What follows belongs to an exercise in optimizing a design on an open flow for small area and a short achievable clock period; a production flow would make more cautious choices. Where RTL was checked, it was by simulation tests only, not by an equivalence proof against the original. The series may have gaps, and a smaller design here may also do less where the tests do not look. For runs 2 to 11 and 13 to 16, only the layout was checked, not whether the RTL still works. Power is estimated from default activity; no workload was simulated.

## design/flow/config.mk

```make
export PLATFORM = sky130hd
export DESIGN_NAME = ALU_TOP
export DESIGN_NICKNAME = ALU_TOP
export VERILOG_FILES = /design/flow/design.v
export SDC_FILE = /design/flow/constraint.sdc
export NUM_CORES = 4
export LEC_CHECK = 0
export CAP_MARGIN = 20
export CORE_AREA = 10 10 170 170
export DIE_AREA = 0 0 180 180
export SLEW_MARGIN = 20
```

## design/flow/design.v

```verilog
module Decoder_Unit(
    input wire [3:2] ALU_FUN,
    input CLK, RST,
    output reg Arith_Enable,
    output reg Logic_Enable,
    output reg CMP_Enable,
    output reg Shift_Enable
);
    always @(posedge CLK or negedge RST) begin
        if (!RST) begin         
            Arith_Enable <= 1'b0;
            Logic_Enable <= 1'b0;
            CMP_Enable <= 1'b0;
            Shift_Enable <= 1'b0; 
        end
        else begin
            case (ALU_FUN)
                2'b00: begin         
                    Arith_Enable <= 1'b1;
                    Logic_Enable <= 1'b0;
                    CMP_Enable <= 1'b0;
                    Shift_Enable <= 1'b0; 
                end
                2'b01: begin         
                    Arith_Enable <= 1'b0;
                    Logic_Enable <= 1'b1;
                    CMP_Enable <= 1'b0;
                    Shift_Enable <= 1'b0; 
                end
                2'b10: begin         
                    Arith_Enable <= 1'b0;
                    Logic_Enable <= 1'b0;
                    CMP_Enable <= 1'b1;
                    Shift_Enable <= 1'b0; 
                end
                2'b11: begin         
                    Arith_Enable <= 1'b0;
                    Logic_Enable <= 1'b0;
                    CMP_Enable <= 1'b0;
                    Shift_Enable <= 1'b1; 
                end
                default: begin
                    Arith_Enable <= 1'b0;
                    Logic_Enable <= 1'b0;
                    CMP_Enable <= 1'b0;
                    Shift_Enable <= 1'b0; 
                end
            endcase
        end
    end
endmodule
module ARITHMETIC_UNIT#(parameter inWidth=7,
                        parameter outWidth=15)
(
                input wire [inWidth:0] A,
                input wire [inWidth:0] B,
                input wire [1:0] ALU_FUN,
                input CLK,RST,
                input wire Arith_Enable,
                output reg [outWidth:0] Arith_OUT,
                output reg Carry_OUT,
                output reg Arith_Flag  
);
    wire [inWidth+1:0] Sum = A + B;
    always @(posedge CLK or negedge RST) begin
        if (!RST) begin
            Arith_OUT<= 16'd0;
            Carry_OUT<=1'b0;
            Arith_Flag<=1'b0;
        end
        else if (Arith_Enable==1'b1) begin
            case (ALU_FUN)
            2'b00: begin
                Arith_OUT<= A + B;
                Carry_OUT<= Sum[inWidth+1];
                Arith_Flag<=1;
             end
            2'b01:begin
                Arith_OUT<= A - B;
                Carry_OUT<= 1'b0;
                Arith_Flag<=1'b1;
            end
            2'b10:begin
                Arith_OUT<= A * B;
                Carry_OUT<= 1'b0;
                Arith_Flag<=1'b1;
            end
            2'b11: begin
                Arith_OUT<= (B == 0) ? 16'hFFFF : A / B;
                Carry_OUT<= 1'b0;
                Arith_Flag<=1'b1; 
            end
                default: begin
                    Arith_OUT<= 16'b0;
                    Carry_OUT<= 1'b0;
                    Arith_Flag<=1'b0;
                end
            endcase
        end
        else
                Arith_Flag<=1'b0; 
    end
endmodule
module LOGIC_UNIT#(parameter inWidth=7,
                   parameter outWidth=15)(
                input wire [inWidth:0] A,
                input wire [inWidth:0] B,
                input wire [1:0] ALU_FUN,
                input CLK,RST,
                input wire Logic_Enable,
                output reg [outWidth:0] Logic_OUT,
                output reg Logic_Flag  
);
    always @(posedge CLK or negedge RST) begin
        if (!RST) begin
            Logic_OUT<= 16'd0;
            Logic_Flag<=1'b0;
        end
        else if (Logic_Enable==1'b1) begin
            case (ALU_FUN)
            2'b00: begin
                Logic_OUT<= (A & B);
                Logic_Flag<=1'b1;
             end
            2'b01:begin
                Logic_OUT<= (A | B);
                Logic_Flag<=1'b1;
            end
            2'b10:begin
                Logic_OUT<= ~(A & B);
                Logic_Flag<=1'b1;
            end
            2'b11: begin
                Logic_OUT<= ~(A | B);
                Logic_Flag<=1'b1; 
            end
                default: begin
                    Logic_OUT<= 16'b0;
                    Logic_Flag<=1'b0;
                end
            endcase
        end
        else
            Logic_Flag<=1'b0; 
    end
endmodule
module CMP_UNIT#(parameter inWidth=7,
                 parameter outWidth=15)(
                input wire [inWidth:0] A,
                input wire [inWidth:0] B,
                input wire [1:0] ALU_FUN,
                input CLK,RST,
                input wire CMP_Enable,
                output reg [3 : 0] CMP_OUT,
                output reg CMP_Flag  
);
    always @(posedge CLK or negedge RST) begin
        if (!RST) begin
            CMP_OUT<= 16'd0;
            CMP_Flag<=1'b0;
        end
        else if (CMP_Enable==1'b1) begin
            case (ALU_FUN)
            2'b00: begin
                CMP_OUT<= 4'd0;
                CMP_Flag<=1'b1;
             end
            2'b01:begin
                CMP_Flag<=1'b1;
                CMP_OUT<=(A == B)? 4'd1 : 4'd0;
            end
            2'b10:begin
                CMP_Flag<=1'b1;
                CMP_OUT<=(A > B)? 4'd2 : 4'd0;
            end
            2'b11: begin
                CMP_Flag<=1'b1;
                CMP_OUT<=(A < B)? 4'd3 : 4'd0; 
            end
                default: begin
                    CMP_OUT<= 4'd0;
                    CMP_Flag<=1'b0;
                end
            endcase
        end
        else
            CMP_Flag<= 1'b0; 
    end
endmodule
module SHIFT_UNIT#(parameter Width=7,
                   parameter outWidth=15)(
                input wire [Width:0] A,
                input wire [Width:0] B,
                input wire [1:0] ALU_FUN,
                input CLK,RST,
                input wire Shift_Enable,
                output reg [outWidth:0] SHIFT_OUT,
                output reg SHIFT_Flag  
);
    always @(posedge CLK or negedge RST) begin
        if (!RST) begin
            SHIFT_OUT<= 16'd0;
            SHIFT_Flag<=1'b0;
        end
        else if (Shift_Enable==1'b1) begin
            case (ALU_FUN)
            2'b00: begin
                SHIFT_OUT<= (A >> 1);
                SHIFT_Flag<=1'b1;
             end
            2'b01:begin
                SHIFT_OUT<= (A << 1);
                SHIFT_Flag<=1'b1;
            end
            2'b10:begin
                SHIFT_OUT<= (B >> 1);
                SHIFT_Flag<=1'b1;
            end
            2'b11: begin
                SHIFT_OUT<= (B << 1);
                SHIFT_Flag<=1'b1; 
            end
                default: begin
                    SHIFT_OUT<= 16'd0;
                    SHIFT_Flag<=1'b0;
                end
            endcase
        end
        else
            SHIFT_Flag<=1'b0;
    end
endmodule
module ALU_TOP#(parameter inWidth = 8,
                parameter outWidth = 16)
(
    input wire [inWidth-1 : 0] A,B,
    input wire [3:0] ALU_FUN,
    input CLK, RST,
    output wire Arith_Enable,Logic_Enable,CMP_Enable,Shift_Enable,
    output wire [outWidth-1:0] Arith_OUT,
    output wire Carry_OUT,Arith_Flag,
    output wire [outWidth-1:0] Logic_OUT,
    output wire Logic_Flag,
    output wire [4-1:0] CMP_OUT,
    output wire CMP_Flag,
    output wire [outWidth-1:0] SHIFT_OUT,
    output wire SHIFT_Flag
);
Decoder_Unit u0 (
    .ALU_FUN(ALU_FUN[3:2]),
    .CLK(CLK),.RST(RST),
    .Arith_Enable(Arith_Enable),
    .Logic_Enable(Logic_Enable),
    .CMP_Enable(CMP_Enable),
    .Shift_Enable(Shift_Enable)
);
ARITHMETIC_UNIT u1 (
    .A(A), .B(B),
    .ALU_FUN(ALU_FUN [1:0]),
    .CLK(CLK),.RST(RST),
    .Arith_Enable(Arith_Enable),
    .Arith_OUT(Arith_OUT),
    .Carry_OUT (Carry_OUT),
    .Arith_Flag (Arith_Flag)
);
LOGIC_UNIT u2 (
    .A(A), .B(B),
    .ALU_FUN(ALU_FUN [1:0]),
    .CLK(CLK),.RST(RST),
    .Logic_Enable(Logic_Enable),
    .Logic_OUT(Logic_OUT),
    .Logic_Flag (Logic_Flag)
);
CMP_UNIT u3 (
    .A(A), .B(B),
    .ALU_FUN(ALU_FUN [1:0]),
    .CLK(CLK),.RST(RST),
    .CMP_Enable(CMP_Enable),
    .CMP_OUT(CMP_OUT),
    .CMP_Flag (CMP_Flag)
);
SHIFT_UNIT u4 (
    .A(A), .B(B),
    .ALU_FUN(ALU_FUN [1:0]),
    .CLK(CLK),.RST(RST),
    .Shift_Enable(Shift_Enable),
    .SHIFT_OUT(SHIFT_OUT),
    .SHIFT_Flag (SHIFT_Flag)
);
endmodule
```

## design/flow/constraint.sdc

```tcl
create_clock -name core_clock -period 32.0 [get_ports {CLK}]
set_input_delay 6.4000 -clock core_clock [delete_from_list [all_inputs] [get_ports {CLK}]]
set_output_delay 6.4000 -clock core_clock [all_outputs]
set_load 0.01 [all_outputs]
```

## design/flow/run.sh

```bash
#!/bin/bash
# synth_recipe.tcl (not shown) runs the flow's synth.tcl, then flattens the netlist and writes it again
# the make line also repeats each setting of config.mk as NAME=value (left out here)
make -C /OpenROAD-flow-scripts/flow DESIGN_CONFIG=/design/flow/config.mk WORK_HOME=/design/flow/orfs CLKGATE_MAP_FILE= SYNTH_SCRIPT=/design/flow/synth_recipe.tcl finish
```

run_1/gate_families.png
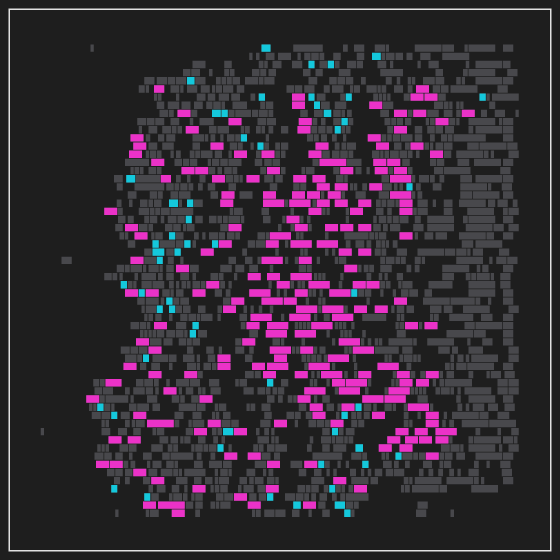
AND and OR gates: shown in cyan, cells 57, most used or3_1. adder and majority cells: shown in magenta, cells 203, most used ha_1.

run_1/cell_classes.png
Fill, decap, tap and diode cells in gray.
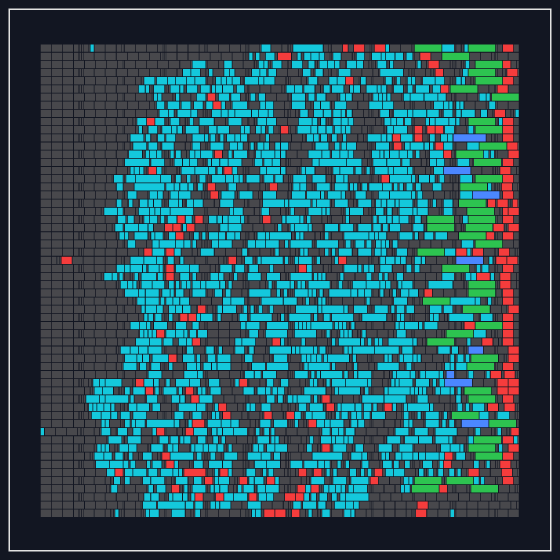
other buffers and delay cells: shown in red, cells 160, share of their area 11%. all other logic: shown in cyan, cells 1,265, share of their area 78%. flip-flops: shown in green, cells 45, share of their area 9.1%. clock drivers and dummy loads: shown in blue, cells 8, share of their area 1.4%.
Seq/total area: 8.830%
Core Util, Final: 50.64%
FP Rows: 58

run_1/final_congestion.png
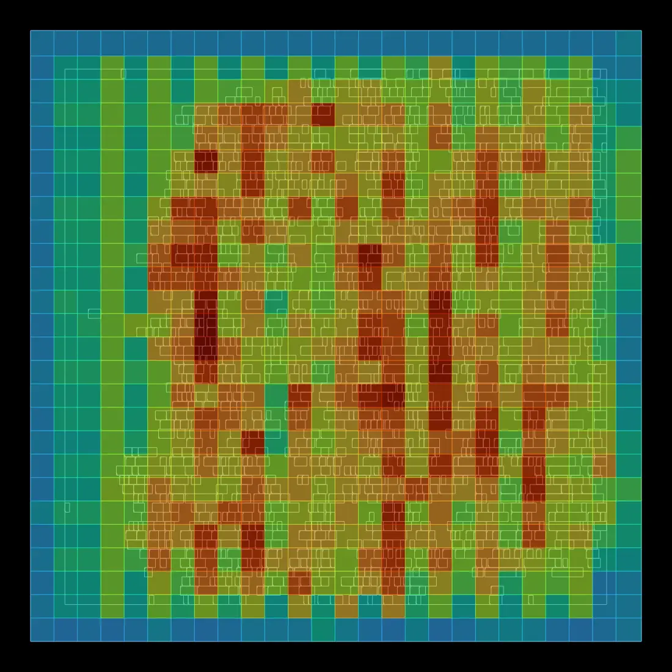
met1 Use GR: 27.36%
GRT busiest layer: met2

==> results.txt, run 1 <==
status complete, no violations; share of cells above drive strength 1 between 15 and 20%; Flop pwr share 5.8%; Post-Synth XOR/XNOR Area around 5.2%; gpl congestion 0.9592; Area contributors post-synth ha_1 (19%), dfrtp_1 (11%), fa_1 (7.1%), nor2_1 (4.8%), a21oi_1 (4.4%); met2 routed WL 15,460 um; core footprint 25,180 um2; count of multi-input gates approximately 1,200; Slew HR 40.69%; largest family of logic cells by synthesized area adder cells; #FFs+latches synth 45; Die H 180 um; Placed Instance Area roughly 12,000 um2; # fillers 2,443; Main power group combinational logic; Tot GR Track Use 20.04%; most frequent cells after synthesis ha_1 (163), nor2_1 (138), inv_1 (102); inverters 105; Most flops, register u1.Arith_OUT; capture point of the critical path u1.Arith_OUT[0]; Area-dominant class multi-input gates; Met1 Wirelength 15,650 um; Routed Antenna Nets 0; crit end category register; Post-Synth Adder-Cell Area roughly a quarter; ClkCell Share roughly 1.4%; placed insts ~1,800; cell mode on critical path o21a_1; Syn Area/Cell 7.919 um2; delay-heaviest family, CP compound AO/OA/AOI/OAI gates; FMAX 32.87 MHz; Power Total around 0.0013 W; Clock Power 0.0000610 W; Yosys cell types 96; Setup CP Type in -> reg; number of global-route vias before repair 10,070; mapped cell area 10,680 um2; total leakage power between 5 and 6 nW; Worst EP required 32,160 ps; Compound-Gate Fraction of Synth Area 24.02%; Die ar. 32,400 um2; Seq Cell Count 45; largest net degree at the start of global routing 55; fin nets 1,700; Pint 0.0006244 W; mux share of post-synthesis cell area 8.573%; ys flop type dfrtp_1; CTS Root Cell clkbuf_16; Final Non-Filler Cells 1,808; worst setup slack after layout 1578 ps; clk sink count 45; CTS H-tree lvls 2; P per Cell Area about 100 nW/um2; max-slew violations 0; Worst setup startpoint B[7]; Top Metal Used met4; count of TritonRoute iterations in the first routing pass 5; Max Cap Viol 0; Crit. path cell count between 100 and 150; Comb power frac 89.4%; Synth Area in Simple Gates 18.80%; Die Span X 180 um; DR vias 10,460; CTS Buffer Depth 2; sw frac 50.88%; RR Startpoint u0.Arith_Enable; FF-to-FF End u1.Arith_OUT[0]; sequential area share after synthesis 10.54%; final non-filler cell area approximately 13,000 um2; CTS tree done; met2 usage 32.63%; hold-fix buffer count after cts 0; P_seq roughly 0.000074 W; Post-synth EDFFs 0; Hold Vio Cnt, Final 0; Clock transition at path regs ~60 ps; multi-input combinational area share 72.55%; Final HPWL DP 26,630 um; Well Taps 330; worst-path fanout max 14; met3 Usage GRT 2.149%; Reg area 1126 um2; most common cell after layout, fill and taps aside ha_1; hold path startpoint u4.SHIFT_OUT[4]; Port Buffer Count 73; Largest register FFs 16; buffering overhead 10.88%
==> run 1 -> run 2 <==
==> design/flow/design.v (replaced) <==
module ALU_TOP #(parameter inWidth = 8,
                 parameter outWidth = 16)
(
    input wire [inWidth-1 : 0] A,B,
    input wire [3:0] ALU_FUN,
    input CLK, RST,
    output reg Arith_Enable,Logic_Enable,CMP_Enable,Shift_Enable,
    output wire [outWidth-1:0] Arith_OUT,
    output reg Carry_OUT,Arith_Flag,
    output wire [outWidth-1:0] Logic_OUT,
    output reg Logic_Flag,
    output wire [4-1:0] CMP_OUT,
    output reg CMP_Flag,
    output wire [outWidth-1:0] SHIFT_OUT,
    output reg SHIFT_Flag
);
    wire [1:0] op = ALU_FUN[1:0];
    wire       sub = op[0];
    wire [8:0] s   = {1'b0, A} + {1'b0, B ^ {8{sub}}} + {8'd0, sub};
    wire       borrow = ~s[8];
    wire [15:0] prod = A * B;
    wire [7:0] quo;
    wire [7:0] rem [0:8];
    assign rem[8] = A;
    genvar i;
    generate
        for (i = 7; i >= 0; i = i - 1) begin : div
            wire [8-i:0] d = {1'b0, rem[i+1][7:i]} - {1'b0, B[7-i:0]};
            wire bhz;
            if (i == 0) begin : top0
                assign bhz = 1'b1;
            end else begin : topn
                assign bhz = ~|B[7:8-i];
            end
            assign quo[i] = bhz & ~d[8-i];
            if (i == 0) begin : r0
                assign rem[i] = quo[i] ? d[7:0] : rem[i+1];
            end else begin : rn
                assign rem[i] = quo[i] ? {d[7-i:0], rem[i+1][i-1:0]} : rem[i+1];
            end
        end
    endgenerate
    wire bz = ~|B;
    reg [8:0] arith_lo;    
    reg [6:0] arith_hi;    
    always @* begin
        case (op)
            2'b00: begin arith_lo = s;               arith_hi = 7'd0;         end
            2'b01: begin arith_lo = {borrow, s[7:0]}; arith_hi = {7{borrow}}; end
            2'b10: begin arith_lo = prod[8:0];       arith_hi = prod[15:9];   end
            default: begin arith_lo = {bz, quo};     arith_hi = {7{bz}};      end
        endcase
    end
    reg [15:0] arith_q;
    always @(posedge CLK or negedge RST) begin
        if (!RST) begin
            arith_q   <= 16'd0;
            Carry_OUT <= 1'b0;
        end else if (Arith_Enable) begin
            arith_q   <= {arith_hi, arith_lo};
            Carry_OUT <= (op == 2'b00) & s[8];
        end
    end
    assign Arith_OUT = arith_q;
    reg [7:0] logic_lo;
    reg       logic_hi;
    wire [7:0] lres = (op[0] ? (A | B) : (A & B)) ^ {8{op[1]}};
    always @(posedge CLK or negedge RST) begin
        if (!RST) begin
            logic_lo <= 8'd0;
            logic_hi <= 1'b0;
        end else if (Logic_Enable) begin
            logic_lo <= lres;
            logic_hi <= op[1];
        end
    end
    assign Logic_OUT = {{8{logic_hi}}, logic_lo};
    reg [1:0] cmp_q;
    wire eq = (A == B);
    wire gt = (A > B);
    wire lt = ~eq & ~gt;
    always @(posedge CLK or negedge RST) begin
        if (!RST)
            cmp_q <= 2'd0;
        else if (CMP_Enable) begin
            cmp_q[0] <= (op == 2'b01) ? eq : (op == 2'b11) ? lt : 1'b0;
            cmp_q[1] <= (op == 2'b10) ? gt : (op == 2'b11) ? lt : 1'b0;
        end
    end
    assign CMP_OUT = {2'b00, cmp_q};
    reg  [8:0] shift_q;
    wire [7:0] sx = op[1] ? B : A;
    always @(posedge CLK or negedge RST) begin
        if (!RST)
            shift_q <= 9'd0;
        else if (Shift_Enable)
            shift_q <= op[0] ? {sx, 1'b0} : {2'b00, sx[7:1]};
    end
    assign SHIFT_OUT = {7'd0, shift_q};
    always @(posedge CLK or negedge RST) begin
        if (!RST) begin
            Arith_Enable <= 1'b0;
            Logic_Enable <= 1'b0;
            CMP_Enable   <= 1'b0;
            Shift_Enable <= 1'b0;
            Arith_Flag   <= 1'b0;
            Logic_Flag   <= 1'b0;
            CMP_Flag     <= 1'b0;
            SHIFT_Flag   <= 1'b0;
        end else begin
            Arith_Enable <= (ALU_FUN[3:2] == 2'b00);
            Logic_Enable <= (ALU_FUN[3:2] == 2'b01);
            CMP_Enable   <= (ALU_FUN[3:2] == 2'b10);
            Shift_Enable <= (ALU_FUN[3:2] == 2'b11);
            Arith_Flag   <= Arith_Enable;
            Logic_Flag   <= Logic_Enable;
            CMP_Flag     <= CMP_Enable;
            SHIFT_Flag   <= Shift_Enable;
        end
    end
endmodule
==> results.txt, run 2 <==
status complete, no violations; Worst EP required 32,230 ps (+70 ps); P_seq 0.0000743 W (about the same); total leakage power 3.699 nW (-38%); most common cell after layout, fill and taps aside ha_1; Post-Synth Adder-Cell Area 32.75% (+6.3 points); FMAX 53.39 MHz (+62%); Clock transition at path regs 70 ps (about the same); CTS tree done; Hold Vio Cnt, Final 0 (unchanged); GRT busiest layer met2; sw frac 42.82% (-8.1 points); sequential area share after synthesis 16.67% (+6.1 points); Port Buffer Count 73 (unchanged); FP Rows 58 (unchanged); capture point of the critical path arith_q[0]; cell mode on critical path ha_1; share of cells above drive strength 1 7.099% (-8.8 points); Die Span X 180 um (unchanged); crit end category register; Reg area 1126 um2 (unchanged); Crit. path cell count 42 (-67%); Synth Area in Simple Gates 14.19% (-4.6 points); #FFs+latches synth 45 (unchanged); CTS Root Cell clkbuf_16; largest family of logic cells by synthesized area adder cells; largest net degree at the start of global routing 52 (-5.5%); Tot GR Track Use 11.33% (-8.7 points); Final HPWL DP 15,070 um (-43%); Met1 Wirelength 8742 um (-44%); Most flops, register arith_q; Area-dominant class multi-input gates; CTS H-tree lvls 2 (unchanged); Setup CP Type in -> reg; Slew HR 53.80% (+13 points); Flop pwr share 22.1% (+16 points); delay-heaviest family, CP compound AO/OA/AOI/OAI gates; Post-synth EDFFs 0 (unchanged); # fillers 2,614 (+7.0%); Routed Antenna Nets 0 (unchanged); Well Taps 330 (unchanged); placed insts 1,138 (-36%); number of global-route vias before repair 5,612 (-44%); met2 usage 18.36% (-14 points); Final Non-Filler Cells 1,148 (-37%); worst setup slack after layout 13,270 ps (+11,690 ps); max-slew violations 0 (unchanged); FF-to-FF End arith_q[15]; ClkCell Share 1.902% (+0.52 points); mux share of post-synthesis cell area 8.427% (-0.15 points); Max Cap Viol 0 (unchanged); Main power group combinational logic; fin nets 989 (-42%); count of TritonRoute iterations in the first routing pass 5 (unchanged); Power Total 0.0003364 W (-74%); clk sink count 45 (unchanged); Placed Instance Area 7730 um2 (-36%); Die ar. 32,400 um2 (unchanged); count of multi-input gates 587 (-49%); multi-input combinational area share 64.17% (-8.4 points); DR vias 5,550 (-47%); ys flop type dfrtp_1; worst-path fanout max 13 (-1); hold-fix buffer count after cts 0 (unchanged); met1 Use GR 15.10% (-12 points); CTS Buffer Depth 2 (unchanged); buffering overhead 9.734% (-1.1 points); Largest register FFs 16 (unchanged); Pint 0.0001923 W (-69%); Worst setup startpoint B[7]; most frequent cells after synthesis ha_1 (108), inv_1 (97), nor2_1 (80); RR Startpoint Arith_Enable; mapped cell area 6755 um2 (-37%); met3 Usage GRT 2.169% (+0.020 points); hold path startpoint CMP_Enable; met2 routed WL 8781 um (-43%)
run_2/cell_classes.png
Fill, decap, tap and diode cells in gray.
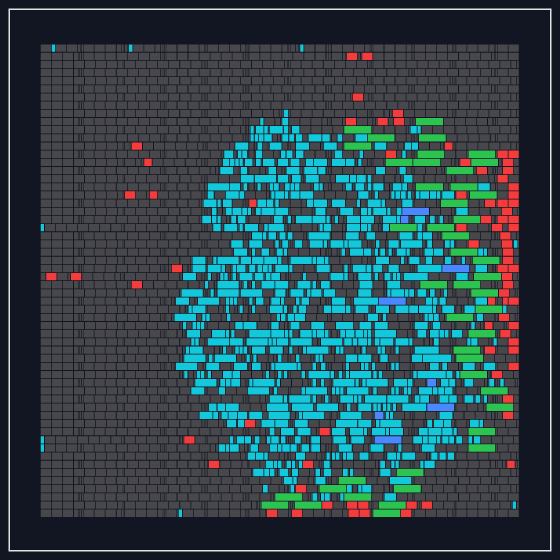
core footprint: 25,180 um2
Seq/total area: 14.27%
final non-filler cell area: 7893 um2
Core Util, Final: 31.34%

run_2/gate_families.png
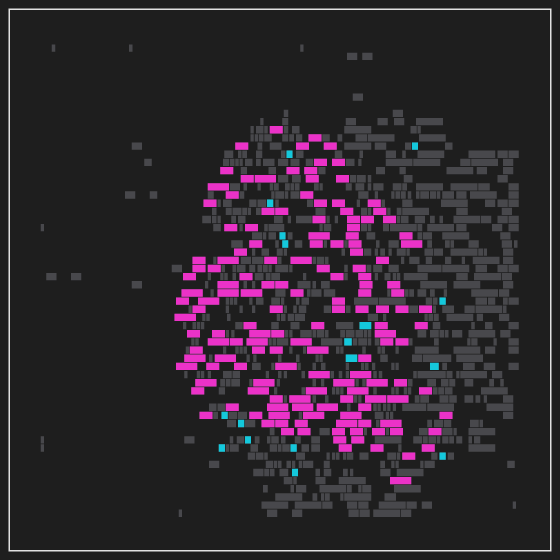
adder and majority cells: shown in magenta, cells 151, most used ha_1. AND and OR gates: shown in cyan, cells 17, most used or2_2.

run_2/final_congestion.png
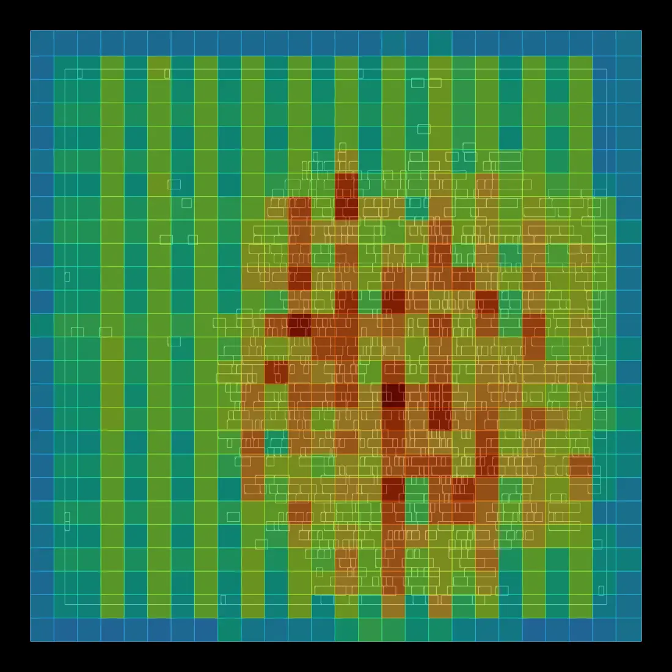

==> run 2 -> run 3 <==
--- a/design/flow/design.v
+++ b/design/flow/design.v
@@ -15,14 +15,53 @@
     output reg SHIFT_Flag
 );
     wire [1:0] op = ALU_FUN[1:0];
-    wire       sub = op[0];
-    wire [8:0] s   = {1'b0, A} + {1'b0, B ^ {8{sub}}} + {8'd0, sub};
-    wire       borrow = ~s[8];
-    wire [15:0] prod = A * B;
+    wire       sub = ~Arith_Enable | op[0];
+    wire [7:0] bx  = B ^ {8{sub}};
+    wire [8:0] ac;
+    wire [8:0] s;
+    assign ac[0] = sub;
+    genvar i, j;
+    generate
+        for (i = 0; i < 8; i = i + 1) begin : addsub
+            assign s[i]    = A[i] ^ bx[i] ^ ac[i];
+            assign ac[i+1] = (A[i] & bx[i]) | (A[i] & ac[i]) | (bx[i] & ac[i]);
+        end
+    endgenerate
+    assign s[8] = ac[8];
+    wire borrow = ~s[8];
+    wire [15:0] nprod;
+    wire [7:0] ms [0:7];    
+    wire [7:0] mc [0:7];    
+    generate
+        for (j = 0; j < 8; j = j + 1) begin : mrow0
+            assign ms[0][j] = ~(A[j] & B[0]);
+            assign mc[0][j] = 1'b1;
+        end
+        for (i = 1; i < 8; i = i + 1) begin : mrow
+            for (j = 0; j < 8; j = j + 1) begin : mcell
+                wire a = ~(A[j] & B[i]);
+                wire b = (j == 7) ? 1'b1 : ms[i-1][(j == 7) ? 0 : j+1];
+                wire c = mc[i-1][j];
+                assign ms[i][j] = a ^ b ^ c;
+                assign mc[i][j] = (a & b) | (a & c) | (b & c);
+            end
+        end
+        for (i = 0; i < 8; i = i + 1) begin : mlow
+            assign nprod[i] = ms[i][0];
+        end
+        wire [8:0] fc;
+        assign fc[0] = 1'b1;
+        for (j = 0; j < 8; j = j + 1) begin : mfinal
+            wire x = (j == 7) ? 1'b1 : ms[7][(j == 7) ? 0 : j+1];
+            wire y = mc[7][j];
+            assign nprod[8+j] = x ^ y ^ fc[j];
+            assign fc[j+1]    = (x & y) | (x & fc[j]) | (y & fc[j]);
+        end
+    endgenerate
+    wire [15:0] prod = ~nprod;
     wire [7:0] quo;
     wire [7:0] rem [0:8];
     assign rem[8] = A;
-    genvar i;
     generate
         for (i = 7; i >= 0; i = i - 1) begin : div
             wire [8-i:0] d = {1'b0, rem[i+1][7:i]} - {1'b0, B[7-i:0]};
@@ -76,9 +115,10 @@
     end
     assign Logic_OUT = {{8{logic_hi}}, logic_lo};
     reg [1:0] cmp_q;
-    wire eq = (A == B);
-    wire gt = (A > B);
-    wire lt = ~eq & ~gt;
+    wire ge = s[8];
+    wire eq = ~|s[7:0];
+    wire gt = ge & ~eq;
+    wire lt = ~ge;
     always @(posedge CLK or negedge RST) begin
         if (!RST)
             cmp_q <= 2'd0;
--- a/design/flow/config.mk
+++ b/design/flow/config.mk
@@ -5,6 +5,7 @@
 export SDC_FILE = /design/flow/constraint.sdc
 export NUM_CORES = 4
 export LEC_CHECK = 0
+export ABC_AREA = 1
 export CAP_MARGIN = 20
 export CORE_AREA = 10 10 170 170
 export DIE_AREA = 0 0 180 180
run_3/final_congestion.png
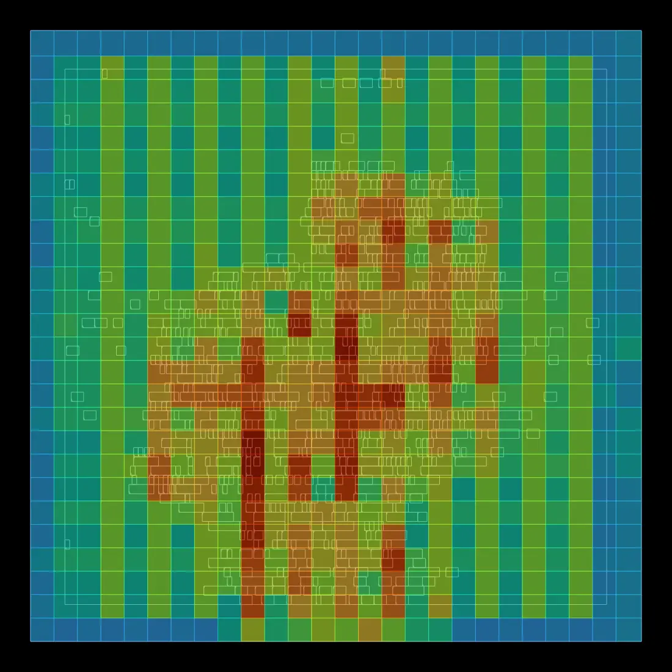
Core Util, Final: 27.56%
met2 usage: 18.05%

run_3/cell_classes.png
Fill, decap, tap and diode cells in gray.
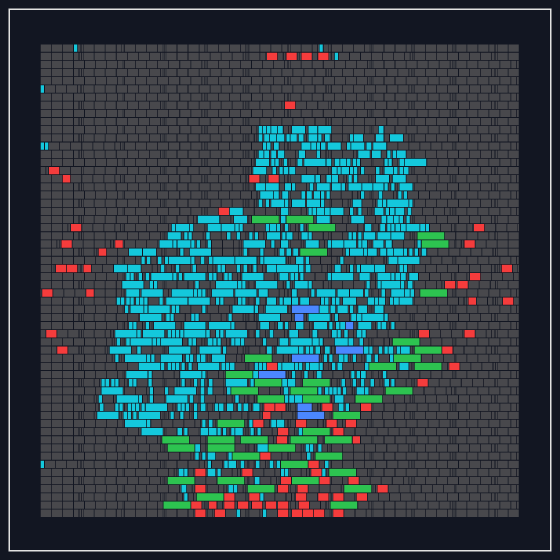
flip-flops: shown in green, cells 45, share of their area 17%. all other logic: shown in cyan, cells 657, share of their area 68%. other buffers and delay cells: shown in red, cells 81, share of their area 12%. clock drivers and dummy loads: shown in blue, cells 8, share of their area 2.4%.
Seq/total area: 16.23%
final non-filler cell area: 6939 um2

==> results.txt, run 3 <==
status complete, no violations; Routed Antenna Nets 0 (unchanged); hold-fix buffer count after cts 0 (unchanged); RSZ-0062 raised after global routing no; met1 Use GR 12.65% (-2.4 points); Port Buffer Count 73 (unchanged); Final Non-Filler Cells 1,121 (-2.4%); fin nets 925 (-6.5%); Worst EP required 32,170 ps (-60 ps); Main power group combinational logic; sequential area share after synthesis 19.51% (+2.8 points); Worst setup startpoint B[4]; Crit. path cell count 55 (+31%); worst-path fanout max 12 (-1); core footprint 25,180 um2 (unchanged); FMAX 64.32 MHz (+20%); Post-synth EDFFs 0 (unchanged); Area-dominant class multi-input gates; mux share of post-synthesis cell area 0% (-8.4 points); most frequent cells after synthesis nand2_1 (173), inv_1 (130), fa_1 (61); share of cells above drive strength 1 7.206% (+0.11 points); DP Worst Slack 16,170 ps; Synth Area in Simple Gates 20.79% (+6.6 points); CTS resizes 0; cell mode on critical path nand2_1; Placed Instance Area 6782 um2 (-12%); Die ar. 32,400 um2 (unchanged); most frequent cell after synthesis nand2_1; P_seq 0.0000735 W (-1%); FF-to-FF path depth 13; Max Cap Viol 0 (unchanged); FF-to-FF End arith_q[8]; Setup CP Type in -> reg; GRT busiest layer met2; Well Taps 330 (unchanged); met3 Usage GRT 0.9639% (-1.2 points); Slew HR 37.43% (-16 points); Pint 0.0001685 W (-12%); ClkCell Share 2.236% (+0.33 points); clk sink count 45 (unchanged); mapped cell area 5771 um2 (-15%); CTS Buffer Depth 2 (unchanged); # fillers 2,707 (+3.6%); met3 WL between 500 and 600 um; count of TritonRoute iterations in the first routing pass 5 (unchanged); Post-Synth Adder-Cell Area 32.44% (-0.31 points); Final HPWL DP 13,320 um (-12%); sw frac 41.42% (-1.4 points); FP Rows 58 (unchanged); #FFs+latches synth 45 (unchanged); Largest regs arith_q x16, shift_q x9, logic_lo x8; ys flop type dfrtp_1; capture point of the critical path arith_q[0]; CTS H-tree lvls 2 (unchanged); hold path startpoint Logic_Enable; worst min path class reg -> reg; Tot GR Track Use 10.08% (-1.3 points); CTS Root Cell clkbuf_16; placed insts 1,113 (-2.2%); number of global-route vias before repair 4,929 (-12%); largest family of logic cells by synthesized area adder cells; Power Total 0.0002877 W (-14%); buffering overhead 11.36% (+1.6 points); Reg area 1126 um2 (unchanged); most common cell after layout, fill and taps aside nand2_1; crit end category register; worst setup slack after layout 16,450 ps (+3183 ps); DR vias 4,837 (-13%); Largest register FFs 16 (unchanged); largest net degree at the start of global routing 46 (-12%); met2 routed WL 8617 um (-1.9%); Clock transition at path regs 70 ps (about the same); Most flops, register arith_q; max-slew violations 0 (unchanged); total leakage power 3.548 nW (-4.1%); RR Startpoint Arith_Enable
==> run 3 -> run 4 <==
--- a/design/flow/config.mk
+++ b/design/flow/config.mk
@@ -7,6 +7,6 @@
 export LEC_CHECK = 0
 export ABC_AREA = 1
 export CAP_MARGIN = 20
-export CORE_AREA = 10 10 170 170
-export DIE_AREA = 0 0 180 180
+export CORE_MARGIN = 2
+export CORE_UTILIZATION = 60
 export SLEW_MARGIN = 20
==> results.txt, run 4 <==
Routed Antenna Nets 0 (unchanged); Port Buffer Count 73 (unchanged); placed insts 908 (-18%); CTS resizes 0 (unchanged); mux share of post-synthesis cell area 0% (unchanged); max-slew violations 0 (unchanged); Pint 0.0001631 W (-3.2%); crit end category register; worst min path class reg -> reg; hold path startpoint Logic_Enable; total leakage power 3.512 nW (-1.0%); Synth Area in Simple Gates 20.79% (unchanged); Hold Vio Cnt, Final 0; Post-Syn Instances 733; # fillers 783 (-71%); largest net degree at the start of global routing 46 (unchanged); mapped cell area 5771 um2 (unchanged); Startpoint Class input pin; met3 WL 896 um (+54%); Worst EP required 32,190 ps (+20 ps); TNS Setup 0 ps; Clock transition at path regs 90 ps (+20 ps); status complete, no violations; CTS Buffer Depth 2 (unchanged); CTS Root Cell clkbuf_8; cell mode on critical path nand2_1; met1 Use GR 42.50% (+30 points); Yosys cell types 46; Seq Cell Count 45; FP Rows 35 (-40%); antenna cell count 0; Worst setup startpoint A[7]; Largest regs arith_q x16, shift_q x9, logic_lo x8; Well Taps 129 (-61%); FMAX 63.46 MHz (-1.3%); clk sink count 45 (unchanged); ys flop type dfrtp_1; Seq/total area 17.00% (+0.78 points); final setup skew between 5 and 6 ps; most common cell after layout, fill and taps aside nand2_1; number of global-route vias before repair 4,831 (-2.0%); FF-to-FF path depth 13 (unchanged); worst setup slack after layout 16,240 ps (-208.7 ps); RR Startpoint Arith_Enable; P_seq 0.0000724 W (-1%); most frequent cells after synthesis nand2_1 (173), inv_1 (130), fa_1 (61); Setup CP Type in -> reg; GRT busiest layer met2; buffering overhead 11.45% (+0.090 points); Clock Power 0.0000467 W; worst-path fanout max 12 (unchanged); Flop pwr share 26.1%; met2 routed WL 6352 um (-26%); core footprint 9284 um2 (-63%); Post-Synth Adder-Cell Area 32.44% (unchanged); CTS H-tree lvls 2 (unchanged); met3 Usage GRT 2.873% (+1.9 points); I/O Pins 83; Main power group combinational logic; sequential area share after synthesis 19.51% (unchanged); Final HPWL DP 11,210 um (-16%); largest family of logic cells by synthesized area adder cells; Largest stage delay, worst path about 840 ps; vias per cell ~5.3; final non-filler cell area 6623 um2 (-4.6%); DR vias 4,900 (+1.3%); RSZ-0062 raised after global routing no; hold-fix buffer count after cts 0 (unchanged); Slew HR 42.48% (+5.0 points); Largest register FFs 16 (unchanged); count of multi-input gates 515; Final Non-Filler Cells 916 (-18%); Placed Instance Area 6500 um2 (-4.2%); Area-dominant class multi-input gates; #FFs+latches synth 45 (unchanged); ClkCell Share 1.814% (-0.42 points); met2 usage 46.41% (+28 points); Most flops, register arith_q; Die ar. 10,420 um2 (-68%); DP Worst Slack 16,040 ps (-130.7 ps); share of cells above drive strength 1 6.734% (-0.47 points); count of TritonRoute iterations in the first routing pass 5 (unchanged); Max Cap Viol 0 (unchanged); FF-to-FF End cmp_q[0]; fin nets 921 (-0.43%); capture point of the critical path arith_q[0]; WL/cell 15.52 um; most frequent cell after synthesis nand2_1; sw frac 41.22% (-0.19 points); Crit. path cell count 57 (+3.6%); Post-synth EDFFs 0 (unchanged); Reg area 1126 um2 (unchanged); Power Total 0.0002775 W (-3.6%)
run_4/final_congestion.png
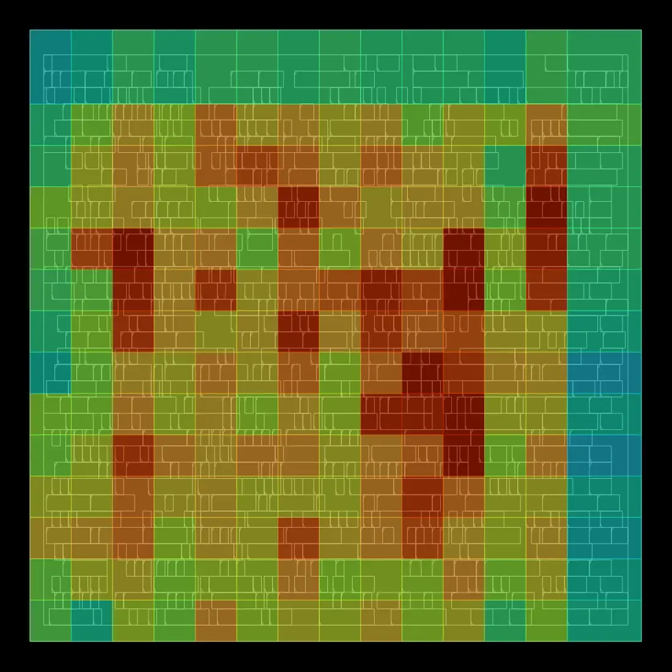
Tot GR Track Use: 29.11%
Core Util, Final: 71.33%

run_4/drive_strength.png
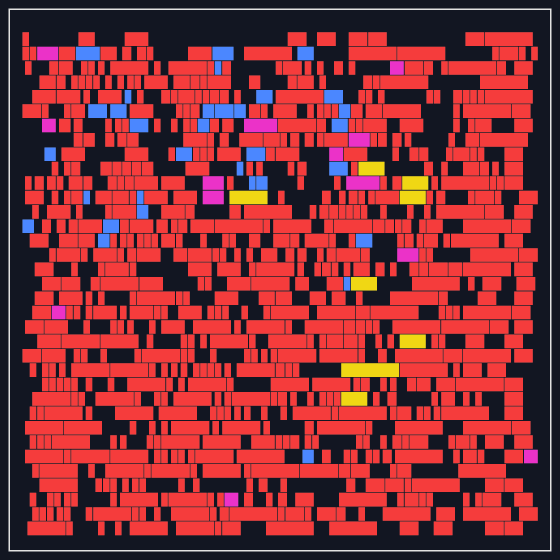
drive 1 or less: shown in red, cells 734, most used nand2_1. drive 6 and up: shown in yellow, cells 8, most used clkbuf_8. drive 2: shown in blue, cells 32. drive 3 to 4: shown in magenta, cells 13, most used buf_4.
Area growth syn-to-layout: 14.77%
Non-clock buffers: 77

run_4/gate_families.png
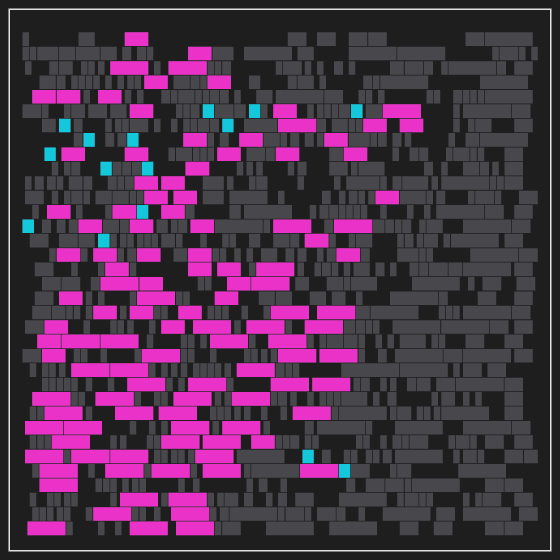

==> run 4 -> run 5 <==
--- a/design/flow/config.mk
+++ b/design/flow/config.mk
@@ -7,6 +7,7 @@
 export LEC_CHECK = 0
 export ABC_AREA = 1
 export CAP_MARGIN = 20
-export CORE_MARGIN = 2
-export CORE_UTILIZATION = 60
+export CORE_AREA = 10 10 170 170
+export CTS_BUF_LIST = sky130_fd_sc_hd__clkbuf_2 sky130_fd_sc_hd__clkbuf_4 sky130_fd_sc_hd__clkbuf_8
+export DIE_AREA = 0 0 180 180
 export SLEW_MARGIN = 20
run_5/gate_families.png
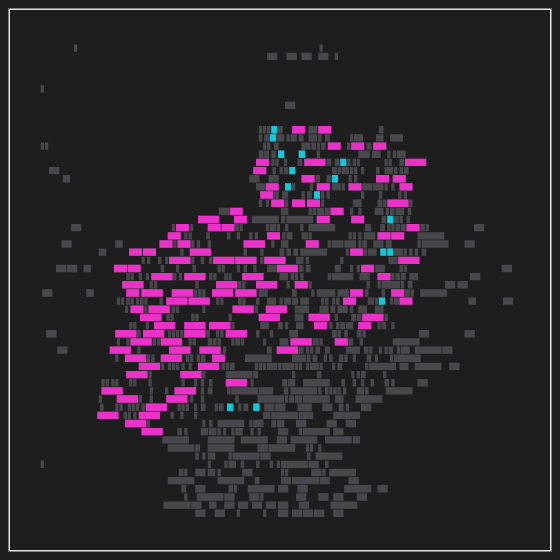
AND and OR gates: shown in cyan, cells 15. adder and majority cells: shown in magenta, cells 113, most used fa_1.

run_5/met1.png
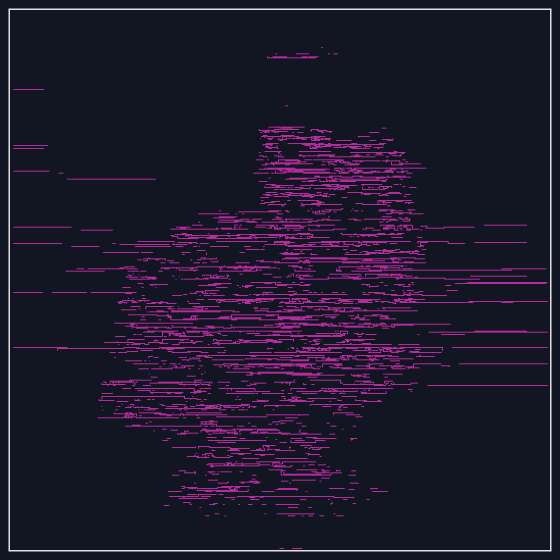
The wires run mostly horizontal. 856 nets have wire on it. The longest straight run is 47.4 um. The layer carries 7,030 um of wire. The layer holds 42% of the routed length.

==> results.txt, run 5 <==
FMAX 64.44 MHz (+1.5%); Post-synth EDFFs 0 (unchanged); met1 Use GR 12.65% (-30 points); antenna cell count 0 (unchanged); placed insts 1,113 (+23%); TNS Setup 0 ps (unchanged); Hold Vio Cnt, Final 0 (unchanged); Die ar. 32,400 um2 (+210%); FF-to-FF path depth 14 (+1); Area growth syn-to-layout 19.28%; DP Worst Slack 16,170 ps (+130.7 ps); worst setup slack after layout 16,480 ps (+239.5 ps); most common cell after layout, fill and taps aside nand2_1; FP Rows 58 (+66%); RSZ-0062 raised after global routing no; Largest register FFs 16 (unchanged); Core Util, Final 27.33% (-44 points); crit end category register; CTS H-tree lvls 2 (unchanged); sw frac 43.04% (+1.8 points); status complete, no violations; count of multi-input gates 515 (unchanged); share of cells above drive strength 1 7.206% (+0.47 points); sequential area share after synthesis 19.51% (unchanged); Placed Instance Area 6782 um2 (+4.3%); WL/cell 14.85 um (-4.3%); #FFs+latches synth 45 (unchanged); Area-dominant class multi-input gates; mapped cell area 5771 um2 (unchanged); FF-to-FF End cmp_q[0]; Seq Cell Count 45 (unchanged); CTS Buffer Depth 2 (unchanged); Routed Antenna Nets 0 (unchanged); Slew HR 36.13% (-6.3 points); Largest regs arith_q x16, shift_q x9, logic_lo x8; Most flops, register arith_q; core footprint 25,180 um2 (+170%); Synth Area in Simple Gates 20.79% (unchanged); I/O Pins 83 (unchanged); most frequent cell after synthesis nand2_1; Clock transition at path regs 100 ps (about the same); Final Non-Filler Cells 1,121 (+22%); clk sink count 45 (unchanged); RR Startpoint Arith_Enable; Worst EP required 32,190 ps (about the same); CTS resizes 0 (unchanged); P_seq 0.0000734 W (+1%); largest family of logic cells by synthesized area adder cells; Well Taps 330 (+160%); number of global-route vias before repair 4,907 (+1.6%); CTS Root Cell clkbuf_8; total leakage power 3.522 nW (+0.28%); Largest stage delay, worst path 770 ps (-70 ps); Flop pwr share 27.0% (+0.9 points); Post-Synth Adder-Cell Area 32.44% (unchanged); worst min path class reg -> reg; Startpoint Class input pin; Pint 0.0001549 W (-5.0%); Seq/total area 16.36% (-0.64 points); met3 Usage GRT 1.024% (-1.8 points); hold-fix buffer count after cts 0 (unchanged); mux share of post-synthesis cell area 0% (unchanged); vias per cell 4.339 (-19%); count of TritonRoute iterations in the first routing pass 5 (unchanged); Yosys cell types 46 (unchanged); Main power group combinational logic; Crit. path cell count 55 (-3.5%); Max Cap Viol 0 (unchanged); Non-clock buffers 81 (+5.2%); Power Total 0.0002719 W (-2.0%); final setup skew 3.914 ps (-1.153 ps); GRT busiest layer met2; Worst setup startpoint B[4]; max-slew violations 0 (unchanged); hold path startpoint Logic_Enable; Reg area 1126 um2 (unchanged); fin nets 925 (+0.43%); cell mode on critical path nand2_1; # fillers 2,716 (+250%)
==> run 5 -> run 6 <==
==> design/flow/flow/run.sh (new file) <==
#!/bin/bash
# The standard layout, with the port buffers made of the smallest buffer cell
set -euo pipefail
bash standard.sh "BUFFER_PORTS_ARGS=-buffer_cell sky130_fd_sc_hd__buf_1" finish > flow_make.log 2>&1
==> design/flow/standard.sh (new file) <==
#!/bin/bash
# synth_recipe.tcl (not shown) runs the flow's synth.tcl, then flattens the netlist and writes it again
# the make line also repeats each setting of config.mk as NAME=value (left out here)
make -C /OpenROAD-flow-scripts/flow DESIGN_CONFIG=/design/flow/config.mk WORK_HOME=/design/flow/orfs CLKGATE_MAP_FILE= SYNTH_SCRIPT=/design/flow/synth_recipe.tcl "${@:-finish}"
--- a/design/flow/config.mk
+++ b/design/flow/config.mk
@@ -8,6 +8,5 @@
 export ABC_AREA = 1
 export CAP_MARGIN = 20
 export CORE_AREA = 10 10 170 170
-export CTS_BUF_LIST = sky130_fd_sc_hd__clkbuf_2 sky130_fd_sc_hd__clkbuf_4 sky130_fd_sc_hd__clkbuf_8
 export DIE_AREA = 0 0 180 180
 export SLEW_MARGIN = 20
removed: design/flow/run.sh
run_6/final_congestion.png
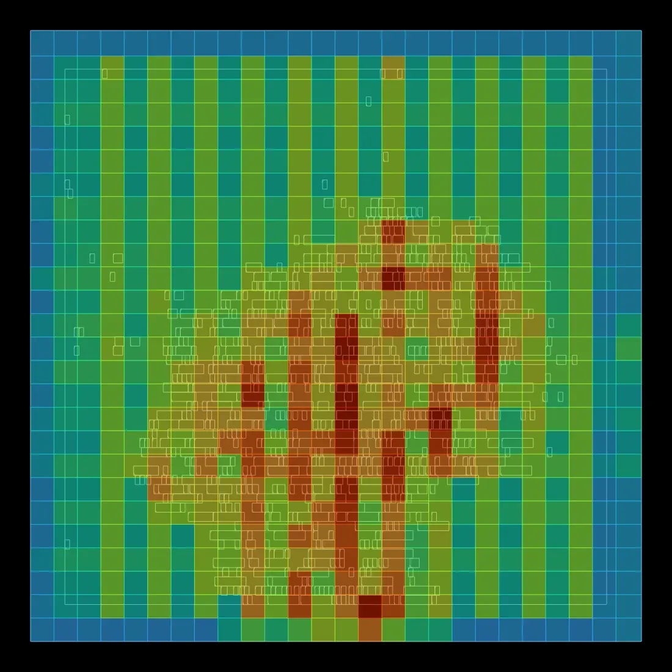
Tot GR Track Use: 9.970%
met1 Use GR: 11.85%
met3 Usage GRT: 1.165%
WL/cell: 14.68 um

run_6/met1.png
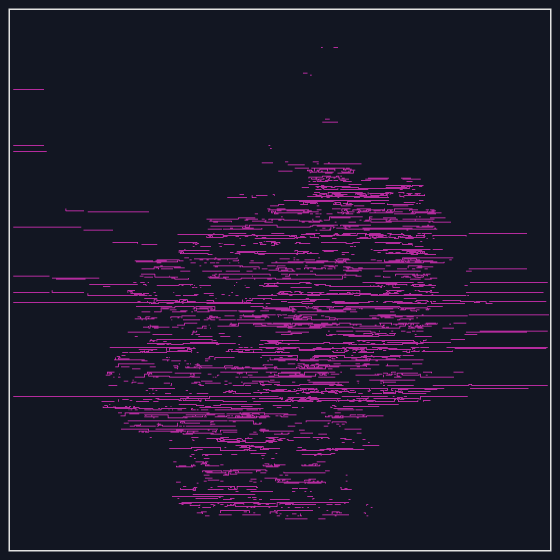
860 nets have wire on it. The layer holds 42% of the routed length.

==> results.txt, run 6 <==
status complete, no violations; sw frac 42.76% (-0.29 points); core footprint 25,180 um2 (unchanged); Most flops, register arith_q; I/O Pins 83 (unchanged); Largest register FFs 16 (unchanged); Hold Slack approximately 480 ps; Worst setup startpoint B[4]; Max Cap Viol 0 (unchanged); Top Metal Used met4; CTS Buffer Depth 2 (unchanged); Seq/total area 17.23% (+0.87 points); switching power total ~0.00012 W; CTS Root Cell clkbuf_16; hold-fix buffer count after cts 0 (unchanged); Hold Vio Cnt, Final 0 (unchanged); FMAX 65.81 MHz (+2.1%); FF-to-FF path depth 14 (unchanged); placed insts 1,117 (+0.36%); Reg area 1126 um2 (unchanged); Placed Instance Area 6361 um2 (-6.2%); Flop pwr share 26.0% (-1.0 points); crit end category register; hold path startpoint Logic_Enable; Clock transition at path regs 80 ps (-20 ps); Core Util, Final 25.95% (-1.4 points); mux share of post-synthesis cell area 0% (unchanged); most common cell after layout, fill and taps aside nand2_1; delay-heaviest family, CP simple AND/OR/NAND/NOR gates; # fillers 2,718 (+0.074%); total leakage power 3.387 nW (-3.8%); DRC Markers 0; worst min path class reg -> reg; grt ovf 0; Logic power comb about 0.00014 W; fin nets 929 (+0.43%); CTS tree done; ys flop type dfrtp_1; final non-filler cell area about 6500 um2; Hold Path Depth 0; Main power group combinational logic; Slew HR 35.84% (-0.29 points); #FFs+latches synth 45 (unchanged); FF-to-FF End cmp_q[0]; largest family of logic cells by synthesized area adder cells; P_seq 0.0000725 W (-1%); Initial Util 22.92%; clock latency (worst-skew pair) 300 ps; RSZ-0062 raised after global routing no; final setup skew 14.41 ps (+10.50 ps); Pint 0.0001599 W (+3.3%); Startpoint Class input pin; TNS Setup 0 ps (unchanged); count of multi-input gates 515 (unchanged); Yosys cell types 46 (unchanged); DR vias between 4,000 and 5,000; async set-reset flop share out of synthesis 100.0%; antenna cell count 0 (unchanged); Area growth syn-to-layout 13.23%; Worst EP required 32,180 ps (about the same); largest net degree at the start of global routing 46; final setup violation count 0; vias per cell 4.310 (-0.66%); clk sink count 45 (unchanged); cell mode on critical path nand2_1; DP Worst Slack 16,540 ps (+364.7 ps); Seq Cell Count 45 (unchanged); met2 usage 18.45%; RR Startpoint Arith_Enable; GRT busiest layer met2; worst path buffer plus inverter count 7; Post-Synth XOR/XNOR Area 2.884%; share of cells above drive strength 1 7.673% (+0.47 points); Largest stage delay, worst path 570 ps (-200 ps); peak supply drop 0.02759 mV; Final Non-Filler Cells 1,125 (+0.36%); most frequent cell after synthesis nand2_1; Largest regs arith_q x16, shift_q x9, logic_lo x8; mapped cell area 5771 um2 (unchanged); Synth Area in Simple Gates 20.79% (unchanged); Routed Antenna Nets 0 (unchanged); Well Taps 330 (unchanged); Power Total 0.0002794 W (+2.8%); Tmin final 15,200 ps; total CTS buffers 5; CTS H-tree lvls 2 (unchanged); worst setup slack after layout 16,810 ps (+322.3 ps); Setup CP Type in -> reg; sequential area share after synthesis 19.51% (unchanged); Die ar. 32,400 um2 (unchanged); Area-dominant class multi-input gates; Non-clock buffers 85 (+4.9%); number of global-route vias before repair 5,095 (+3.8%); CTS resizes 0 (unchanged); Post-synth EDFFs 0 (unchanged); max-slew violations 0 (unchanged); count of TritonRoute iterations in the first routing pass 5 (unchanged); FP Rows 58 (unchanged); Post-Synth Adder-Cell Area 32.44% (unchanged); top-area cell type share of the netlist area a little over a fifth; Die H 180 um; Crit. path cell count 56 (+1.8%); Crit-path slowest cell buf_1
==> run 6 -> run 7 <==
==> design/flow/flow/run.sh (replaced) <==
#!/bin/bash
# The standard layout (standard.sh, unchanged synthesis), with the port
# buffers made of the smallest buffer cell instead of a delay cell.
set -euo pipefail
bash standard.sh "BUFFER_PORTS_ARGS=-buffer_cell sky130_fd_sc_hd__buf_1" finish > flow_make.log 2>&1
--- a/design/flow/config.mk
+++ b/design/flow/config.mk
@@ -8,5 +8,6 @@
 export ABC_AREA = 1
 export CAP_MARGIN = 20
 export CORE_AREA = 10 10 170 170
+export CTS_BUF_LIST = sky130_fd_sc_hd__clkbuf_2 sky130_fd_sc_hd__clkbuf_4 sky130_fd_sc_hd__clkbuf_8
 export DIE_AREA = 0 0 180 180
 export SLEW_MARGIN = 20
run_7/final_congestion.png
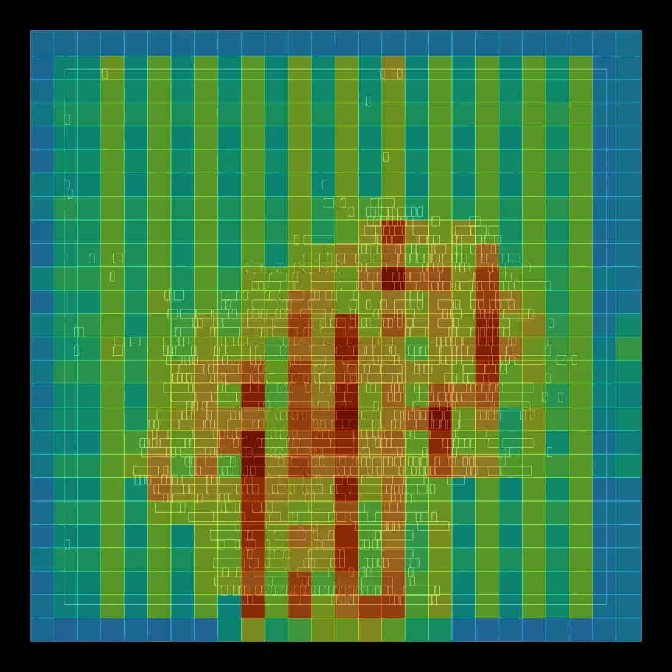
met3 Usage GRT: 1.265%
met2 usage: 18.30%
Tot GR Track Use: 9.941%
met1 Use GR: 11.87%
WL/cell: 14.63 um

run_7/cell_classes.png
Fill, decap, tap and diode cells in gray.
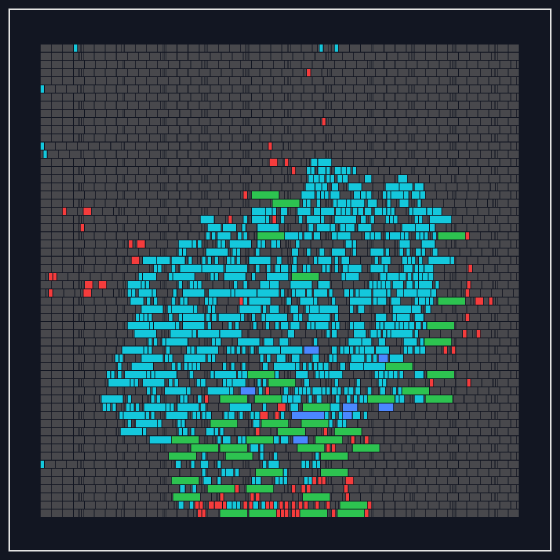
flip-flops: shown in green, cells 45, share of their area 19%. all other logic: shown in cyan, cells 657, share of their area 73%. clock drivers and dummy loads: shown in blue, cells 8, share of their area 1.9%. other buffers and delay cells: shown in red, cells 85, share of their area 6.0%.

==> results.txt, run 7 <==
status complete, no violations; FP Rows 58 (unchanged); Initial Util 22.92% (unchanged); Area-dominant class multi-input gates; Seq/total area 17.38% (+0.15 points); Crit. path cell count 56 (unchanged); number of global-route vias before repair 5,062 (-0.65%); Clock transition at path regs 110 ps (+30 ps); CTS resizes 0 (unchanged); Main power group combinational logic; RR Startpoint Arith_Enable; Largest stage delay, worst path 560 ps (about the same); Die ar. 32,400 um2 (unchanged); async set-reset flop share out of synthesis 100.0% (unchanged); CTS Buffer Depth 2 (unchanged); clk sink count 45 (unchanged); mux share of post-synthesis cell area 0% (unchanged); Largest register FFs 16 (unchanged); CTS H-tree lvls 2 (unchanged); Crit-path slowest cell buf_1; worst min path class reg -> reg; TNS Setup 0 ps (unchanged); hold path startpoint CMP_Enable; mapped cell area 5771 um2 (unchanged); Top Metal Used met4; Max Cap Viol 0 (unchanged); CTS tree done; FF-to-FF End cmp_q[0]; Worst EP required 32,210 ps (+30 ps); total leakage power 3.361 nW (-0.76%); Largest regs arith_q x16, shift_q x9, logic_lo x8; Power Total 0.0002639 W (-5.6%); worst path buffer plus inverter count 7 (unchanged); antenna cell count 0 (unchanged); cell mode on critical path nand2_1; CTS Root Cell clkbuf_8; P_seq 0.0000725 W (about the same); max-slew violations 0 (unchanged); FMAX 65.99 MHz (+0.28%); Flop pwr share 27.5% (+1.5 points); Post-synth EDFFs 0 (unchanged); vias per cell 4.318 (+0.19%)
==> run 7 -> run 8 <==
==> design/flow/flow/run.sh (replaced) <==
#!/bin/bash
# The standard layout, with the port buffers made of the smallest buffer
# cell, and timing repair asked for extra setup margin
set -euo pipefail
bash standard.sh "BUFFER_PORTS_ARGS=-buffer_cell sky130_fd_sc_hd__buf_1" SETUP_SLACK_MARGIN=19 finish > flow_make.log 2>&1
==> results.txt, run 8 <==
Crit-path slowest cell fa_2; Post-synth EDFFs 0 (unchanged); Tmin final 13,800 ps; vias per cell 4.392 (+1.7%); DP Worst Slack 17,000 ps; max-slew violations 0 (unchanged); Area-dominant class multi-input gates; total leakage power 3.649 nW (+8.5%); P_seq 0.0000731 W (+0.8%); Crit. path cell count 56 (unchanged); Largest stage delay, worst path 530 ps (-30 ps); CTS Root Cell clkbuf_8; CTS tree done; Max Cap Viol 0 (unchanged); clk sink count 45 (unchanged); RR Startpoint Arith_Enable; hold-fix buffer count after cts 0; count of multi-input gates 515; status complete, no violations; worst setup slack after layout 18,200 ps; WL/cell 15.53 um (+6.2%); Top Metal Used met4; Least-Margin Pin Slew 851.5 ps; mux share of post-synthesis cell area 0% (unchanged); Hold Slack ~460 ps; count of TritonRoute iterations in the first routing pass 5; Layout clock buffers 6; Routed Antenna Nets 0; Flop pwr share 26.2% (-1.3 points); Initial Util 22.92% (unchanged); cell mode on critical path nand2_1; met2 usage 18.85% (+0.55 points); Startpoint Class input pin; TNS Setup 0 ps (unchanged); FP Rows 58 (unchanged); antenna cell count 0 (unchanged); mapped cell area 5771 um2 (unchanged); CTS Buffer Depth 2 (unchanged); number of global-route vias before repair 5,252 (+3.8%); FF-to-FF End arith_q[14]; Post-Synth Adder-Cell Area between 30% and 40%; Most flops, register arith_q; Largest regs arith_q x16, shift_q x9, logic_lo x8; met3 WL 1125 um; Tot GR Track Use 10.83% (+0.89 points); Die ar. 32,400 um2 (unchanged); worst reg-to-reg setup slack 26,760 ps; Power Total 0.0002787 W (+5.6%); inverters about 140; FMAX 72.49 MHz (+9.8%); hold path startpoint Logic_Enable; delay-heaviest family, CP simple AND/OR/NAND/NOR gates; Worst EP required 32,210 ps (about the same); CTS resizes 61 (+61); ClkCell Share 1.350%; worst min path class reg -> reg; Well Taps 330; async set-reset flop share out of synthesis 100.0% (unchanged); Main power group combinational logic; most frequent cells after synthesis nand2_1 (173), inv_1 (130), fa_1 (61); Largest register FFs 16 (unchanged); CTS H-tree lvls 2 (unchanged)
run_8/gate_families.png
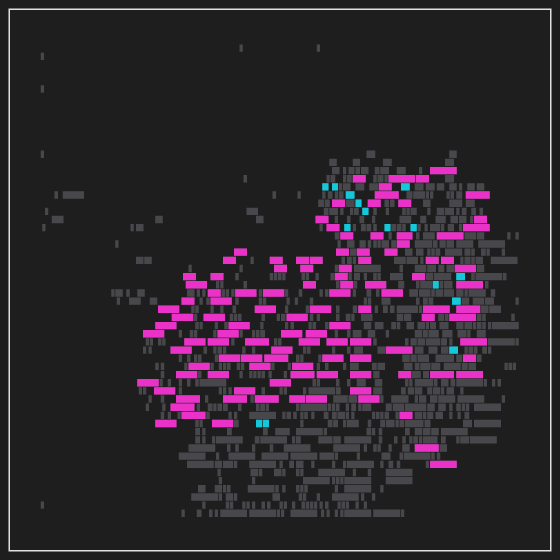
adder and majority cells: shown in magenta, cells 113, most used fa_1. AND and OR gates: shown in cyan, cells 15, most used or2_2.

run_8/final_congestion.png
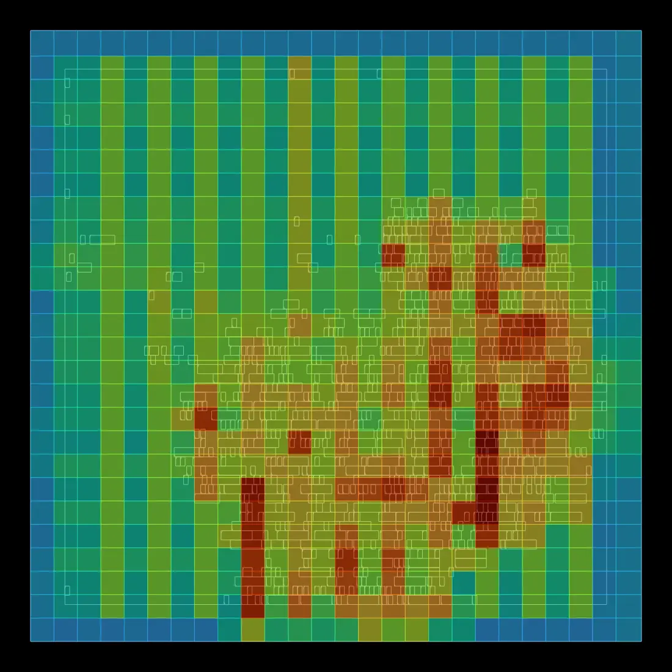
met3 Usage GRT: 2.550%
Core Util, Final: 29.07%

run_8/drive_strength.png
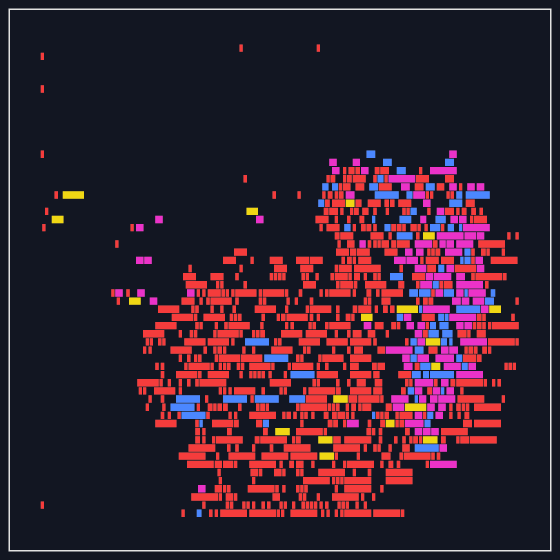

==> run 8 -> run 9 <==
==> design/flow/flow/run.sh (replaced) <==
#!/bin/bash
# The standard layout, with the port buffers made of the smallest buffer
# cell, and timing repair asked for extra setup margin
set -euo pipefail
bash standard.sh "BUFFER_PORTS_ARGS=-buffer_cell sky130_fd_sc_hd__buf_1" SETUP_SLACK_MARGIN=17.5 finish > flow_make.log 2>&1
run_9/drive_strength.png
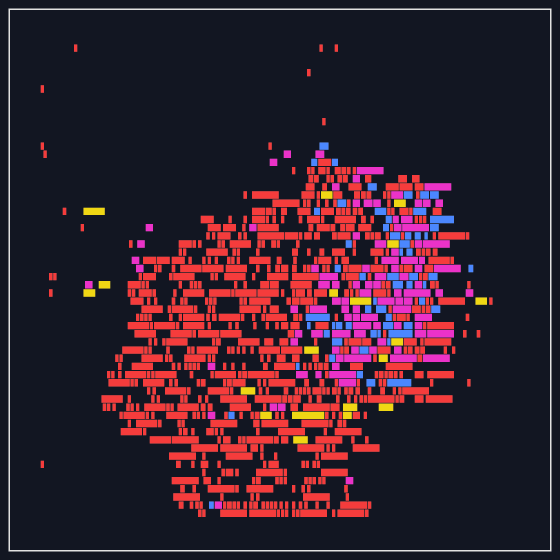
drive 3 to 4: shown in magenta, cells 96, most used buf_4. drive 6 and up: shown in yellow, cells 19, most used buf_6. drive 2: shown in blue, cells 59, most used nand2_2. drive 1 or less: shown in red, cells 669, most used nand2_1.

==> results.txt, run 9 <==
status complete, no violations; TNS Setup 0 ps (unchanged); Well Taps 330 (unchanged); Core Util, Final 28.88% (-0.19 points); CTS resizes 19 (-69%); met3 Usage GRT 1.506% (-1.0 points); Hold Slack 482.5 ps (+27.13 ps); Flop pwr share 25.8% (-0.4 points); cell mode on critical path nand2_1; Initial Util 22.92% (unchanged); FF-to-FF End cmp_q[0]; Largest stage delay, worst path 350 ps (-180 ps); Tot GR Track Use 10.05% (-0.78 points); Yosys cell types 46; post-synth top area cell fa_1; WL/cell 15.18 um (-2.3%); count of TritonRoute iterations in the first routing pass 5 (unchanged); FP Rows 58 (unchanged); Main power group combinational logic; Die Span X approximately 180 um; Hold Path End CMP_Flag; Layout clock buffers 5 (-1); CTS H-tree lvls 2 (unchanged); inverters 142 (-0.70%); Post-Synth Adder-Cell Area 32.44% (unchanged); FMAX 70.51 MHz (-2.7%); CTS Root Cell clkbuf_8; DP Worst Slack 16,540 ps (-462.2 ps); Setup CP Type in -> reg; CTS tree done; number of global-route vias before repair 5,096 (-3.0%); Worst setup startpoint B[0]; hold path startpoint CMP_Enable; Die ar. 32,400 um2 (unchanged); met3 WL 763 um (-32%); ClkCell Share 1.600% (+0.25 points); CTS Buffer Depth 2 (unchanged); Crit. path cell count 57 (+1.8%); total CTS buffers 5; met2 usage 18.56% (-0.30 points); worst path buffer plus inverter count 10; max-slew violations 0 (unchanged); worst-path fanout max 14; clk sink count 45 (unchanged); Post-synth EDFFs 0 (unchanged); Logic power comb around 0.00016 W; worst reg-to-reg setup slack 27,110 ps (+350 ps); hold-fix buffer count after cts 0 (unchanged); RR Startpoint Arith_Enable; Startpoint Class input pin; Max Cap Viol 0 (unchanged); async set-reset flop share out of synthesis 100.0% (unchanged); Crit-path slowest cell fa_2; Least-Margin Pin Slew 965.7 ps (+114.2 ps); # fillers 2,645; worst setup slack after layout 17,820 ps (-386.8 ps); count of multi-input gates 515 (unchanged); most frequent cells after synthesis nand2_1 (173), inv_1 (130), fa_1 (61); largest net degree at the start of global routing between 40 and 50; Largest register FFs 16 (unchanged); Largest regs arith_q x16, shift_q x9, logic_lo x8; Routed Antenna Nets 0 (unchanged); total leakage power 3.655 nW (+0.18%); delay-heaviest family, CP compound AO/OA/AOI/OAI gates; Area-dominant class multi-input gates; Power Total 0.0002814 W (+0.98%); Most flops, register arith_q; Area contributors post-synth fa_1 (21%), dfrtp_1 (20%), ha_1 (11%), nand2_1 (11%), inv_1 (8.5%); P_seq 0.0000726 W (-0.7%); Syn Area/Cell between 7 and 8 um2; Hold Path Depth 0; buffering overhead about a tenth; Tmin final 14,180 ps (+386.8 ps); mux share of post-synthesis cell area 0% (unchanged); antenna cell count 0 (unchanged); switching power total 0.0001249 W; Top Metal Used met4; mapped cell area 5771 um2 (unchanged); worst min path class reg -> reg; Worst EP required 32,250 ps (+40 ps); vias per cell 4.349 (-0.99%)
run_9/gate_families.png
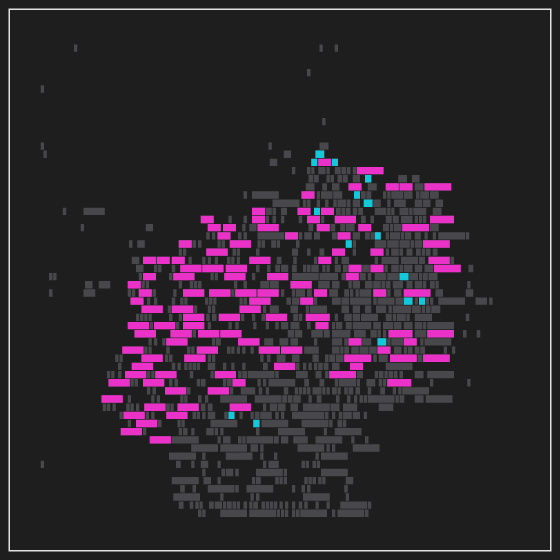
AND and OR gates: shown in cyan, cells 15, most used or2_2. adder and majority cells: shown in magenta, cells 113, most used fa_1.
multi-input combinational area share: 58.88%
Final Non-Filler Cells: 1,173
most common cell after layout, fill and taps aside: nand2_1

run_9/final_congestion.png
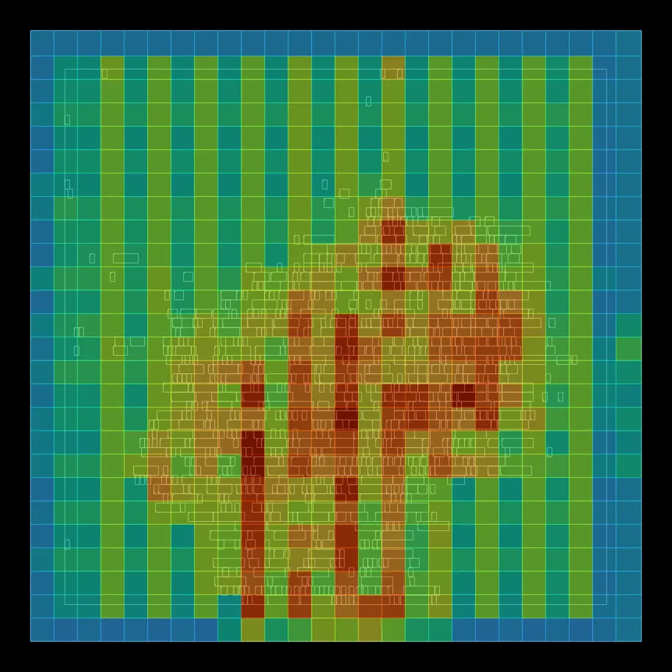

==> run 9 -> run 10 <==
--- a/design/flow/design.v
+++ b/design/flow/design.v
@@ -60,22 +60,25 @@
     endgenerate
     wire [15:0] prod = ~nprod;
     wire [7:0] quo;
-    wire [7:0] rem [0:8];
+    wire [7:0] rem [1:8];
     assign rem[8] = A;
     generate
         for (i = 7; i >= 0; i = i - 1) begin : div
-            wire [8-i:0] d = {1'b0, rem[i+1][7:i]} - {1'b0, B[7-i:0]};
-            wire bhz;
-            if (i == 0) begin : top0
-                assign bhz = 1'b1;
-            end else begin : topn
-                assign bhz = ~|B[7:8-i];
+            localparam W = 8 - i;
+            wire [W-1:0] x = rem[i+1][7:i];
+            wire [W-1:0] y = ~B[W-1:0];
+            wire [W:0]   c;
+            wire [W-1:0] d;
+            assign c[0] = 1'b1;
+            for (j = 0; j < W; j = j + 1) begin : dbit
+                assign d[j]   = x[j] ^ y[j] ^ c[j];
+                assign c[j+1] = (x[j] & y[j]) | (x[j] & c[j]) | (y[j] & c[j]);
             end
-            assign quo[i] = bhz & ~d[8-i];
-            if (i == 0) begin : r0
-                assign rem[i] = quo[i] ? d[7:0] : rem[i+1];
-            end else begin : rn
-                assign rem[i] = quo[i] ? {d[7-i:0], rem[i+1][i-1:0]} : rem[i+1];
+            if (i == 0) begin : last
+                assign quo[0] = c[W];
+            end else begin : mid
+                assign quo[i] = c[W] & ~|B[7:W];
+                assign rem[i] = {quo[i] ? d : x, rem[i+1][i-1:0]};
             end
         end
     endgenerate
==> design/flow/flow/run.sh (replaced) <==
#!/bin/bash
# The standard layout (standard.sh) with two changes:
#  - synthesis leaves adders to ABC instead of mapping them to the library's
#    full/half-adder cells (ADDER_MAP_FILE empty); registers are unchanged;
#  - the port buffers are the smallest buffer cell instead of a delay cell.
# Each tool's full output is in flow_make.log and orfs/logs/.
set -euo pipefail
bash standard.sh ADDER_MAP_FILE= "BUFFER_PORTS_ARGS=-buffer_cell sky130_fd_sc_hd__buf_1" finish > flow_make.log 2>&1
run_10/final_congestion.png
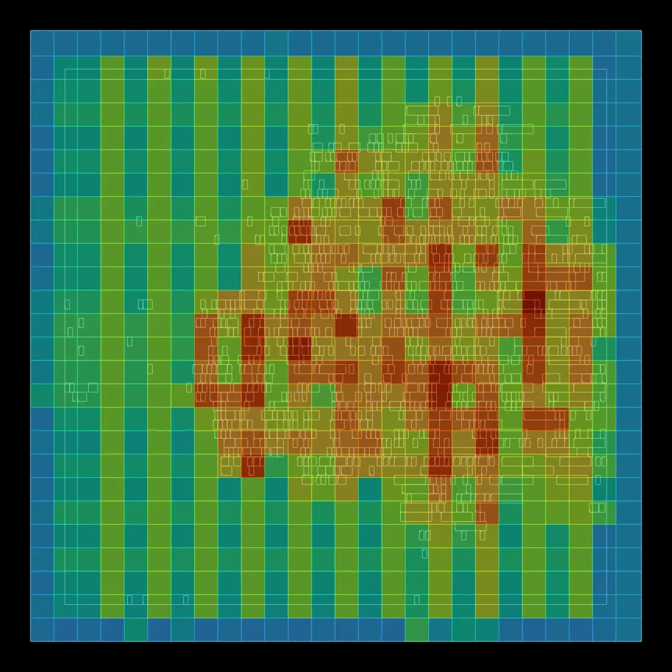
met2 usage: 17.99%
WL/cell: 14.06 um

run_10/cell_classes.png
Fill, decap, tap and diode cells in gray.
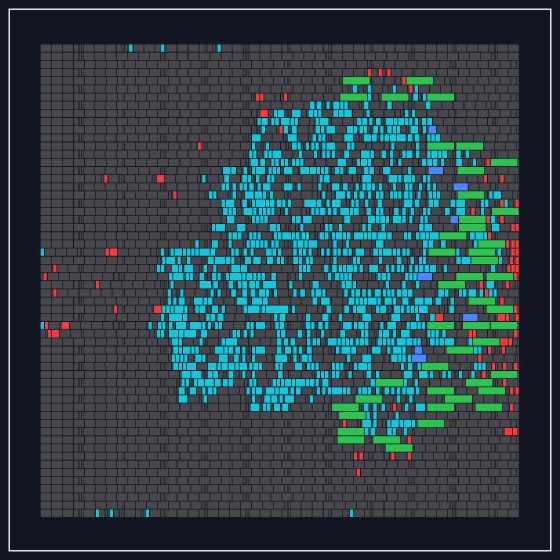
all other logic: shown in cyan, cells 898, share of their area 74%. clock drivers and dummy loads: shown in blue, cells 8, share of their area 1.5%. flip-flops: shown in green, cells 45, share of their area 19%. other buffers and delay cells: shown in red, cells 83, share of their area 5.9%.
final non-filler cell area: 6387 um2
Seq/total area: 17.63%
Core Util, Final: 25.37%

==> results.txt, run 10 <==
count of TritonRoute iterations in the first routing pass 5 (unchanged); Largest regs arith_q x16, shift_q x9, logic_lo x8; count of multi-input gates 789 (+53%); most common cell after layout, fill and taps aside nand2_1; buffering overhead 5.485% (-5.1 points); Post-synth EDFFs 0 (unchanged); RR Startpoint Arith_Enable; Syn Area/Cell 5.899 um2 (-25%); Setup CP Type in -> reg; Routed Antenna Nets 0 (unchanged); multi-input combinational area share 62.39% (+3.5 points); CTS Buffer Depth 2 (unchanged); FF-to-FF End arith_q[8]; number of global-route vias before repair 5,875 (+15%); largest net degree at the start of global routing 46 (unchanged); worst setup slack after layout 19,800 ps (+1983 ps); FP Rows 58 (unchanged); worst reg-to-reg setup slack 28,550 ps (+1440 ps); met3 WL 1323 um (+73%); Area-dominant class multi-input gates; async set-reset flop share out of synthesis 100.0% (unchanged); TNS Setup 0 ps (unchanged); Layout clock buffers 6 (+1); DP Worst Slack 19,540 ps (+3004 ps); P_seq 0.0000707 W (-3%); total leakage power 3.207 nW (-12%); Largest register FFs 16 (unchanged); Initial Util 23.17% (+0.25 points); Tot GR Track Use 11.53% (+1.5 points); inverters 109 (-23%); Hold Path End Logic_Flag; Most flops, register arith_q; Well Taps 330 (unchanged); Max Cap Viol 0 (unchanged); Hold Slack 443.9 ps (-38.54 ps); Tmin final 12,200 ps (-1983 ps); post-synth top area cell nand2_1; clk sink count 45 (unchanged); Worst EP required 32,240 ps (about the same); hold-fix buffer count after cts 0 (unchanged); Die ar. 32,400 um2 (unchanged); CTS tree done; met3 Usage GRT 2.169% (+0.66 points); delay-heaviest family, CP simple AND/OR/NAND/NOR gates; antenna cell count 0 (unchanged); # fillers 2,864 (+8.3%); Top Metal Used met5; Least-Margin Pin Slew 1094 ps (+128.1 ps); status complete, no violations; cell mode on critical path nand2_2; max-slew violations 0 (unchanged); Hold Path Depth 0 (unchanged); Crit. path cell count 59 (+3.5%); worst-path fanout max 16 (+2); Area contributors post-synth nand2_1 (23%), dfrtp_1 (19%), inv_1 (6.0%), xor2_1 (5.1%), nand3_1 (5.1%); mapped cell area 5834 um2 (+1.1%); total CTS buffers 5 (unchanged); Post-Synth Adder-Cell Area 0% (-32 points); Yosys cell types 54 (+17%); Worst setup startpoint B[7]; Main power group combinational logic; ClkCell Share 1.430% (-0.17 points); vias per cell 4.521 (+4.0%); worst min path class reg -> reg; Startpoint Class input pin; Die Span X 180 um (unchanged)
--- run 11 (changed files replaced; the others as in run 10) ---
==> design/flow/design.v <==
module FA (
    input  wire a, b, c,
    output wire s, co
);
    assign s  = a ^ b ^ c;
    assign co = (a & b) | (a & c) | (b & c);
endmodule
module ADDSUB8 (
    input  wire [7:0] A, B,
    input  wire       sub,
    output wire [8:0] s
);
    wire [7:0] bx = B ^ {8{sub}};
    wire [8:0] c;
    assign c[0] = sub;
    genvar i;
    generate
        for (i = 0; i < 8; i = i + 1) begin : g
            FA fa (.a(A[i]), .b(bx[i]), .c(c[i]), .s(s[i]), .co(c[i+1]));
        end
    endgenerate
    assign s[8] = c[8];
endmodule
module MUL8 (
    input  wire [7:0]  A, B,
    output wire [15:0] P
);
    assign P = A * B;
endmodule
module DIV8 (
    input  wire [7:0] A, B,
    output wire [7:0] Q
);
    wire [9:0] b1 = {2'b00, B};
    wire [9:0] b2 = {1'b0, B, 1'b0};
    wire [9:0] b3 = b1 + b2;
    wire [7:0] rem [0:4];
    assign rem[4] = A;
    genvar m;
    generate
        for (m = 3; m >= 0; m = m - 1) begin : s
            localparam W = 8 - 2*m;            
            wire [W-1:0] x = rem[m+1][7:2*m];
            wire [W:0] d1 = {1'b0, x} - {1'b0, b1[W-1:0]};
            wire [W:0] d2 = {1'b0, x} - {1'b0, b2[W-1:0]};
            wire [W:0] d3 = {1'b0, x} - {1'b0, b3[W-1:0]};
            wire c1, c2, c3;
            if (W < 10) begin : hz
                assign c1 = ~|b1[9:W] & ~d1[W];
                assign c2 = ~|b2[9:W] & ~d2[W];
                assign c3 = ~|b3[9:W] & ~d3[W];
            end
            assign Q[2*m+1] = c2;
            assign Q[2*m]   = c3 | (c1 & ~c2);
            if (m != 0) begin : r
                wire [W-1:0] nx = c3 ? d3[W-1:0] : c2 ? d2[W-1:0] : c1 ? d1[W-1:0] : x;
                assign rem[m] = {nx, rem[m+1][2*m-1:0]};
            end
        end
    endgenerate
endmodule
module ALU_TOP #(parameter inWidth = 8,
                 parameter outWidth = 16)
(
    input wire [inWidth-1 : 0] A,B,
    input wire [3:0] ALU_FUN,
    input CLK, RST,
    output reg Arith_Enable,Logic_Enable,CMP_Enable,Shift_Enable,
    output wire [outWidth-1:0] Arith_OUT,
    output reg Carry_OUT,Arith_Flag,
    output wire [outWidth-1:0] Logic_OUT,
    output reg Logic_Flag,
    output wire [4-1:0] CMP_OUT,
    output reg CMP_Flag,
    output wire [outWidth-1:0] SHIFT_OUT,
    output reg SHIFT_Flag
);
    wire [1:0] op = ALU_FUN[1:0];
    wire       sub = ~Arith_Enable | op[0];
    wire [8:0] s;
    ADDSUB8 u_addsub (.A(A), .B(B), .sub(sub), .s(s));
    wire borrow = ~s[8];
    wire [15:0] prod;
    MUL8 u_mul (.A(A), .B(B), .P(prod));
    wire [7:0] quo;
    DIV8 u_div (.A(A), .B(B), .Q(quo));
    wire bz = ~|B;
    reg [8:0] arith_lo;    
    reg [6:0] arith_hi;    
    always @* begin
        case (op)
            2'b00: begin arith_lo = s;               arith_hi = 7'd0;         end
            2'b01: begin arith_lo = {borrow, s[7:0]}; arith_hi = {7{borrow}}; end
            2'b10: begin arith_lo = prod[8:0];       arith_hi = prod[15:9];   end
            default: begin arith_lo = {bz, quo};     arith_hi = {7{bz}};      end
        endcase
    end
    reg [15:0] arith_q;
    always @(posedge CLK or negedge RST) begin
        if (!RST) begin
            arith_q   <= 16'd0;
            Carry_OUT <= 1'b0;
        end else if (Arith_Enable) begin
            arith_q   <= {arith_hi, arith_lo};
            Carry_OUT <= (op == 2'b00) & s[8];
        end
    end
    assign Arith_OUT = arith_q;
    reg [7:0] logic_lo;
    reg       logic_hi;
    wire [7:0] lres = (op[0] ? (A | B) : (A & B)) ^ {8{op[1]}};
    always @(posedge CLK or negedge RST) begin
        if (!RST) begin
            logic_lo <= 8'd0;
            logic_hi <= 1'b0;
        end else if (Logic_Enable) begin
            logic_lo <= lres;
            logic_hi <= op[1];
        end
    end
    assign Logic_OUT = {{8{logic_hi}}, logic_lo};
    reg [1:0] cmp_q;
    wire ge = s[8];
    wire eq = ~|s[7:0];
    wire gt = ge & ~eq;
    wire lt = ~ge;
    always @(posedge CLK or negedge RST) begin
        if (!RST)
            cmp_q <= 2'd0;
        else if (CMP_Enable) begin
            cmp_q[0] <= (op == 2'b01) ? eq : (op == 2'b11) ? lt : 1'b0;
            cmp_q[1] <= (op == 2'b10) ? gt : (op == 2'b11) ? lt : 1'b0;
        end
    end
    assign CMP_OUT = {2'b00, cmp_q};
    reg  [8:0] shift_q;
    wire [7:0] sx = op[1] ? B : A;
    always @(posedge CLK or negedge RST) begin
        if (!RST)
            shift_q <= 9'd0;
        else if (Shift_Enable)
            shift_q <= op[0] ? {sx, 1'b0} : {2'b00, sx[7:1]};
    end
    assign SHIFT_OUT = {7'd0, shift_q};
    always @(posedge CLK or negedge RST) begin
        if (!RST) begin
            Arith_Enable <= 1'b0;
            Logic_Enable <= 1'b0;
            CMP_Enable   <= 1'b0;
            Shift_Enable <= 1'b0;
            Arith_Flag   <= 1'b0;
            Logic_Flag   <= 1'b0;
            CMP_Flag     <= 1'b0;
            SHIFT_Flag   <= 1'b0;
        end else begin
            Arith_Enable <= (ALU_FUN[3:2] == 2'b00);
            Logic_Enable <= (ALU_FUN[3:2] == 2'b01);
            CMP_Enable   <= (ALU_FUN[3:2] == 2'b10);
            Shift_Enable <= (ALU_FUN[3:2] == 2'b11);
            Arith_Flag   <= Arith_Enable;
            Logic_Flag   <= Logic_Enable;
            CMP_Flag     <= CMP_Enable;
            SHIFT_Flag   <= Shift_Enable;
        end
    end
endmodule
==> design/flow/flow/run.sh <==
#!/bin/bash
set -euo pipefail
here=$(cd "$(dirname "$0")" && pwd)
bash standard.sh ADDER_MAP_FILE= "SYNTH_SCRIPT=$here/synth.tcl" \
  "BUFFER_PORTS_ARGS=-buffer_cell sky130_fd_sc_hd__buf_1" finish > flow_make.log 2>&1
==> design/flow/flow/abc.script <==
strash
&get -n
&deepsyn -T 20
&put
dch
map -B 0.9
topo
stime -c
buffer -c
upsize -c
dnsize -c
==> design/flow/flow/synth.tcl <==
proc synth {args} { yosys synth -nofsm -noshare {*}$args }
set ::flow_abc_script [file join [file dirname [file normalize [info script]]] abc.script]
proc abc {args} {
  set i [lsearch -exact $args -script]
  if {$i >= 0} {
    lset args [expr {$i + 1}] $::flow_abc_script
  }
  yosys abc {*}$args
}
source $::env(SCRIPTS_DIR)/synth.tcl
# left out here: clear keep_hierarchy, flatten, clean up, hide names made inside functions, write 1_2_yosys.v
==> results.txt, run 11 <==
worst setup slack after layout 21,680 ps (+1882 ps); Hold Slack 438.3 ps (-5.646 ps); Hold Path End Logic_Flag; FF-to-FF End arith_q[8]; multi-input combinational area share 62.57% (+0.18 points); ClkCell Share 1.780% (+0.35 points); Tmin final 10,320 ps (-1882 ps); count of TritonRoute iterations in the first routing pass 5 (unchanged); clk sink count 45 (unchanged); Hold Path Depth 0 (unchanged); Crit. path cell count 33 (-44%); vias per cell 4.875 (+7.8%); hold-fix buffer count after cts 0 (unchanged); worst-path fanout max 13 (-3); Die Span X 180 um (unchanged); CTS Buffer Depth 2 (unchanged); DP Worst Slack 21,380 ps (+1840 ps); Well Taps 330 (unchanged); TNS Setup 0 ps (unchanged); RR Startpoint Arith_Enable; total leakage power 3.124 nW (-2.6%); worst min path class reg -> reg; WL/cell 16.17 um (+15%); Initial Util 23.40% (+0.23 points); buffering overhead 6.047% (+0.56 points); status complete, no violations; inverters 105 (-3.7%); post-synth top area cell nand2_1; cell mode on critical path nand2_2; largest net degree at the start of global routing 46 (unchanged); antenna cell count 1 (+1); met2 usage 22.28% (+4.3 points); Startpoint Class input pin; Area contributors post-synth nand2_1 (20%), dfrtp_1 (19%), nand3_1 (7.8%), inv_1 (6.0%), xor2_1 (5.1%); worst reg-to-reg setup slack 27,930 ps (-620 ps); number of global-route vias before repair 6,472 (+10%); delay-heaviest family, CP simple AND/OR/NAND/NOR gates; Post-Synth Adder-Cell Area 0.8494% (+0.85 points); max-slew violations 0 (unchanged); Layout clock buffers 5 (-1); Top Metal Used met4; FP Rows 58 (unchanged)
run_11/met1.png
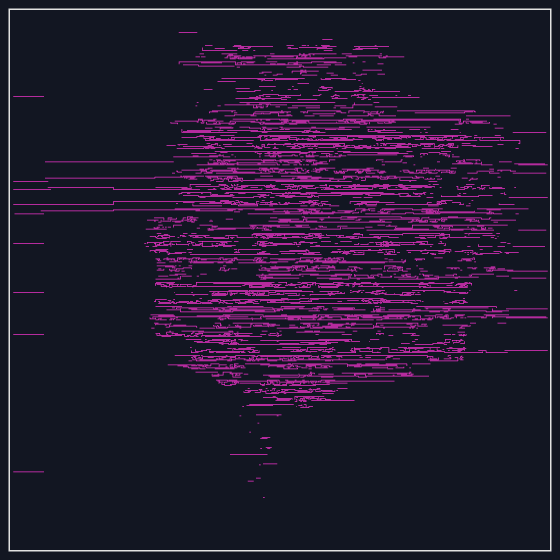
The wires run mostly horizontal. 999 nets have wire on it.

run_11/cell_classes.png
Fill, decap, tap and diode cells in gray.
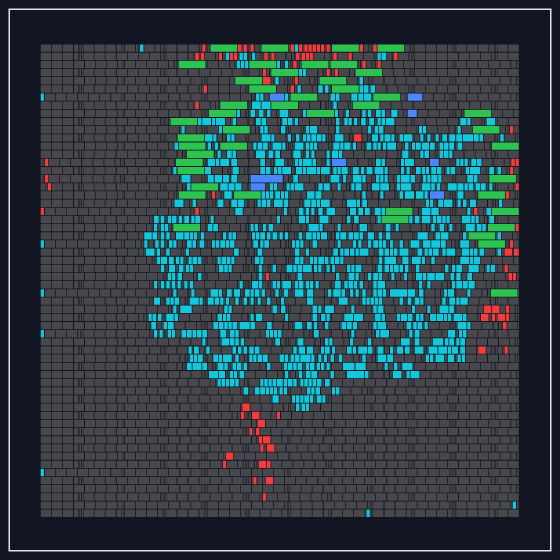
final non-filler cell area: 6539 um2
Core Util, Final: 25.97%
Seq/total area: 17.22%

==> run 11 -> run 12 <==
--- a/design/flow/design.v
+++ b/design/flow/design.v
@@ -25,7 +25,43 @@
     input  wire [7:0]  A, B,
     output wire [15:0] P
 );
-    assign P = A * B;
+    wire [15:0] np;
+    wire [7:0] ms [0:7];    
+    wire [7:0] mc [0:7];    
+    genvar i, j;
+    generate
+        for (j = 0; j < 8; j = j + 1) begin : r0
+            assign ms[0][j] = ~(A[j] & B[0]);
+            assign mc[0][j] = 1'b1;
+        end
+        for (i = 1; i < 8; i = i + 1) begin : r
+            for (j = 0; j < 8; j = j + 1) begin : c
+                wire a = ~(A[j] & B[i]);
+                if (j == 7) begin : ed
+                    assign ms[i][j] = ~(a ^ mc[i-1][j]);
+                    assign mc[i][j] = a | mc[i-1][j];
+                end else if (i == 1) begin : top
+                    assign ms[i][j] = ~(a ^ ms[i-1][j+1]);
+                    assign mc[i][j] = a | ms[i-1][j+1];
+                end else begin : full
+                    FA fa (.a(a), .b(ms[i-1][j+1]), .c(mc[i-1][j]), .s(ms[i][j]), .co(mc[i][j]));
+                end
+            end
+        end
+        for (i = 0; i < 8; i = i + 1) begin : lo
+            assign np[i] = ms[i][0];
+        end
+        wire [8:0] fc;
+        assign fc[0] = 1'b1;
+        for (j = 0; j < 8; j = j + 1) begin : f
+            if (j == 7) begin : last
+                assign np[15] = ~(mc[7][j] ^ fc[j]);
+            end else begin : mid
+                FA fa (.a(ms[7][j+1]), .b(mc[7][j]), .c(fc[j]), .s(np[8+j]), .co(fc[j+1]));
+            end
+        end
+    endgenerate
+    assign P = ~np;
 endmodule
 module DIV8 (
     input  wire [7:0] A, B,
==> design/flow/flow/run.sh (replaced) <==
#!/bin/bash
# The standard layout (standard.sh, unchanged synthesis), with the port
# buffers made of the smallest buffer cell instead of a delay cell.
set -euo pipefail
bash standard.sh "BUFFER_PORTS_ARGS=-buffer_cell sky130_fd_sc_hd__buf_1" finish > flow_make.log 2>&1
removed: design/flow/flow/abc.script
removed: design/flow/flow/synth.tcl
run_12/final_congestion.png
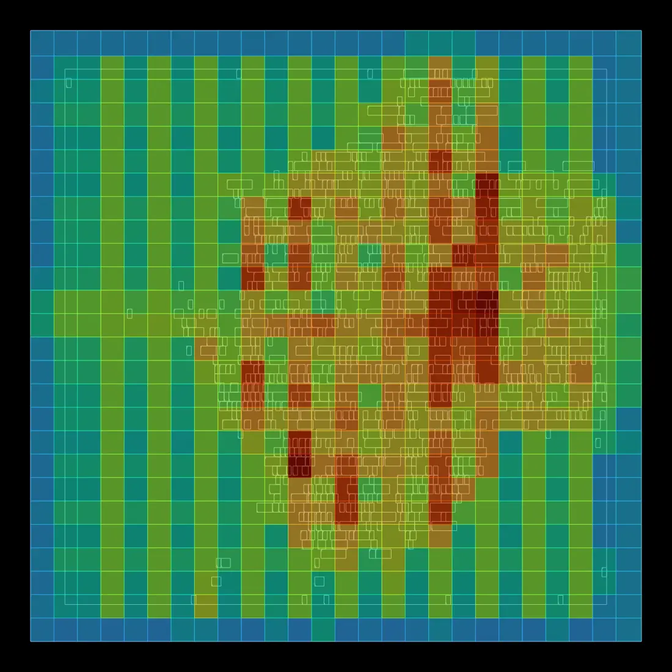
Tot GR Track Use: 11.51%
met2 usage: 18.01%
WL/cell: 15.02 um
Core Util, Final: 28.77%

run_12/cell_classes.png
Fill, decap, tap and diode cells in gray.
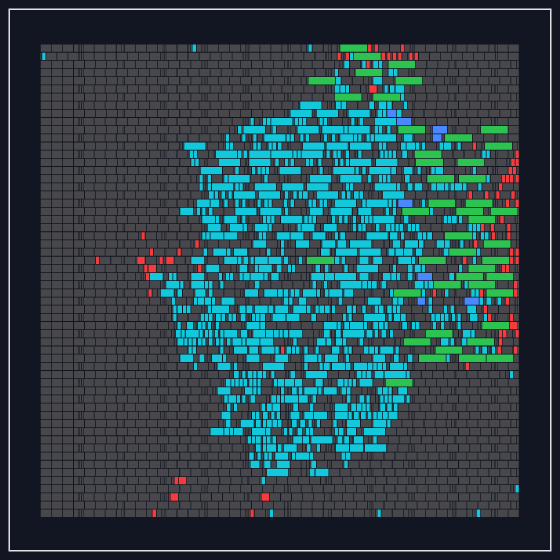
all other logic: shown in cyan, cells 790, share of their area 77%. flip-flops: shown in green, cells 45, share of their area 16%. other buffers and delay cells: shown in red, cells 80, share of their area 4.8%. clock drivers and dummy loads: shown in blue, cells 8, share of their area 1.4%.

==> results.txt, run 12 <==
FF-to-FF End cmp_q[1]; antenna cell count 2 (+1); clk sink count 45 (unchanged); inverters 169 (+61%); Seq/total area 15.54% (-1.7 points); buffering overhead 4.559% (-1.5 points); number of global-route vias before repair 5,784 (-11%); vias per cell 4.519 (-7.3%); Die Span X 180 um (unchanged); grt ovf 0; Startpoint Class input pin; TNS Setup 0 ps (unchanged); RR Startpoint Arith_Enable; Hold Slack 463.4 ps (+25.11 ps); multi-input combinational area share 64.06% (+1.5 points); Post-Synth Adder-Cell Area 35.91% (+35 points); mux share of post-synthesis cell area 0%; Top Metal Used met5; largest net degree at the start of global routing 46 (unchanged); max-slew violations 0 (unchanged); count of TritonRoute iterations in the first routing pass 5 (unchanged); cell mode on critical path nand2_1; final non-filler cell area 7246 um2 (+11%); hold-fix buffer count after cts 0 (unchanged); DP Worst Slack 18,430 ps (-2951 ps); Well Taps 330 (unchanged); CTS Buffer Depth 2 (unchanged); worst-path fanout max 16 (+3); worst reg-to-reg setup slack 26,260 ps (-1670 ps); ClkCell Share 1.295% (-0.48 points); Crit. path cell count 43 (+30%); Initial Util 26.12% (+2.7 points); delay-heaviest family, CP compound AO/OA/AOI/OAI gates; worst setup slack after layout 18,800 ps (-2885 ps); post-synth top area cell fa_1; async set-reset flop share out of synthesis 100.0%; Area contributors post-synth fa_1 (19%), dfrtp_1 (17%), ha_1 (17%), nand2_1 (11%), inv_1 (9.2%); Tmin final 13,200 ps (+2885 ps); Hold Path Depth 0 (unchanged); status complete, no violations
==> run 13: a larger rewrite; changed files in full <==
==> design/flow/design.v <==
module FA (
    input  wire a, b, c,
    output wire s, co
);
    assign s  = a ^ b ^ c;
    assign co = (a & b) | (a & c) | (b & c);
endmodule
module ADDSUB8 (
    input  wire [7:0] A, B,
    input  wire       sub,
    output wire [8:0] s
);
    wire [7:0] bx = B ^ {8{sub}};
    wire [8:0] c;
    assign c[0] = sub;
    genvar i;
    generate
        for (i = 0; i < 8; i = i + 1) begin : g
            FA fa (.a(A[i]), .b(bx[i]), .c(c[i]), .s(s[i]), .co(c[i+1]));
        end
    endgenerate
    assign s[8] = c[8];
endmodule
module MUL8 (
    input  wire [7:0]  A, B,
    output wire [15:0] P
);
    wire pp0_0 = ~(A[0] & B[0]);
    wire pp0_1 = ~(A[1] & B[0]);
    wire pp0_2 = ~(A[2] & B[0]);
    wire pp0_3 = ~(A[3] & B[0]);
    wire pp0_4 = ~(A[4] & B[0]);
    wire pp0_5 = ~(A[5] & B[0]);
    wire pp0_6 = ~(A[6] & B[0]);
    wire pp0_7 = ~(A[7] & B[0]);
    wire pp1_0 = ~(A[0] & B[1]);
    wire pp1_1 = ~(A[1] & B[1]);
    wire pp1_2 = ~(A[2] & B[1]);
    wire pp1_3 = ~(A[3] & B[1]);
    wire pp1_4 = ~(A[4] & B[1]);
    wire pp1_5 = ~(A[5] & B[1]);
    wire pp1_6 = ~(A[6] & B[1]);
    wire pp1_7 = ~(A[7] & B[1]);
    wire pp2_0 = ~(A[0] & B[2]);
    wire pp2_1 = ~(A[1] & B[2]);
    wire pp2_2 = ~(A[2] & B[2]);
    wire pp2_3 = ~(A[3] & B[2]);
    wire pp2_4 = ~(A[4] & B[2]);
    wire pp2_5 = ~(A[5] & B[2]);
    wire pp2_6 = ~(A[6] & B[2]);
    wire pp2_7 = ~(A[7] & B[2]);
    wire pp3_0 = ~(A[0] & B[3]);
    wire pp3_1 = ~(A[1] & B[3]);
    wire pp3_2 = ~(A[2] & B[3]);
    wire pp3_3 = ~(A[3] & B[3]);
    wire pp3_4 = ~(A[4] & B[3]);
    wire pp3_5 = ~(A[5] & B[3]);
    wire pp3_6 = ~(A[6] & B[3]);
    wire pp3_7 = ~(A[7] & B[3]);
    wire pp4_0 = ~(A[0] & B[4]);
    wire pp4_1 = ~(A[1] & B[4]);
    wire pp4_2 = ~(A[2] & B[4]);
    wire pp4_3 = ~(A[3] & B[4]);
    wire pp4_4 = ~(A[4] & B[4]);
    wire pp4_5 = ~(A[5] & B[4]);
    wire pp4_6 = ~(A[6] & B[4]);
    wire pp4_7 = ~(A[7] & B[4]);
    wire pp5_0 = ~(A[0] & B[5]);
    wire pp5_1 = ~(A[1] & B[5]);
    wire pp5_2 = ~(A[2] & B[5]);
    wire pp5_3 = ~(A[3] & B[5]);
    wire pp5_4 = ~(A[4] & B[5]);
    wire pp5_5 = ~(A[5] & B[5]);
    wire pp5_6 = ~(A[6] & B[5]);
    wire pp5_7 = ~(A[7] & B[5]);
    wire pp6_0 = ~(A[0] & B[6]);
    wire pp6_1 = ~(A[1] & B[6]);
    wire pp6_2 = ~(A[2] & B[6]);
    wire pp6_3 = ~(A[3] & B[6]);
    wire pp6_4 = ~(A[4] & B[6]);
    wire pp6_5 = ~(A[5] & B[6]);
    wire pp6_6 = ~(A[6] & B[6]);
    wire pp6_7 = ~(A[7] & B[6]);
    wire pp7_0 = ~(A[0] & B[7]);
    wire pp7_1 = ~(A[1] & B[7]);
    wire pp7_2 = ~(A[2] & B[7]);
    wire pp7_3 = ~(A[3] & B[7]);
    wire pp7_4 = ~(A[4] & B[7]);
    wire pp7_5 = ~(A[5] & B[7]);
    wire pp7_6 = ~(A[6] & B[7]);
    wire pp7_7 = ~(A[7] & B[7]);
    wire s1, c2;
    wire s3, c4;
    wire s6, c7;
    wire s8, c9;
    wire s11, c12;
    wire s13, c14;
    wire s16, c17;
    wire s18, c19;
    wire s21, c22;
    wire s23, c24;
    wire s26, c27;
    wire s29, c30;
    wire s32, c33;
    wire s35, c36;
    wire s38, c39;
    wire s41, c42;
    wire s44, c45;
    wire s47, c48;
    wire s50, c51;
    wire s53, c54;
    wire s56, c57;
    wire s58, c59;
    wire s61, c62;
    wire s64, c65;
    wire s67, c68;
    wire s70, c71;
    wire s73, c74;
    wire s76, c77;
    wire s79, c80;
    wire s82, c83;
    wire s85, c86;
    wire s87, c88;
    wire s90, c91;
    wire s93, c94;
    wire s96, c97;
    wire s99, c100;
    wire s102, c103;
    wire s105, c106;
    wire s108, c109;
    wire s111, c112;
    wire s114, c115;
    wire s117, c118;
    assign s1 = ~(pp0_6 ^ pp1_5);
    assign c2 = pp0_6 | pp1_5;
    FA u5 (.a(pp0_7), .b(pp1_6), .c(pp2_5), .s(s3), .co(c4));
    assign s6 = ~(pp3_4 ^ pp4_3);
    assign c7 = pp3_4 | pp4_3;
    FA u10 (.a(pp1_7), .b(pp2_6), .c(pp3_5), .s(s8), .co(c9));
    assign s11 = ~(pp4_4 ^ pp5_3);
    assign c12 = pp4_4 | pp5_3;
    FA u15 (.a(pp2_7), .b(pp3_6), .c(pp4_5), .s(s13), .co(c14));
    assign s16 = ~(pp0_4 ^ pp1_3);
    assign c17 = pp0_4 | pp1_3;
    FA u20 (.a(pp0_5), .b(pp1_4), .c(pp2_3), .s(s18), .co(c19));
    assign s21 = ~(pp3_2 ^ pp4_1);
    assign c22 = pp3_2 | pp4_1;
    FA u25 (.a(s1), .b(pp2_4), .c(pp3_3), .s(s23), .co(c24));
    FA u28 (.a(pp4_2), .b(pp5_1), .c(pp6_0), .s(s26), .co(c27));
    FA u31 (.a(c2), .b(s3), .c(s6), .s(s29), .co(c30));
    FA u34 (.a(pp5_2), .b(pp6_1), .c(pp7_0), .s(s32), .co(c33));
    FA u37 (.a(c4), .b(c7), .c(s8), .s(s35), .co(c36));
    FA u40 (.a(s11), .b(pp6_2), .c(pp7_1), .s(s38), .co(c39));
    FA u43 (.a(c9), .b(c12), .c(s13), .s(s41), .co(c42));
    FA u46 (.a(pp5_4), .b(pp6_3), .c(pp7_2), .s(s44), .co(c45));
    FA u49 (.a(c14), .b(pp3_7), .c(pp4_6), .s(s47), .co(c48));
    FA u52 (.a(pp5_5), .b(pp6_4), .c(pp7_3), .s(s50), .co(c51));
    FA u55 (.a(pp4_7), .b(pp5_6), .c(pp6_5), .s(s53), .co(c54));
    assign s56 = ~(pp0_3 ^ pp1_2);
    assign c57 = pp0_3 | pp1_2;
    FA u60 (.a(s16), .b(pp2_2), .c(pp3_1), .s(s58), .co(c59));
    FA u63 (.a(c17), .b(s18), .c(s21), .s(s61), .co(c62));
    FA u66 (.a(c19), .b(c22), .c(s23), .s(s64), .co(c65));
    FA u69 (.a(c24), .b(c27), .c(s29), .s(s67), .co(c68));
    FA u72 (.a(c30), .b(c33), .c(s35), .s(s70), .co(c71));
    FA u75 (.a(c36), .b(c39), .c(s41), .s(s73), .co(c74));
    FA u78 (.a(c42), .b(c45), .c(s47), .s(s76), .co(c77));
    FA u81 (.a(c48), .b(c51), .c(s53), .s(s79), .co(c80));
    FA u84 (.a(c54), .b(pp5_7), .c(pp6_6), .s(s82), .co(c83));
    assign s85 = ~(pp0_2 ^ pp1_1);
    assign c86 = pp0_2 | pp1_1;
    FA u89 (.a(s56), .b(pp2_1), .c(pp3_0), .s(s87), .co(c88));
    FA u92 (.a(c57), .b(s58), .c(pp4_0), .s(s90), .co(c91));
    FA u95 (.a(c59), .b(s61), .c(pp5_0), .s(s93), .co(c94));
    FA u98 (.a(c62), .b(s64), .c(s26), .s(s96), .co(c97));
    FA u101 (.a(c65), .b(s67), .c(s32), .s(s99), .co(c100));
    FA u104 (.a(c68), .b(s70), .c(s38), .s(s102), .co(c103));
    FA u107 (.a(c71), .b(s73), .c(s44), .s(s105), .co(c106));
    FA u110 (.a(c74), .b(s76), .c(s50), .s(s108), .co(c109));
    FA u113 (.a(c77), .b(s79), .c(pp7_4), .s(s111), .co(c112));
    FA u116 (.a(c80), .b(s82), .c(pp7_5), .s(s114), .co(c115));
    FA u119 (.a(c83), .b(pp6_7), .c(pp7_6), .s(s117), .co(c118));
    wire [15:0] x = {1'b1, c118, c115, c112, c109, c106, c103, c100, c97, c94, c91, c88, c86, s85, pp0_1, pp0_0};
    wire [15:0] y = {1'b1, pp7_7, s117, s114, s111, s108, s105, s102, s99, s96, s93, s90, s87, pp2_0, pp1_0, 1'b1};
    wire [16:0] t = {x, 1'b1} + {y, 1'b1};
    assign P = ~t[16:1];
endmodule
module DIV8 (
    input  wire [7:0] A, B,
    output wire [7:0] Q
);
    wire [9:0] b1 = {2'b00, B};
    wire [9:0] b2 = {1'b0, B, 1'b0};
    wire [9:0] b3 = b1 + b2;
    wire [7:0] rem [0:4];
    assign rem[4] = A;
    genvar m;
    generate
        for (m = 3; m >= 0; m = m - 1) begin : s
            localparam W = 8 - 2*m;            
            wire [W-1:0] x = rem[m+1][7:2*m];
            wire [W:0] d1 = {1'b0, x} - {1'b0, b1[W-1:0]};
            wire [W:0] d2 = {1'b0, x} - {1'b0, b2[W-1:0]};
            wire [W:0] d3 = {1'b0, x} - {1'b0, b3[W-1:0]};
            wire c1, c2, c3;
            if (W < 10) begin : hz
                assign c1 = ~|b1[9:W] & ~d1[W];
                assign c2 = ~|b2[9:W] & ~d2[W];
                assign c3 = ~|b3[9:W] & ~d3[W];
            end
            assign Q[2*m+1] = c2;
            assign Q[2*m]   = c3 | (c1 & ~c2);
            if (m != 0) begin : r
                wire [W-1:0] nx = c3 ? d3[W-1:0] : c2 ? d2[W-1:0] : c1 ? d1[W-1:0] : x;
                assign rem[m] = {nx, rem[m+1][2*m-1:0]};
            end
        end
    endgenerate
endmodule
module ALU_TOP #(parameter inWidth = 8,
                 parameter outWidth = 16)
(
    input wire [inWidth-1 : 0] A,B,
    input wire [3:0] ALU_FUN,
    input CLK, RST,
    output reg Arith_Enable,Logic_Enable,CMP_Enable,Shift_Enable,
    output wire [outWidth-1:0] Arith_OUT,
    output reg Carry_OUT,Arith_Flag,
    output wire [outWidth-1:0] Logic_OUT,
    output reg Logic_Flag,
    output wire [4-1:0] CMP_OUT,
    output reg CMP_Flag,
    output wire [outWidth-1:0] SHIFT_OUT,
    output reg SHIFT_Flag
);
    wire [1:0] op = ALU_FUN[1:0];
    wire       sub = ~Arith_Enable | op[0];
    wire [8:0] s;
    ADDSUB8 u_addsub (.A(A), .B(B), .sub(sub), .s(s));
    wire borrow = ~s[8];
    wire [15:0] prod;
    MUL8 u_mul (.A(A), .B(B), .P(prod));
    wire [7:0] quo;
    DIV8 u_div (.A(A), .B(B), .Q(quo));
    wire bz = ~|B;
    reg [8:0] arith_lo;    
    reg [6:0] arith_hi;    
    always @* begin
        case (op)
            2'b00: begin arith_lo = s;               arith_hi = 7'd0;         end
            2'b01: begin arith_lo = {borrow, s[7:0]}; arith_hi = {7{borrow}}; end
            2'b10: begin arith_lo = prod[8:0];       arith_hi = prod[15:9];   end
            default: begin arith_lo = {bz, quo};     arith_hi = {7{bz}};      end
        endcase
    end
    reg [15:0] arith_q;
    always @(posedge CLK or negedge RST) begin
        if (!RST) begin
            arith_q   <= 16'd0;
            Carry_OUT <= 1'b0;
        end else if (Arith_Enable) begin
            arith_q   <= {arith_hi, arith_lo};
            Carry_OUT <= (op == 2'b00) & s[8];
        end
    end
    assign Arith_OUT = arith_q;
    reg [7:0] logic_lo;
    reg       logic_hi;
    wire [7:0] lres = (op[0] ? (A | B) : (A & B)) ^ {8{op[1]}};
    always @(posedge CLK or negedge RST) begin
        if (!RST) begin
            logic_lo <= 8'd0;
            logic_hi <= 1'b0;
        end else if (Logic_Enable) begin
            logic_lo <= lres;
            logic_hi <= op[1];
        end
    end
    assign Logic_OUT = {{8{logic_hi}}, logic_lo};
    reg [1:0] cmp_q;
    wire ge = s[8];
    wire eq = ~|s[7:0];
    wire gt = ge & ~eq;
    wire lt = ~ge;
    always @(posedge CLK or negedge RST) begin
        if (!RST)
            cmp_q <= 2'd0;
        else if (CMP_Enable) begin
            cmp_q[0] <= (op == 2'b01) ? eq : (op == 2'b11) ? lt : 1'b0;
            cmp_q[1] <= (op == 2'b10) ? gt : (op == 2'b11) ? lt : 1'b0;
        end
    end
    assign CMP_OUT = {2'b00, cmp_q};
    reg  [8:0] shift_q;
    wire [7:0] sx = op[1] ? B : A;
    always @(posedge CLK or negedge RST) begin
        if (!RST)
            shift_q <= 9'd0;
        else if (Shift_Enable)
            shift_q <= op[0] ? {sx, 1'b0} : {2'b00, sx[7:1]};
    end
    assign SHIFT_OUT = {7'd0, shift_q};
    always @(posedge CLK or negedge RST) begin
        if (!RST) begin
            Arith_Enable <= 1'b0;
            Logic_Enable <= 1'b0;
            CMP_Enable   <= 1'b0;
            Shift_Enable <= 1'b0;
            Arith_Flag   <= 1'b0;
            Logic_Flag   <= 1'b0;
            CMP_Flag     <= 1'b0;
            SHIFT_Flag   <= 1'b0;
        end else begin
            Arith_Enable <= (ALU_FUN[3:2] == 2'b00);
            Logic_Enable <= (ALU_FUN[3:2] == 2'b01);
            CMP_Enable   <= (ALU_FUN[3:2] == 2'b10);
            Shift_Enable <= (ALU_FUN[3:2] == 2'b11);
            Arith_Flag   <= Arith_Enable;
            Logic_Flag   <= Logic_Enable;
            CMP_Flag     <= CMP_Enable;
            SHIFT_Flag   <= Shift_Enable;
        end
    end
endmodule
==> results.txt, run 13 <==
DRC Markers 0; antenna cell count 2 (unchanged); Hold Vio Cnt, Final 0; async set-reset flop share out of synthesis 100.0% (unchanged); Area-dominant class multi-input gates; sequential area share after synthesis between 15 and 20%; Synth Area in Simple Gates 21.86%; capture point of the critical path arith_q[0]; YS warnings 2; Crit. path cell count 41 (-4.7%); DR vias 6,217; Post-Syn Instances 935; worst-path fanout max 15 (-1); Yosys cell types 50; P_seq 0.0000724 W; status complete, no violations; count of multi-input gates 688; met3 Usage GRT 2.390%; Seq/total area 14.87% (-0.68 points); most frequent cell after synthesis nand2_1; DP Worst Slack 19,060 ps (+630.8 ps); FMAX between 70 and 80 MHz; grt ovf 0 (unchanged); Slew HR about a third; Largest regs arith_q x16, shift_q x9, logic_lo x8; Core Util, Final 30.08% (+1.3 points); Post-Synth XOR/XNOR Area 2.940%; Largest stage delay, worst path 570 ps; worst setup slack after layout 19,370 ps (+569.3 ps); Startpoint Class input pin; Final HPWL DP roughly 17,000 um; fin nets 1,173; CTS resizes 0; clk sink count 45 (unchanged); Initial Util 27.21% (+1.1 points); Most flops, register arith_q; RR Startpoint Arith_Enable; Non-clock buffers 88; vias per cell 4.664 (+3.2%); CTS Root Cell clkbuf_8; hold-fix buffer count after cts 0 (unchanged); Clock transition at path regs 120 ps; FP Rows between 50 and 60; Area growth syn-to-layout 10.53%; number of global-route vias before repair 6,015 (+4.0%); cell mode on critical path nand2_1; Hold Path Depth 0 (unchanged); Placed Instance Area 7476 um2; max-slew violations 0 (unchanged); Compound-Gate Fraction of Synth Area 13.00%; Tot GR Track Use 12.20% (+0.69 points); Hold Slack 488.5 ps (+25.14 ps); placed insts 1,323; routed wire length approximately 21,000 um; Post-Synth Adder-Cell Area 33.27% (-2.6 points); post-synth top area cell ha_1; total CTS buffers 5; crit end category register; Reg area 1126 um2; peak supply drop 0.02602 mV; Seq Cell Count 45; TNS Setup 0 ps (unchanged); Power Total 0.0003137 W; I/O Pins 83; clock share of power approximately 13%; hold path startpoint CMP_Enable; FF-to-FF End arith_q[12]; largest net degree at the start of global routing 46 (unchanged); final non-filler cell area 7575 um2 (+4.5%); Comb power frac 64.3%; count of TritonRoute iterations in the first routing pass 5 (unchanged); WL/cell 15.47 um (+3.0%); CTS Buffer Depth 2 (unchanged); first-pass GRT wire length 32,690 um; Crit-path slowest cell fa_1; Hold Path End CMP_Flag; inverters 172 (+1.8%); delay-heaviest family, CP compound AO/OA/AOI/OAI gates; buffering overhead 5.121% (+0.56 points); most common cell after layout, fill and taps aside nand2_1; multi-input logic area approximately 4900 um2; mux share of post-synthesis cell area 0% (unchanged); Syn Area/Cell 7.329 um2; met2 routed WL 9520 um; top-area cell type share of the netlist area between 15 and 20%; Port Buffer Count 73; ClkCell Share 1.239% (-0.056 points); Die Span X 180 um (unchanged); Well Taps 330 (unchanged); worst reg-to-reg setup slack 26,620 ps (+360 ps); Tmin final 12,630 ps (-569.3 ps); Flop pwr share 23.1%; Clock Power between 0.00003 and 0.00004 W; Area contributors post-synth ha_1 (18%), dfrtp_1 (16%), fa_1 (15%), nand2_1 (12%), inv_1 (9.0%); Top Metal Used met4; met2 usage 20.22% (+2.2 points)
run_13/met1.png
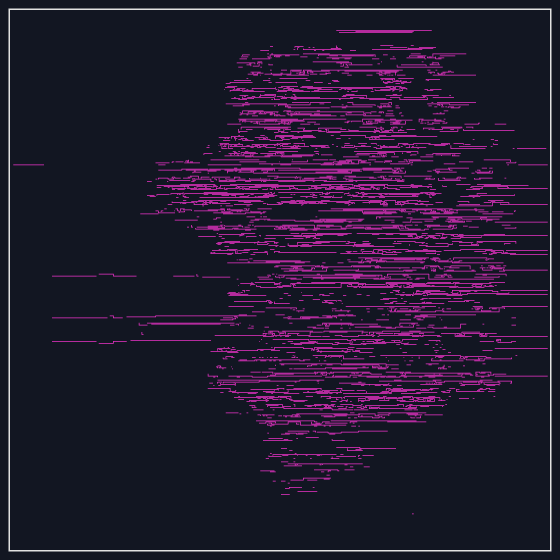
The layer carries 9,270 um of wire. 1,065 nets have wire on it.

run_13/gate_families.png
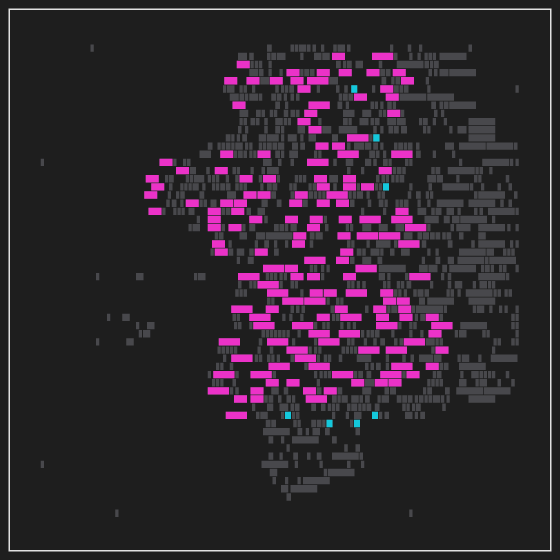
AND and OR gates: shown in cyan, cells 7, most used or2_2. adder and majority cells: shown in magenta, cells 151, most used ha_1.
Final Non-Filler Cells: 1,333
multi-input combinational area share: 64.73%

==> run 13 -> run 14 <==
--- a/design/flow/config.mk
+++ b/design/flow/config.mk
@@ -11,3 +11,5 @@
 export CTS_BUF_LIST = sky130_fd_sc_hd__clkbuf_2 sky130_fd_sc_hd__clkbuf_4 sky130_fd_sc_hd__clkbuf_8
 export DIE_AREA = 0 0 180 180
 export SLEW_MARGIN = 20
+export SYNTH_HIERARCHICAL = 1
+export SYNTH_MINIMUM_KEEP_SIZE = 0
run_14/met1.png
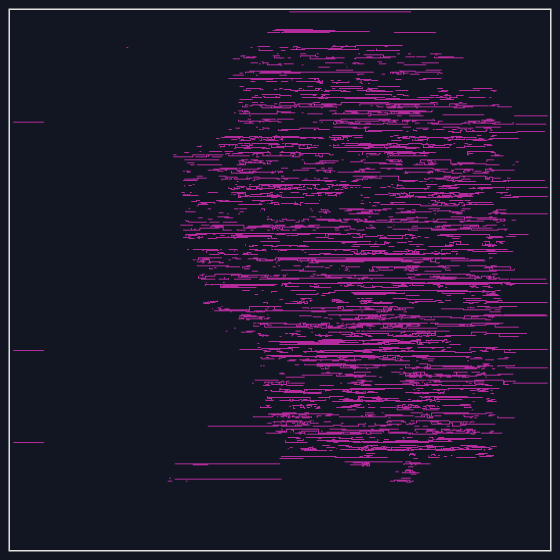
The longest straight run is 44.2 um. The wires run mostly horizontal. The layer carries 9,480 um of wire. 1,128 nets have wire on it. The layer holds 46% of the routed length.

==> results.txt, run 14 <==
status complete, no violations; RR Startpoint Arith_Enable; Area contributors post-synth nand2_1 (16%), dfrtp_1 (16%), fa_1 (15%), ha_1 (15%), inv_1 (7.5%); FF-to-FF End cmp_q[1]; total CTS buffers 5 (unchanged); Syn Area/Cell 7.029 um2 (-4.1%); clock share of power 13.4% (+0.8 points); Clock transition at path regs 100 ps (-20 ps); Die Span X 180 um (unchanged); clk sink count 45 (unchanged); fin nets 1,237 (+5.5%); Hold Slack 458.6 ps (-29.93 ps); routed wire length 20,540 um (-0.37%); hold-fix buffer count after cts 0 (unchanged); worst setup slack after layout 18,880 ps (-489.6 ps); final non-filler cell area 7834 um2 (+3.4%); Synth Area in Simple Gates 29.15% (+7.3 points); CTS resizes 0 (unchanged); first-pass GRT wire length 34,420 um (+5.3%); Core Util, Final 31.11% (+1.0 points); Crit-path slowest cell buf_1; Largest regs arith_q x16, shift_q x9, logic_lo x8; Post-Synth Adder-Cell Area 29.34% (-3.9 points); Comb power frac 65.6% (+1.3 points); Power Total 0.0003442 W (+9.7%); capture point of the critical path arith_q[0]; multi-input logic area 5216 um2 (+6.4%); Startpoint Class input pin; mux share of post-synthesis cell area 0% (unchanged); most frequent cell after synthesis nand2_1; cell mode on critical path nand2_1; Yosys cell types 52 (+4.0%); peak supply drop 0.01825 mV (-30%); most frequent cells after synthesis nand2_1 (312), inv_1 (144), ha_1 (84); ClkCell Share 1.469% (+0.23 points); Top Metal Used met4; multi-input combinational area share 66.59% (+1.9 points); core footprint 25,180 um2; Area growth syn-to-layout 8.830%; Non-clock buffers 87 (-1.1%); delay-heaviest family, CP compound AO/OA/AOI/OAI gates; count of TritonRoute iterations in the first routing pass 5 (unchanged); Port Buffer Count 73 (unchanged); Compound-Gate Fraction of Synth Area 10.72% (-2.3 points); Clock Power 0.0000459 W (+16%); DR vias 6,623 (+6.5%); Tot GR Track Use 12.54% (+0.34 points); Post-Synth XOR/XNOR Area 2.781% (-0.16 points); worst reg-to-reg setup slack 26,850 ps (+230 ps); largest net degree at the start of global routing 46 (unchanged); inverters 153 (-11%); Hold Path End CMP_Flag; post-synth top area cell nand2_1; YS warnings 8 (+6); crit end category register; TNS Setup 0 ps (unchanged); WL/cell 14.58 um (-5.7%); P_seq 0.0000724 W (about the same); Post-Syn Instances 1,024 (+9.5%); Area-dominant class multi-input gates; met2 usage 21.59% (+1.4 points); Final HPWL DP 15,990 um (-3.2%); grt ovf 0 (unchanged); count of multi-input gates 786 (+14%); buffering overhead 4.855% (-0.27 points); Crit. path cell count 38 (-7.3%); Hold Path Depth 0 (unchanged); Reg area 1126 um2 (unchanged); Post-synth EDFFs 0; DRC Markers 0 (unchanged); CTS Buffer Depth 2 (unchanged); vias per cell 4.700 (+0.78%); most common cell after layout, fill and taps aside nand2_1; Flop pwr share 21.0% (-2.1 points); met3 Usage GRT 1.225% (-1.2 points); hold path startpoint CMP_Enable; Initial Util 28.58% (+1.4 points); max-slew violations 0 (unchanged); Well Taps 330 (unchanged); CTS Root Cell clkbuf_8; I/O Pins 83 (unchanged); Final Non-Filler Cells 1,409 (+5.7%); Seq/total area 14.37% (-0.49 points); FMAX 76.21 MHz (-3.7%); Hold Vio Cnt, Final 0 (unchanged); met2 routed WL 9862 um (+3.6%); Largest stage delay, worst path 730 ps (+160 ps); top-area cell type share of the netlist area 16.27% (-1.8 points); async set-reset flop share out of synthesis 100.0% (unchanged); number of global-route vias before repair 6,712 (+12%)
run_14/drive_strength.png
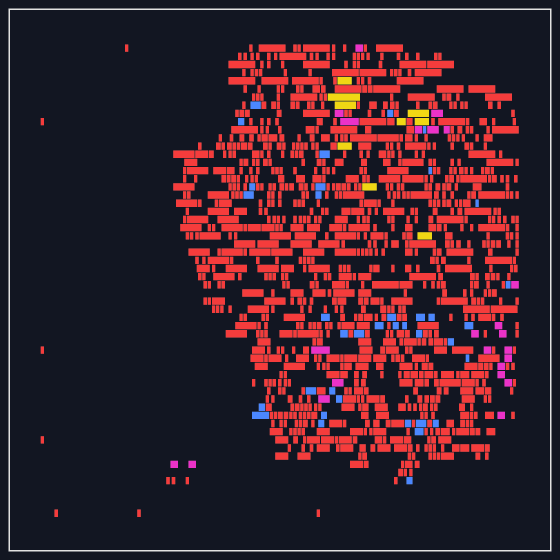
drive 2: shown in blue, cells 37, most used nand2_2. drive 1 or less: shown in red, cells 1,010, most used nand2_1. drive 3 to 4: shown in magenta, cells 23, most used buf_4. drive 6 and up: shown in yellow, cells 9, most used clkbuf_8.

==> run 14 -> run 15 <==
==> design/flow/flow/run.sh (replaced) <==
#!/bin/bash
set -euo pipefail
bash standard.sh "BUFFER_PORTS_ARGS=-buffer_cell sky130_fd_sc_hd__buf_1" SETUP_SLACK_MARGIN=19.6 SETUP_MOVE_SEQUENCE=sizeup,swap finish > flow_make.log 2>&1
--- a/design/flow/config.mk
+++ b/design/flow/config.mk
@@ -11,5 +11,3 @@
 export CTS_BUF_LIST = sky130_fd_sc_hd__clkbuf_2 sky130_fd_sc_hd__clkbuf_4 sky130_fd_sc_hd__clkbuf_8
 export DIE_AREA = 0 0 180 180
 export SLEW_MARGIN = 20
-export SYNTH_HIERARCHICAL = 1
-export SYNTH_MINIMUM_KEEP_SIZE = 0
==> results.txt, run 15 <==
buffering overhead 5.062% (+0.21 points); Largest stage delay, worst path 530 ps (-200 ps); Top Metal Used met4; count of TritonRoute iterations in the first routing pass 4 (-1); Tot GR Track Use 12.19% (-0.35 points); Comb power frac 65.2% (-0.4 points); Die Span X 180 um (unchanged); Largest regs arith_q x16, shift_q x9, logic_lo x8; ClkCell Share 1.190% (-0.28 points); count of multi-input gates 688 (-12%); Hold Path Depth 1 (+1); met2 routed WL 9756 um (-1.1%); Area growth syn-to-layout 15.06%; clock share of power 12.3% (-1.1 points); WL/cell 15.74 um (+8.0%); Post-synth EDFFs 0 (unchanged); Area-dominant class multi-input gates; Post-Synth XOR/XNOR Area 2.940% (+0.16 points); FMAX 82.39 MHz (+8.1%); DRC Markers 0 (unchanged); YS warnings 2 (-6); DR vias 6,233 (-5.9%); max-slew violations 0 (unchanged); status complete, no violations; async set-reset flop share out of synthesis 100.0% (unchanged); hold-fix buffer count after cts 0 (unchanged); clk sink count 45 (unchanged); Initial Util 27.21% (-1.4 points); Crit. path cell count 40 (+5.3%); P_seq 0.0000724 W (about the same); met2 usage 20.12% (-1.5 points); cell mode on critical path nand2_1; TNS Setup 0 ps (unchanged); Clock transition at path regs 110 ps (about the same); Clock Power 0.0000396 W (-14%); CTS resizes 7 (+7); core footprint 25,180 um2 (unchanged); met3 Usage GRT 2.390% (+1.2 points); most common cell after layout, fill and taps aside nand2_1; first-pass GRT wire length 32,640 um (-5.2%); Reg area 1126 um2 (unchanged); Hold Vio Cnt, Final 0 (unchanged); Crit-path slowest cell fa_2; Well Taps 330 (unchanged); most frequent cell after synthesis nand2_1; crit end category register; Startpoint Class input pin; most frequent cells after synthesis nand2_1 (222), inv_1 (165), ha_1 (99); post-synth top area cell ha_1; Yosys cell types 50 (-3.8%); capture point of the critical path arith_q[0]; Post-Synth Adder-Cell Area 33.27% (+3.9 points); inverters 172 (+12%); number of global-route vias before repair 6,012 (-10%); total CTS buffers 5 (unchanged); grt ovf 0 (unchanged); Final Non-Filler Cells 1,333 (-5.4%); Post-Syn Instances 935 (-8.7%)
run_15/cell_classes.png
Fill, decap, tap and diode cells in gray.
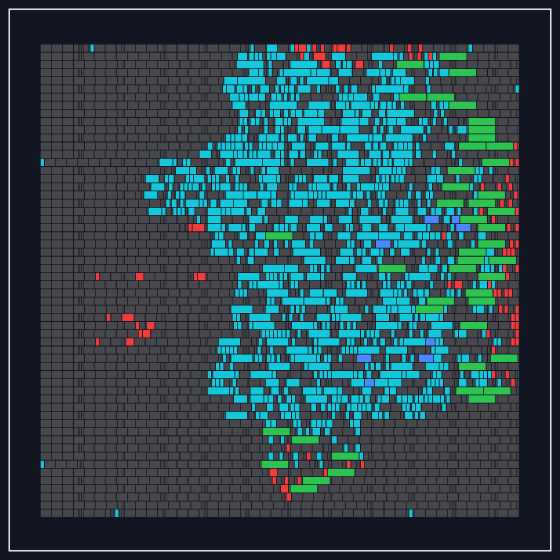
clock drivers and dummy loads: shown in blue, cells 8, share of their area 1.3%. all other logic: shown in cyan, cells 860, share of their area 78%. flip-flops: shown in green, cells 45, share of their area 15%. other buffers and delay cells: shown in red, cells 88, share of their area 5.3%.
final non-filler cell area: 7885 um2
Core Util, Final: 31.31%
Seq/total area: 14.28%

run_15/gate_families.png
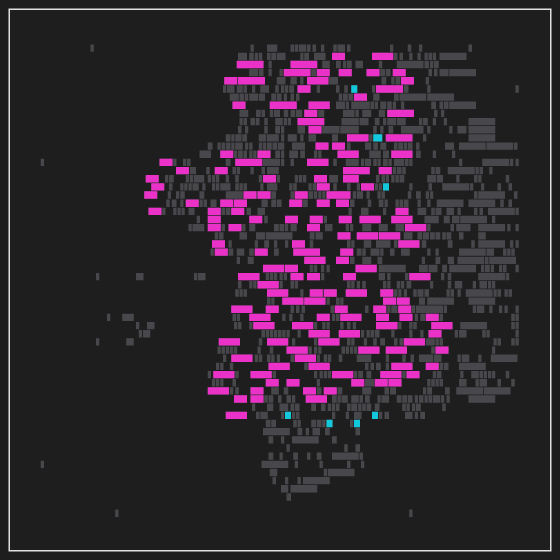
multi-input combinational area share: 65.80%

==> run 15 -> run 16 <==
==> design/flow/flow/run.sh (replaced) <==
#!/bin/bash
set -euo pipefail
bash standard.sh "BUFFER_PORTS_ARGS=-buffer_cell sky130_fd_sc_hd__buf_1" SETUP_SLACK_MARGIN=20.5 SETUP_MOVE_SEQUENCE=sizeup,swap finish > flow_make.log 2>&1
run_16/met1.png
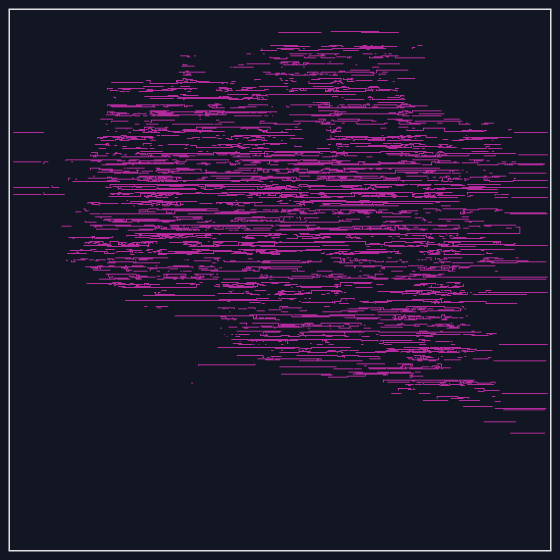
The layer holds 47% of the routed length. 1,065 nets have wire on it. The longest straight run is 52.0 um.

==> results.txt, run 16 <==
Tmin final roughly 12,000 ps; Tot GR Track Use 13.00% (+0.82 points); RSZ-0062 raised after global routing yes; antenna cell count 0; most common cell after layout, fill and taps aside nand2_1; count of multi-input gates 688 (unchanged); Crit-path slowest cell fa_1; Logic power comb 0.000222 W; Top Metal Used met4; Hold Slack 468.5 ps; Comb power frac 65.1% (about the same); met3 WL 1392 um; WL/cell 16.29 um (+3.5%); P_seq 0.0000724 W (about the same); met3 Usage GRT 1.667% (-0.72 points); DRC Markers 0 (unchanged); max-slew violations 0 (unchanged); Well Taps 330 (unchanged); Seq/total area 13.74% (-0.54 points); Non-clock buffers 86; number of global-route vias before repair 6,188 (+2.9%); Area growth syn-to-layout 19.57%; Yosys cell types 50 (unchanged); Most flops, register arith_q; vias per cell 4.732; Hold Vio Cnt, Final 0 (unchanged); Largest regs arith_q x16, shift_q x9, logic_lo x8; Reg area 1126 um2 (unchanged); Startpoint Class input pin; Die Span X 180 um (unchanged); ClkCell Share 1.405% (+0.21 points); Post-Syn Instances 935 (unchanged); core footprint 25,180 um2 (unchanged); DR vias 6,289 (+0.90%); count of TritonRoute iterations in the first routing pass 8 (+4); Initial Util 27.21% (unchanged); Largest register FFs 16; TNS Setup 0 ps (unchanged); met2 usage 20.58% (+0.46 points); final setup skew 12.45 ps; Core Util, Final 32.54% (+1.2 points); cell mode on critical path nand2_2; clk sink count 45 (unchanged); total CTS buffers 5 (unchanged); YS warnings 2 (unchanged); routed wire length 21,640 um; most frequent cell after synthesis nand2_1; capture point of the critical path arith_q[0]; crit end category register; clock share of power 13.6% (+1.3 points); Crit. path cell count 35 (-13%); async set-reset flop share out of synthesis 100.0% (unchanged); grt ovf 0 (unchanged); Clock Power 0.0000463 W (+17%); inverters 172 (unchanged); final setup violation count 0; most frequent cells after synthesis nand2_1 (222), inv_1 (165), ha_1 (99); mux share of post-synthesis cell area 0%; status complete, no violations; Synth Area in Simple Gates 21.86%; Hold Path Depth 0 (-1); Post-Synth XOR/XNOR Area 2.940% (unchanged); met2 routed WL 9702 um (-0.55%); Slew HR 48.36%; Post-synth EDFFs 0 (unchanged); period utilisation layout a little under two fifths; Flop pwr share 21.3%; Area-dominant class multi-input gates; final non-filler cell area 8194 um2 (+3.9%); post-synth top area cell ha_1; Post-Synth Adder-Cell Area 33.27% (unchanged); CTS resizes 69 (+62); FMAX 84.23 MHz (+2.2%); buffering overhead 5.589% (+0.53 points); Largest stage delay, worst path 460 ps (-70 ps); Clock transition at path regs 100 ps (about the same); first-pass GRT wire length 34,620 um (+6.1%); hold-fix buffer count after cts 0 (unchanged); clock latency (worst-skew pair) 320 ps; FF-to-FF End arith_q[9]
run_16/gate_families.png
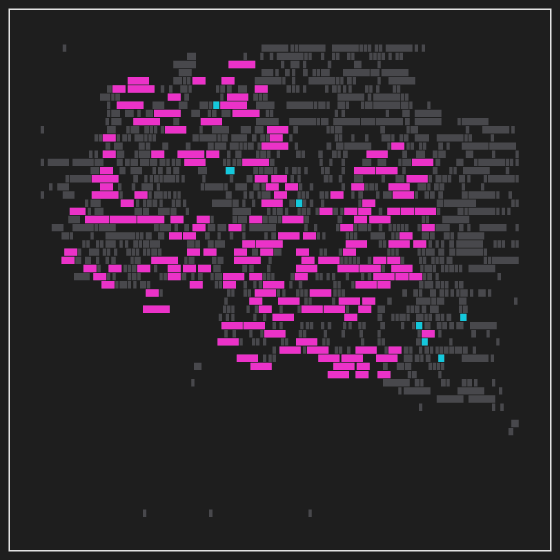
adder and majority cells: shown in magenta, cells 151, most used ha_1. AND and OR gates: shown in cyan, cells 7, most used or2_2.
Final Non-Filler Cells: 1,329
multi-input combinational area share: 66.06%

port drivers added, routing unchanged:
The results above use ideal ports. As a check the final layouts listed here were re-extracted and re-timed, cells and wires unchanged. Step 1: set_driving_cell puts a clkbuf_16 on CLK and a buf_2 on each other input, an assumption about the parent block. Step 2 also shifts input and output timing later by t, the mid clock arrival at the registers, as if the neighbouring blocks saw the same clock. a / b / c = ideal / step 1 / step 2; a / b = the first two.
run | t, ns | setup slack, ns | latest minus earliest clock arrival (ns)
run 1 | 0.327 | 1.578 / 1.586 / 1.259 | 0.008 / 0.007
run 2 | 0.333 | 13.269 / 13.275 / 12.943 | 0.004 / 0.005
run 3 | 0.329 | 16.452 / 16.462 / 16.133 | 0.007 / 0.007
run 4 | 0.328 | 16.243 / 16.244 / 15.916 | 0.007 / 0.008
run 5 | 0.342 | 16.483 / 16.488 / 16.146 | 0.007 / 0.008
run 6 | 0.331 | 16.805 / 16.804 / 16.474 | 0.014 / 0.015
run 7 | 0.346 | 16.847 / 16.843 / 16.497 | 0.025 / 0.025
run 8 | 0.351 | 18.205 / 18.203 / 17.852 | 0.007 / 0.007
run 9 | 0.347 | 17.818 / 17.825 / 17.478 | 0.025 / 0.025
run 10 | 0.334 | 19.802 / 19.792 / 19.458 | 0.012 / 0.011
run 11 | 0.358 | 21.684 / 21.672 / 21.314 | 0.012 / 0.012
run 12 | 0.343 | 18.798 / 18.780 / 18.437 | 0.020 / 0.020
run 13 | 0.357 | 19.368 / 19.381 / 19.024 | 0.024 / 0.024
run 14 | 0.340 | 18.878 / 18.866 / 18.526 | 0.010 / 0.010
run 15 | 0.357 | 19.863 / 19.843 / 19.486 | 0.022 / 0.022
run 16 | 0.343 | 20.128 / 20.121 / 19.778 | 0.014 / 0.014
After both steps setup and hold are still met in every run listed. For run 15, which loses most, drivers alone change the setup slack by -0.020 ns; drivers and shift together by -0.377 ns.
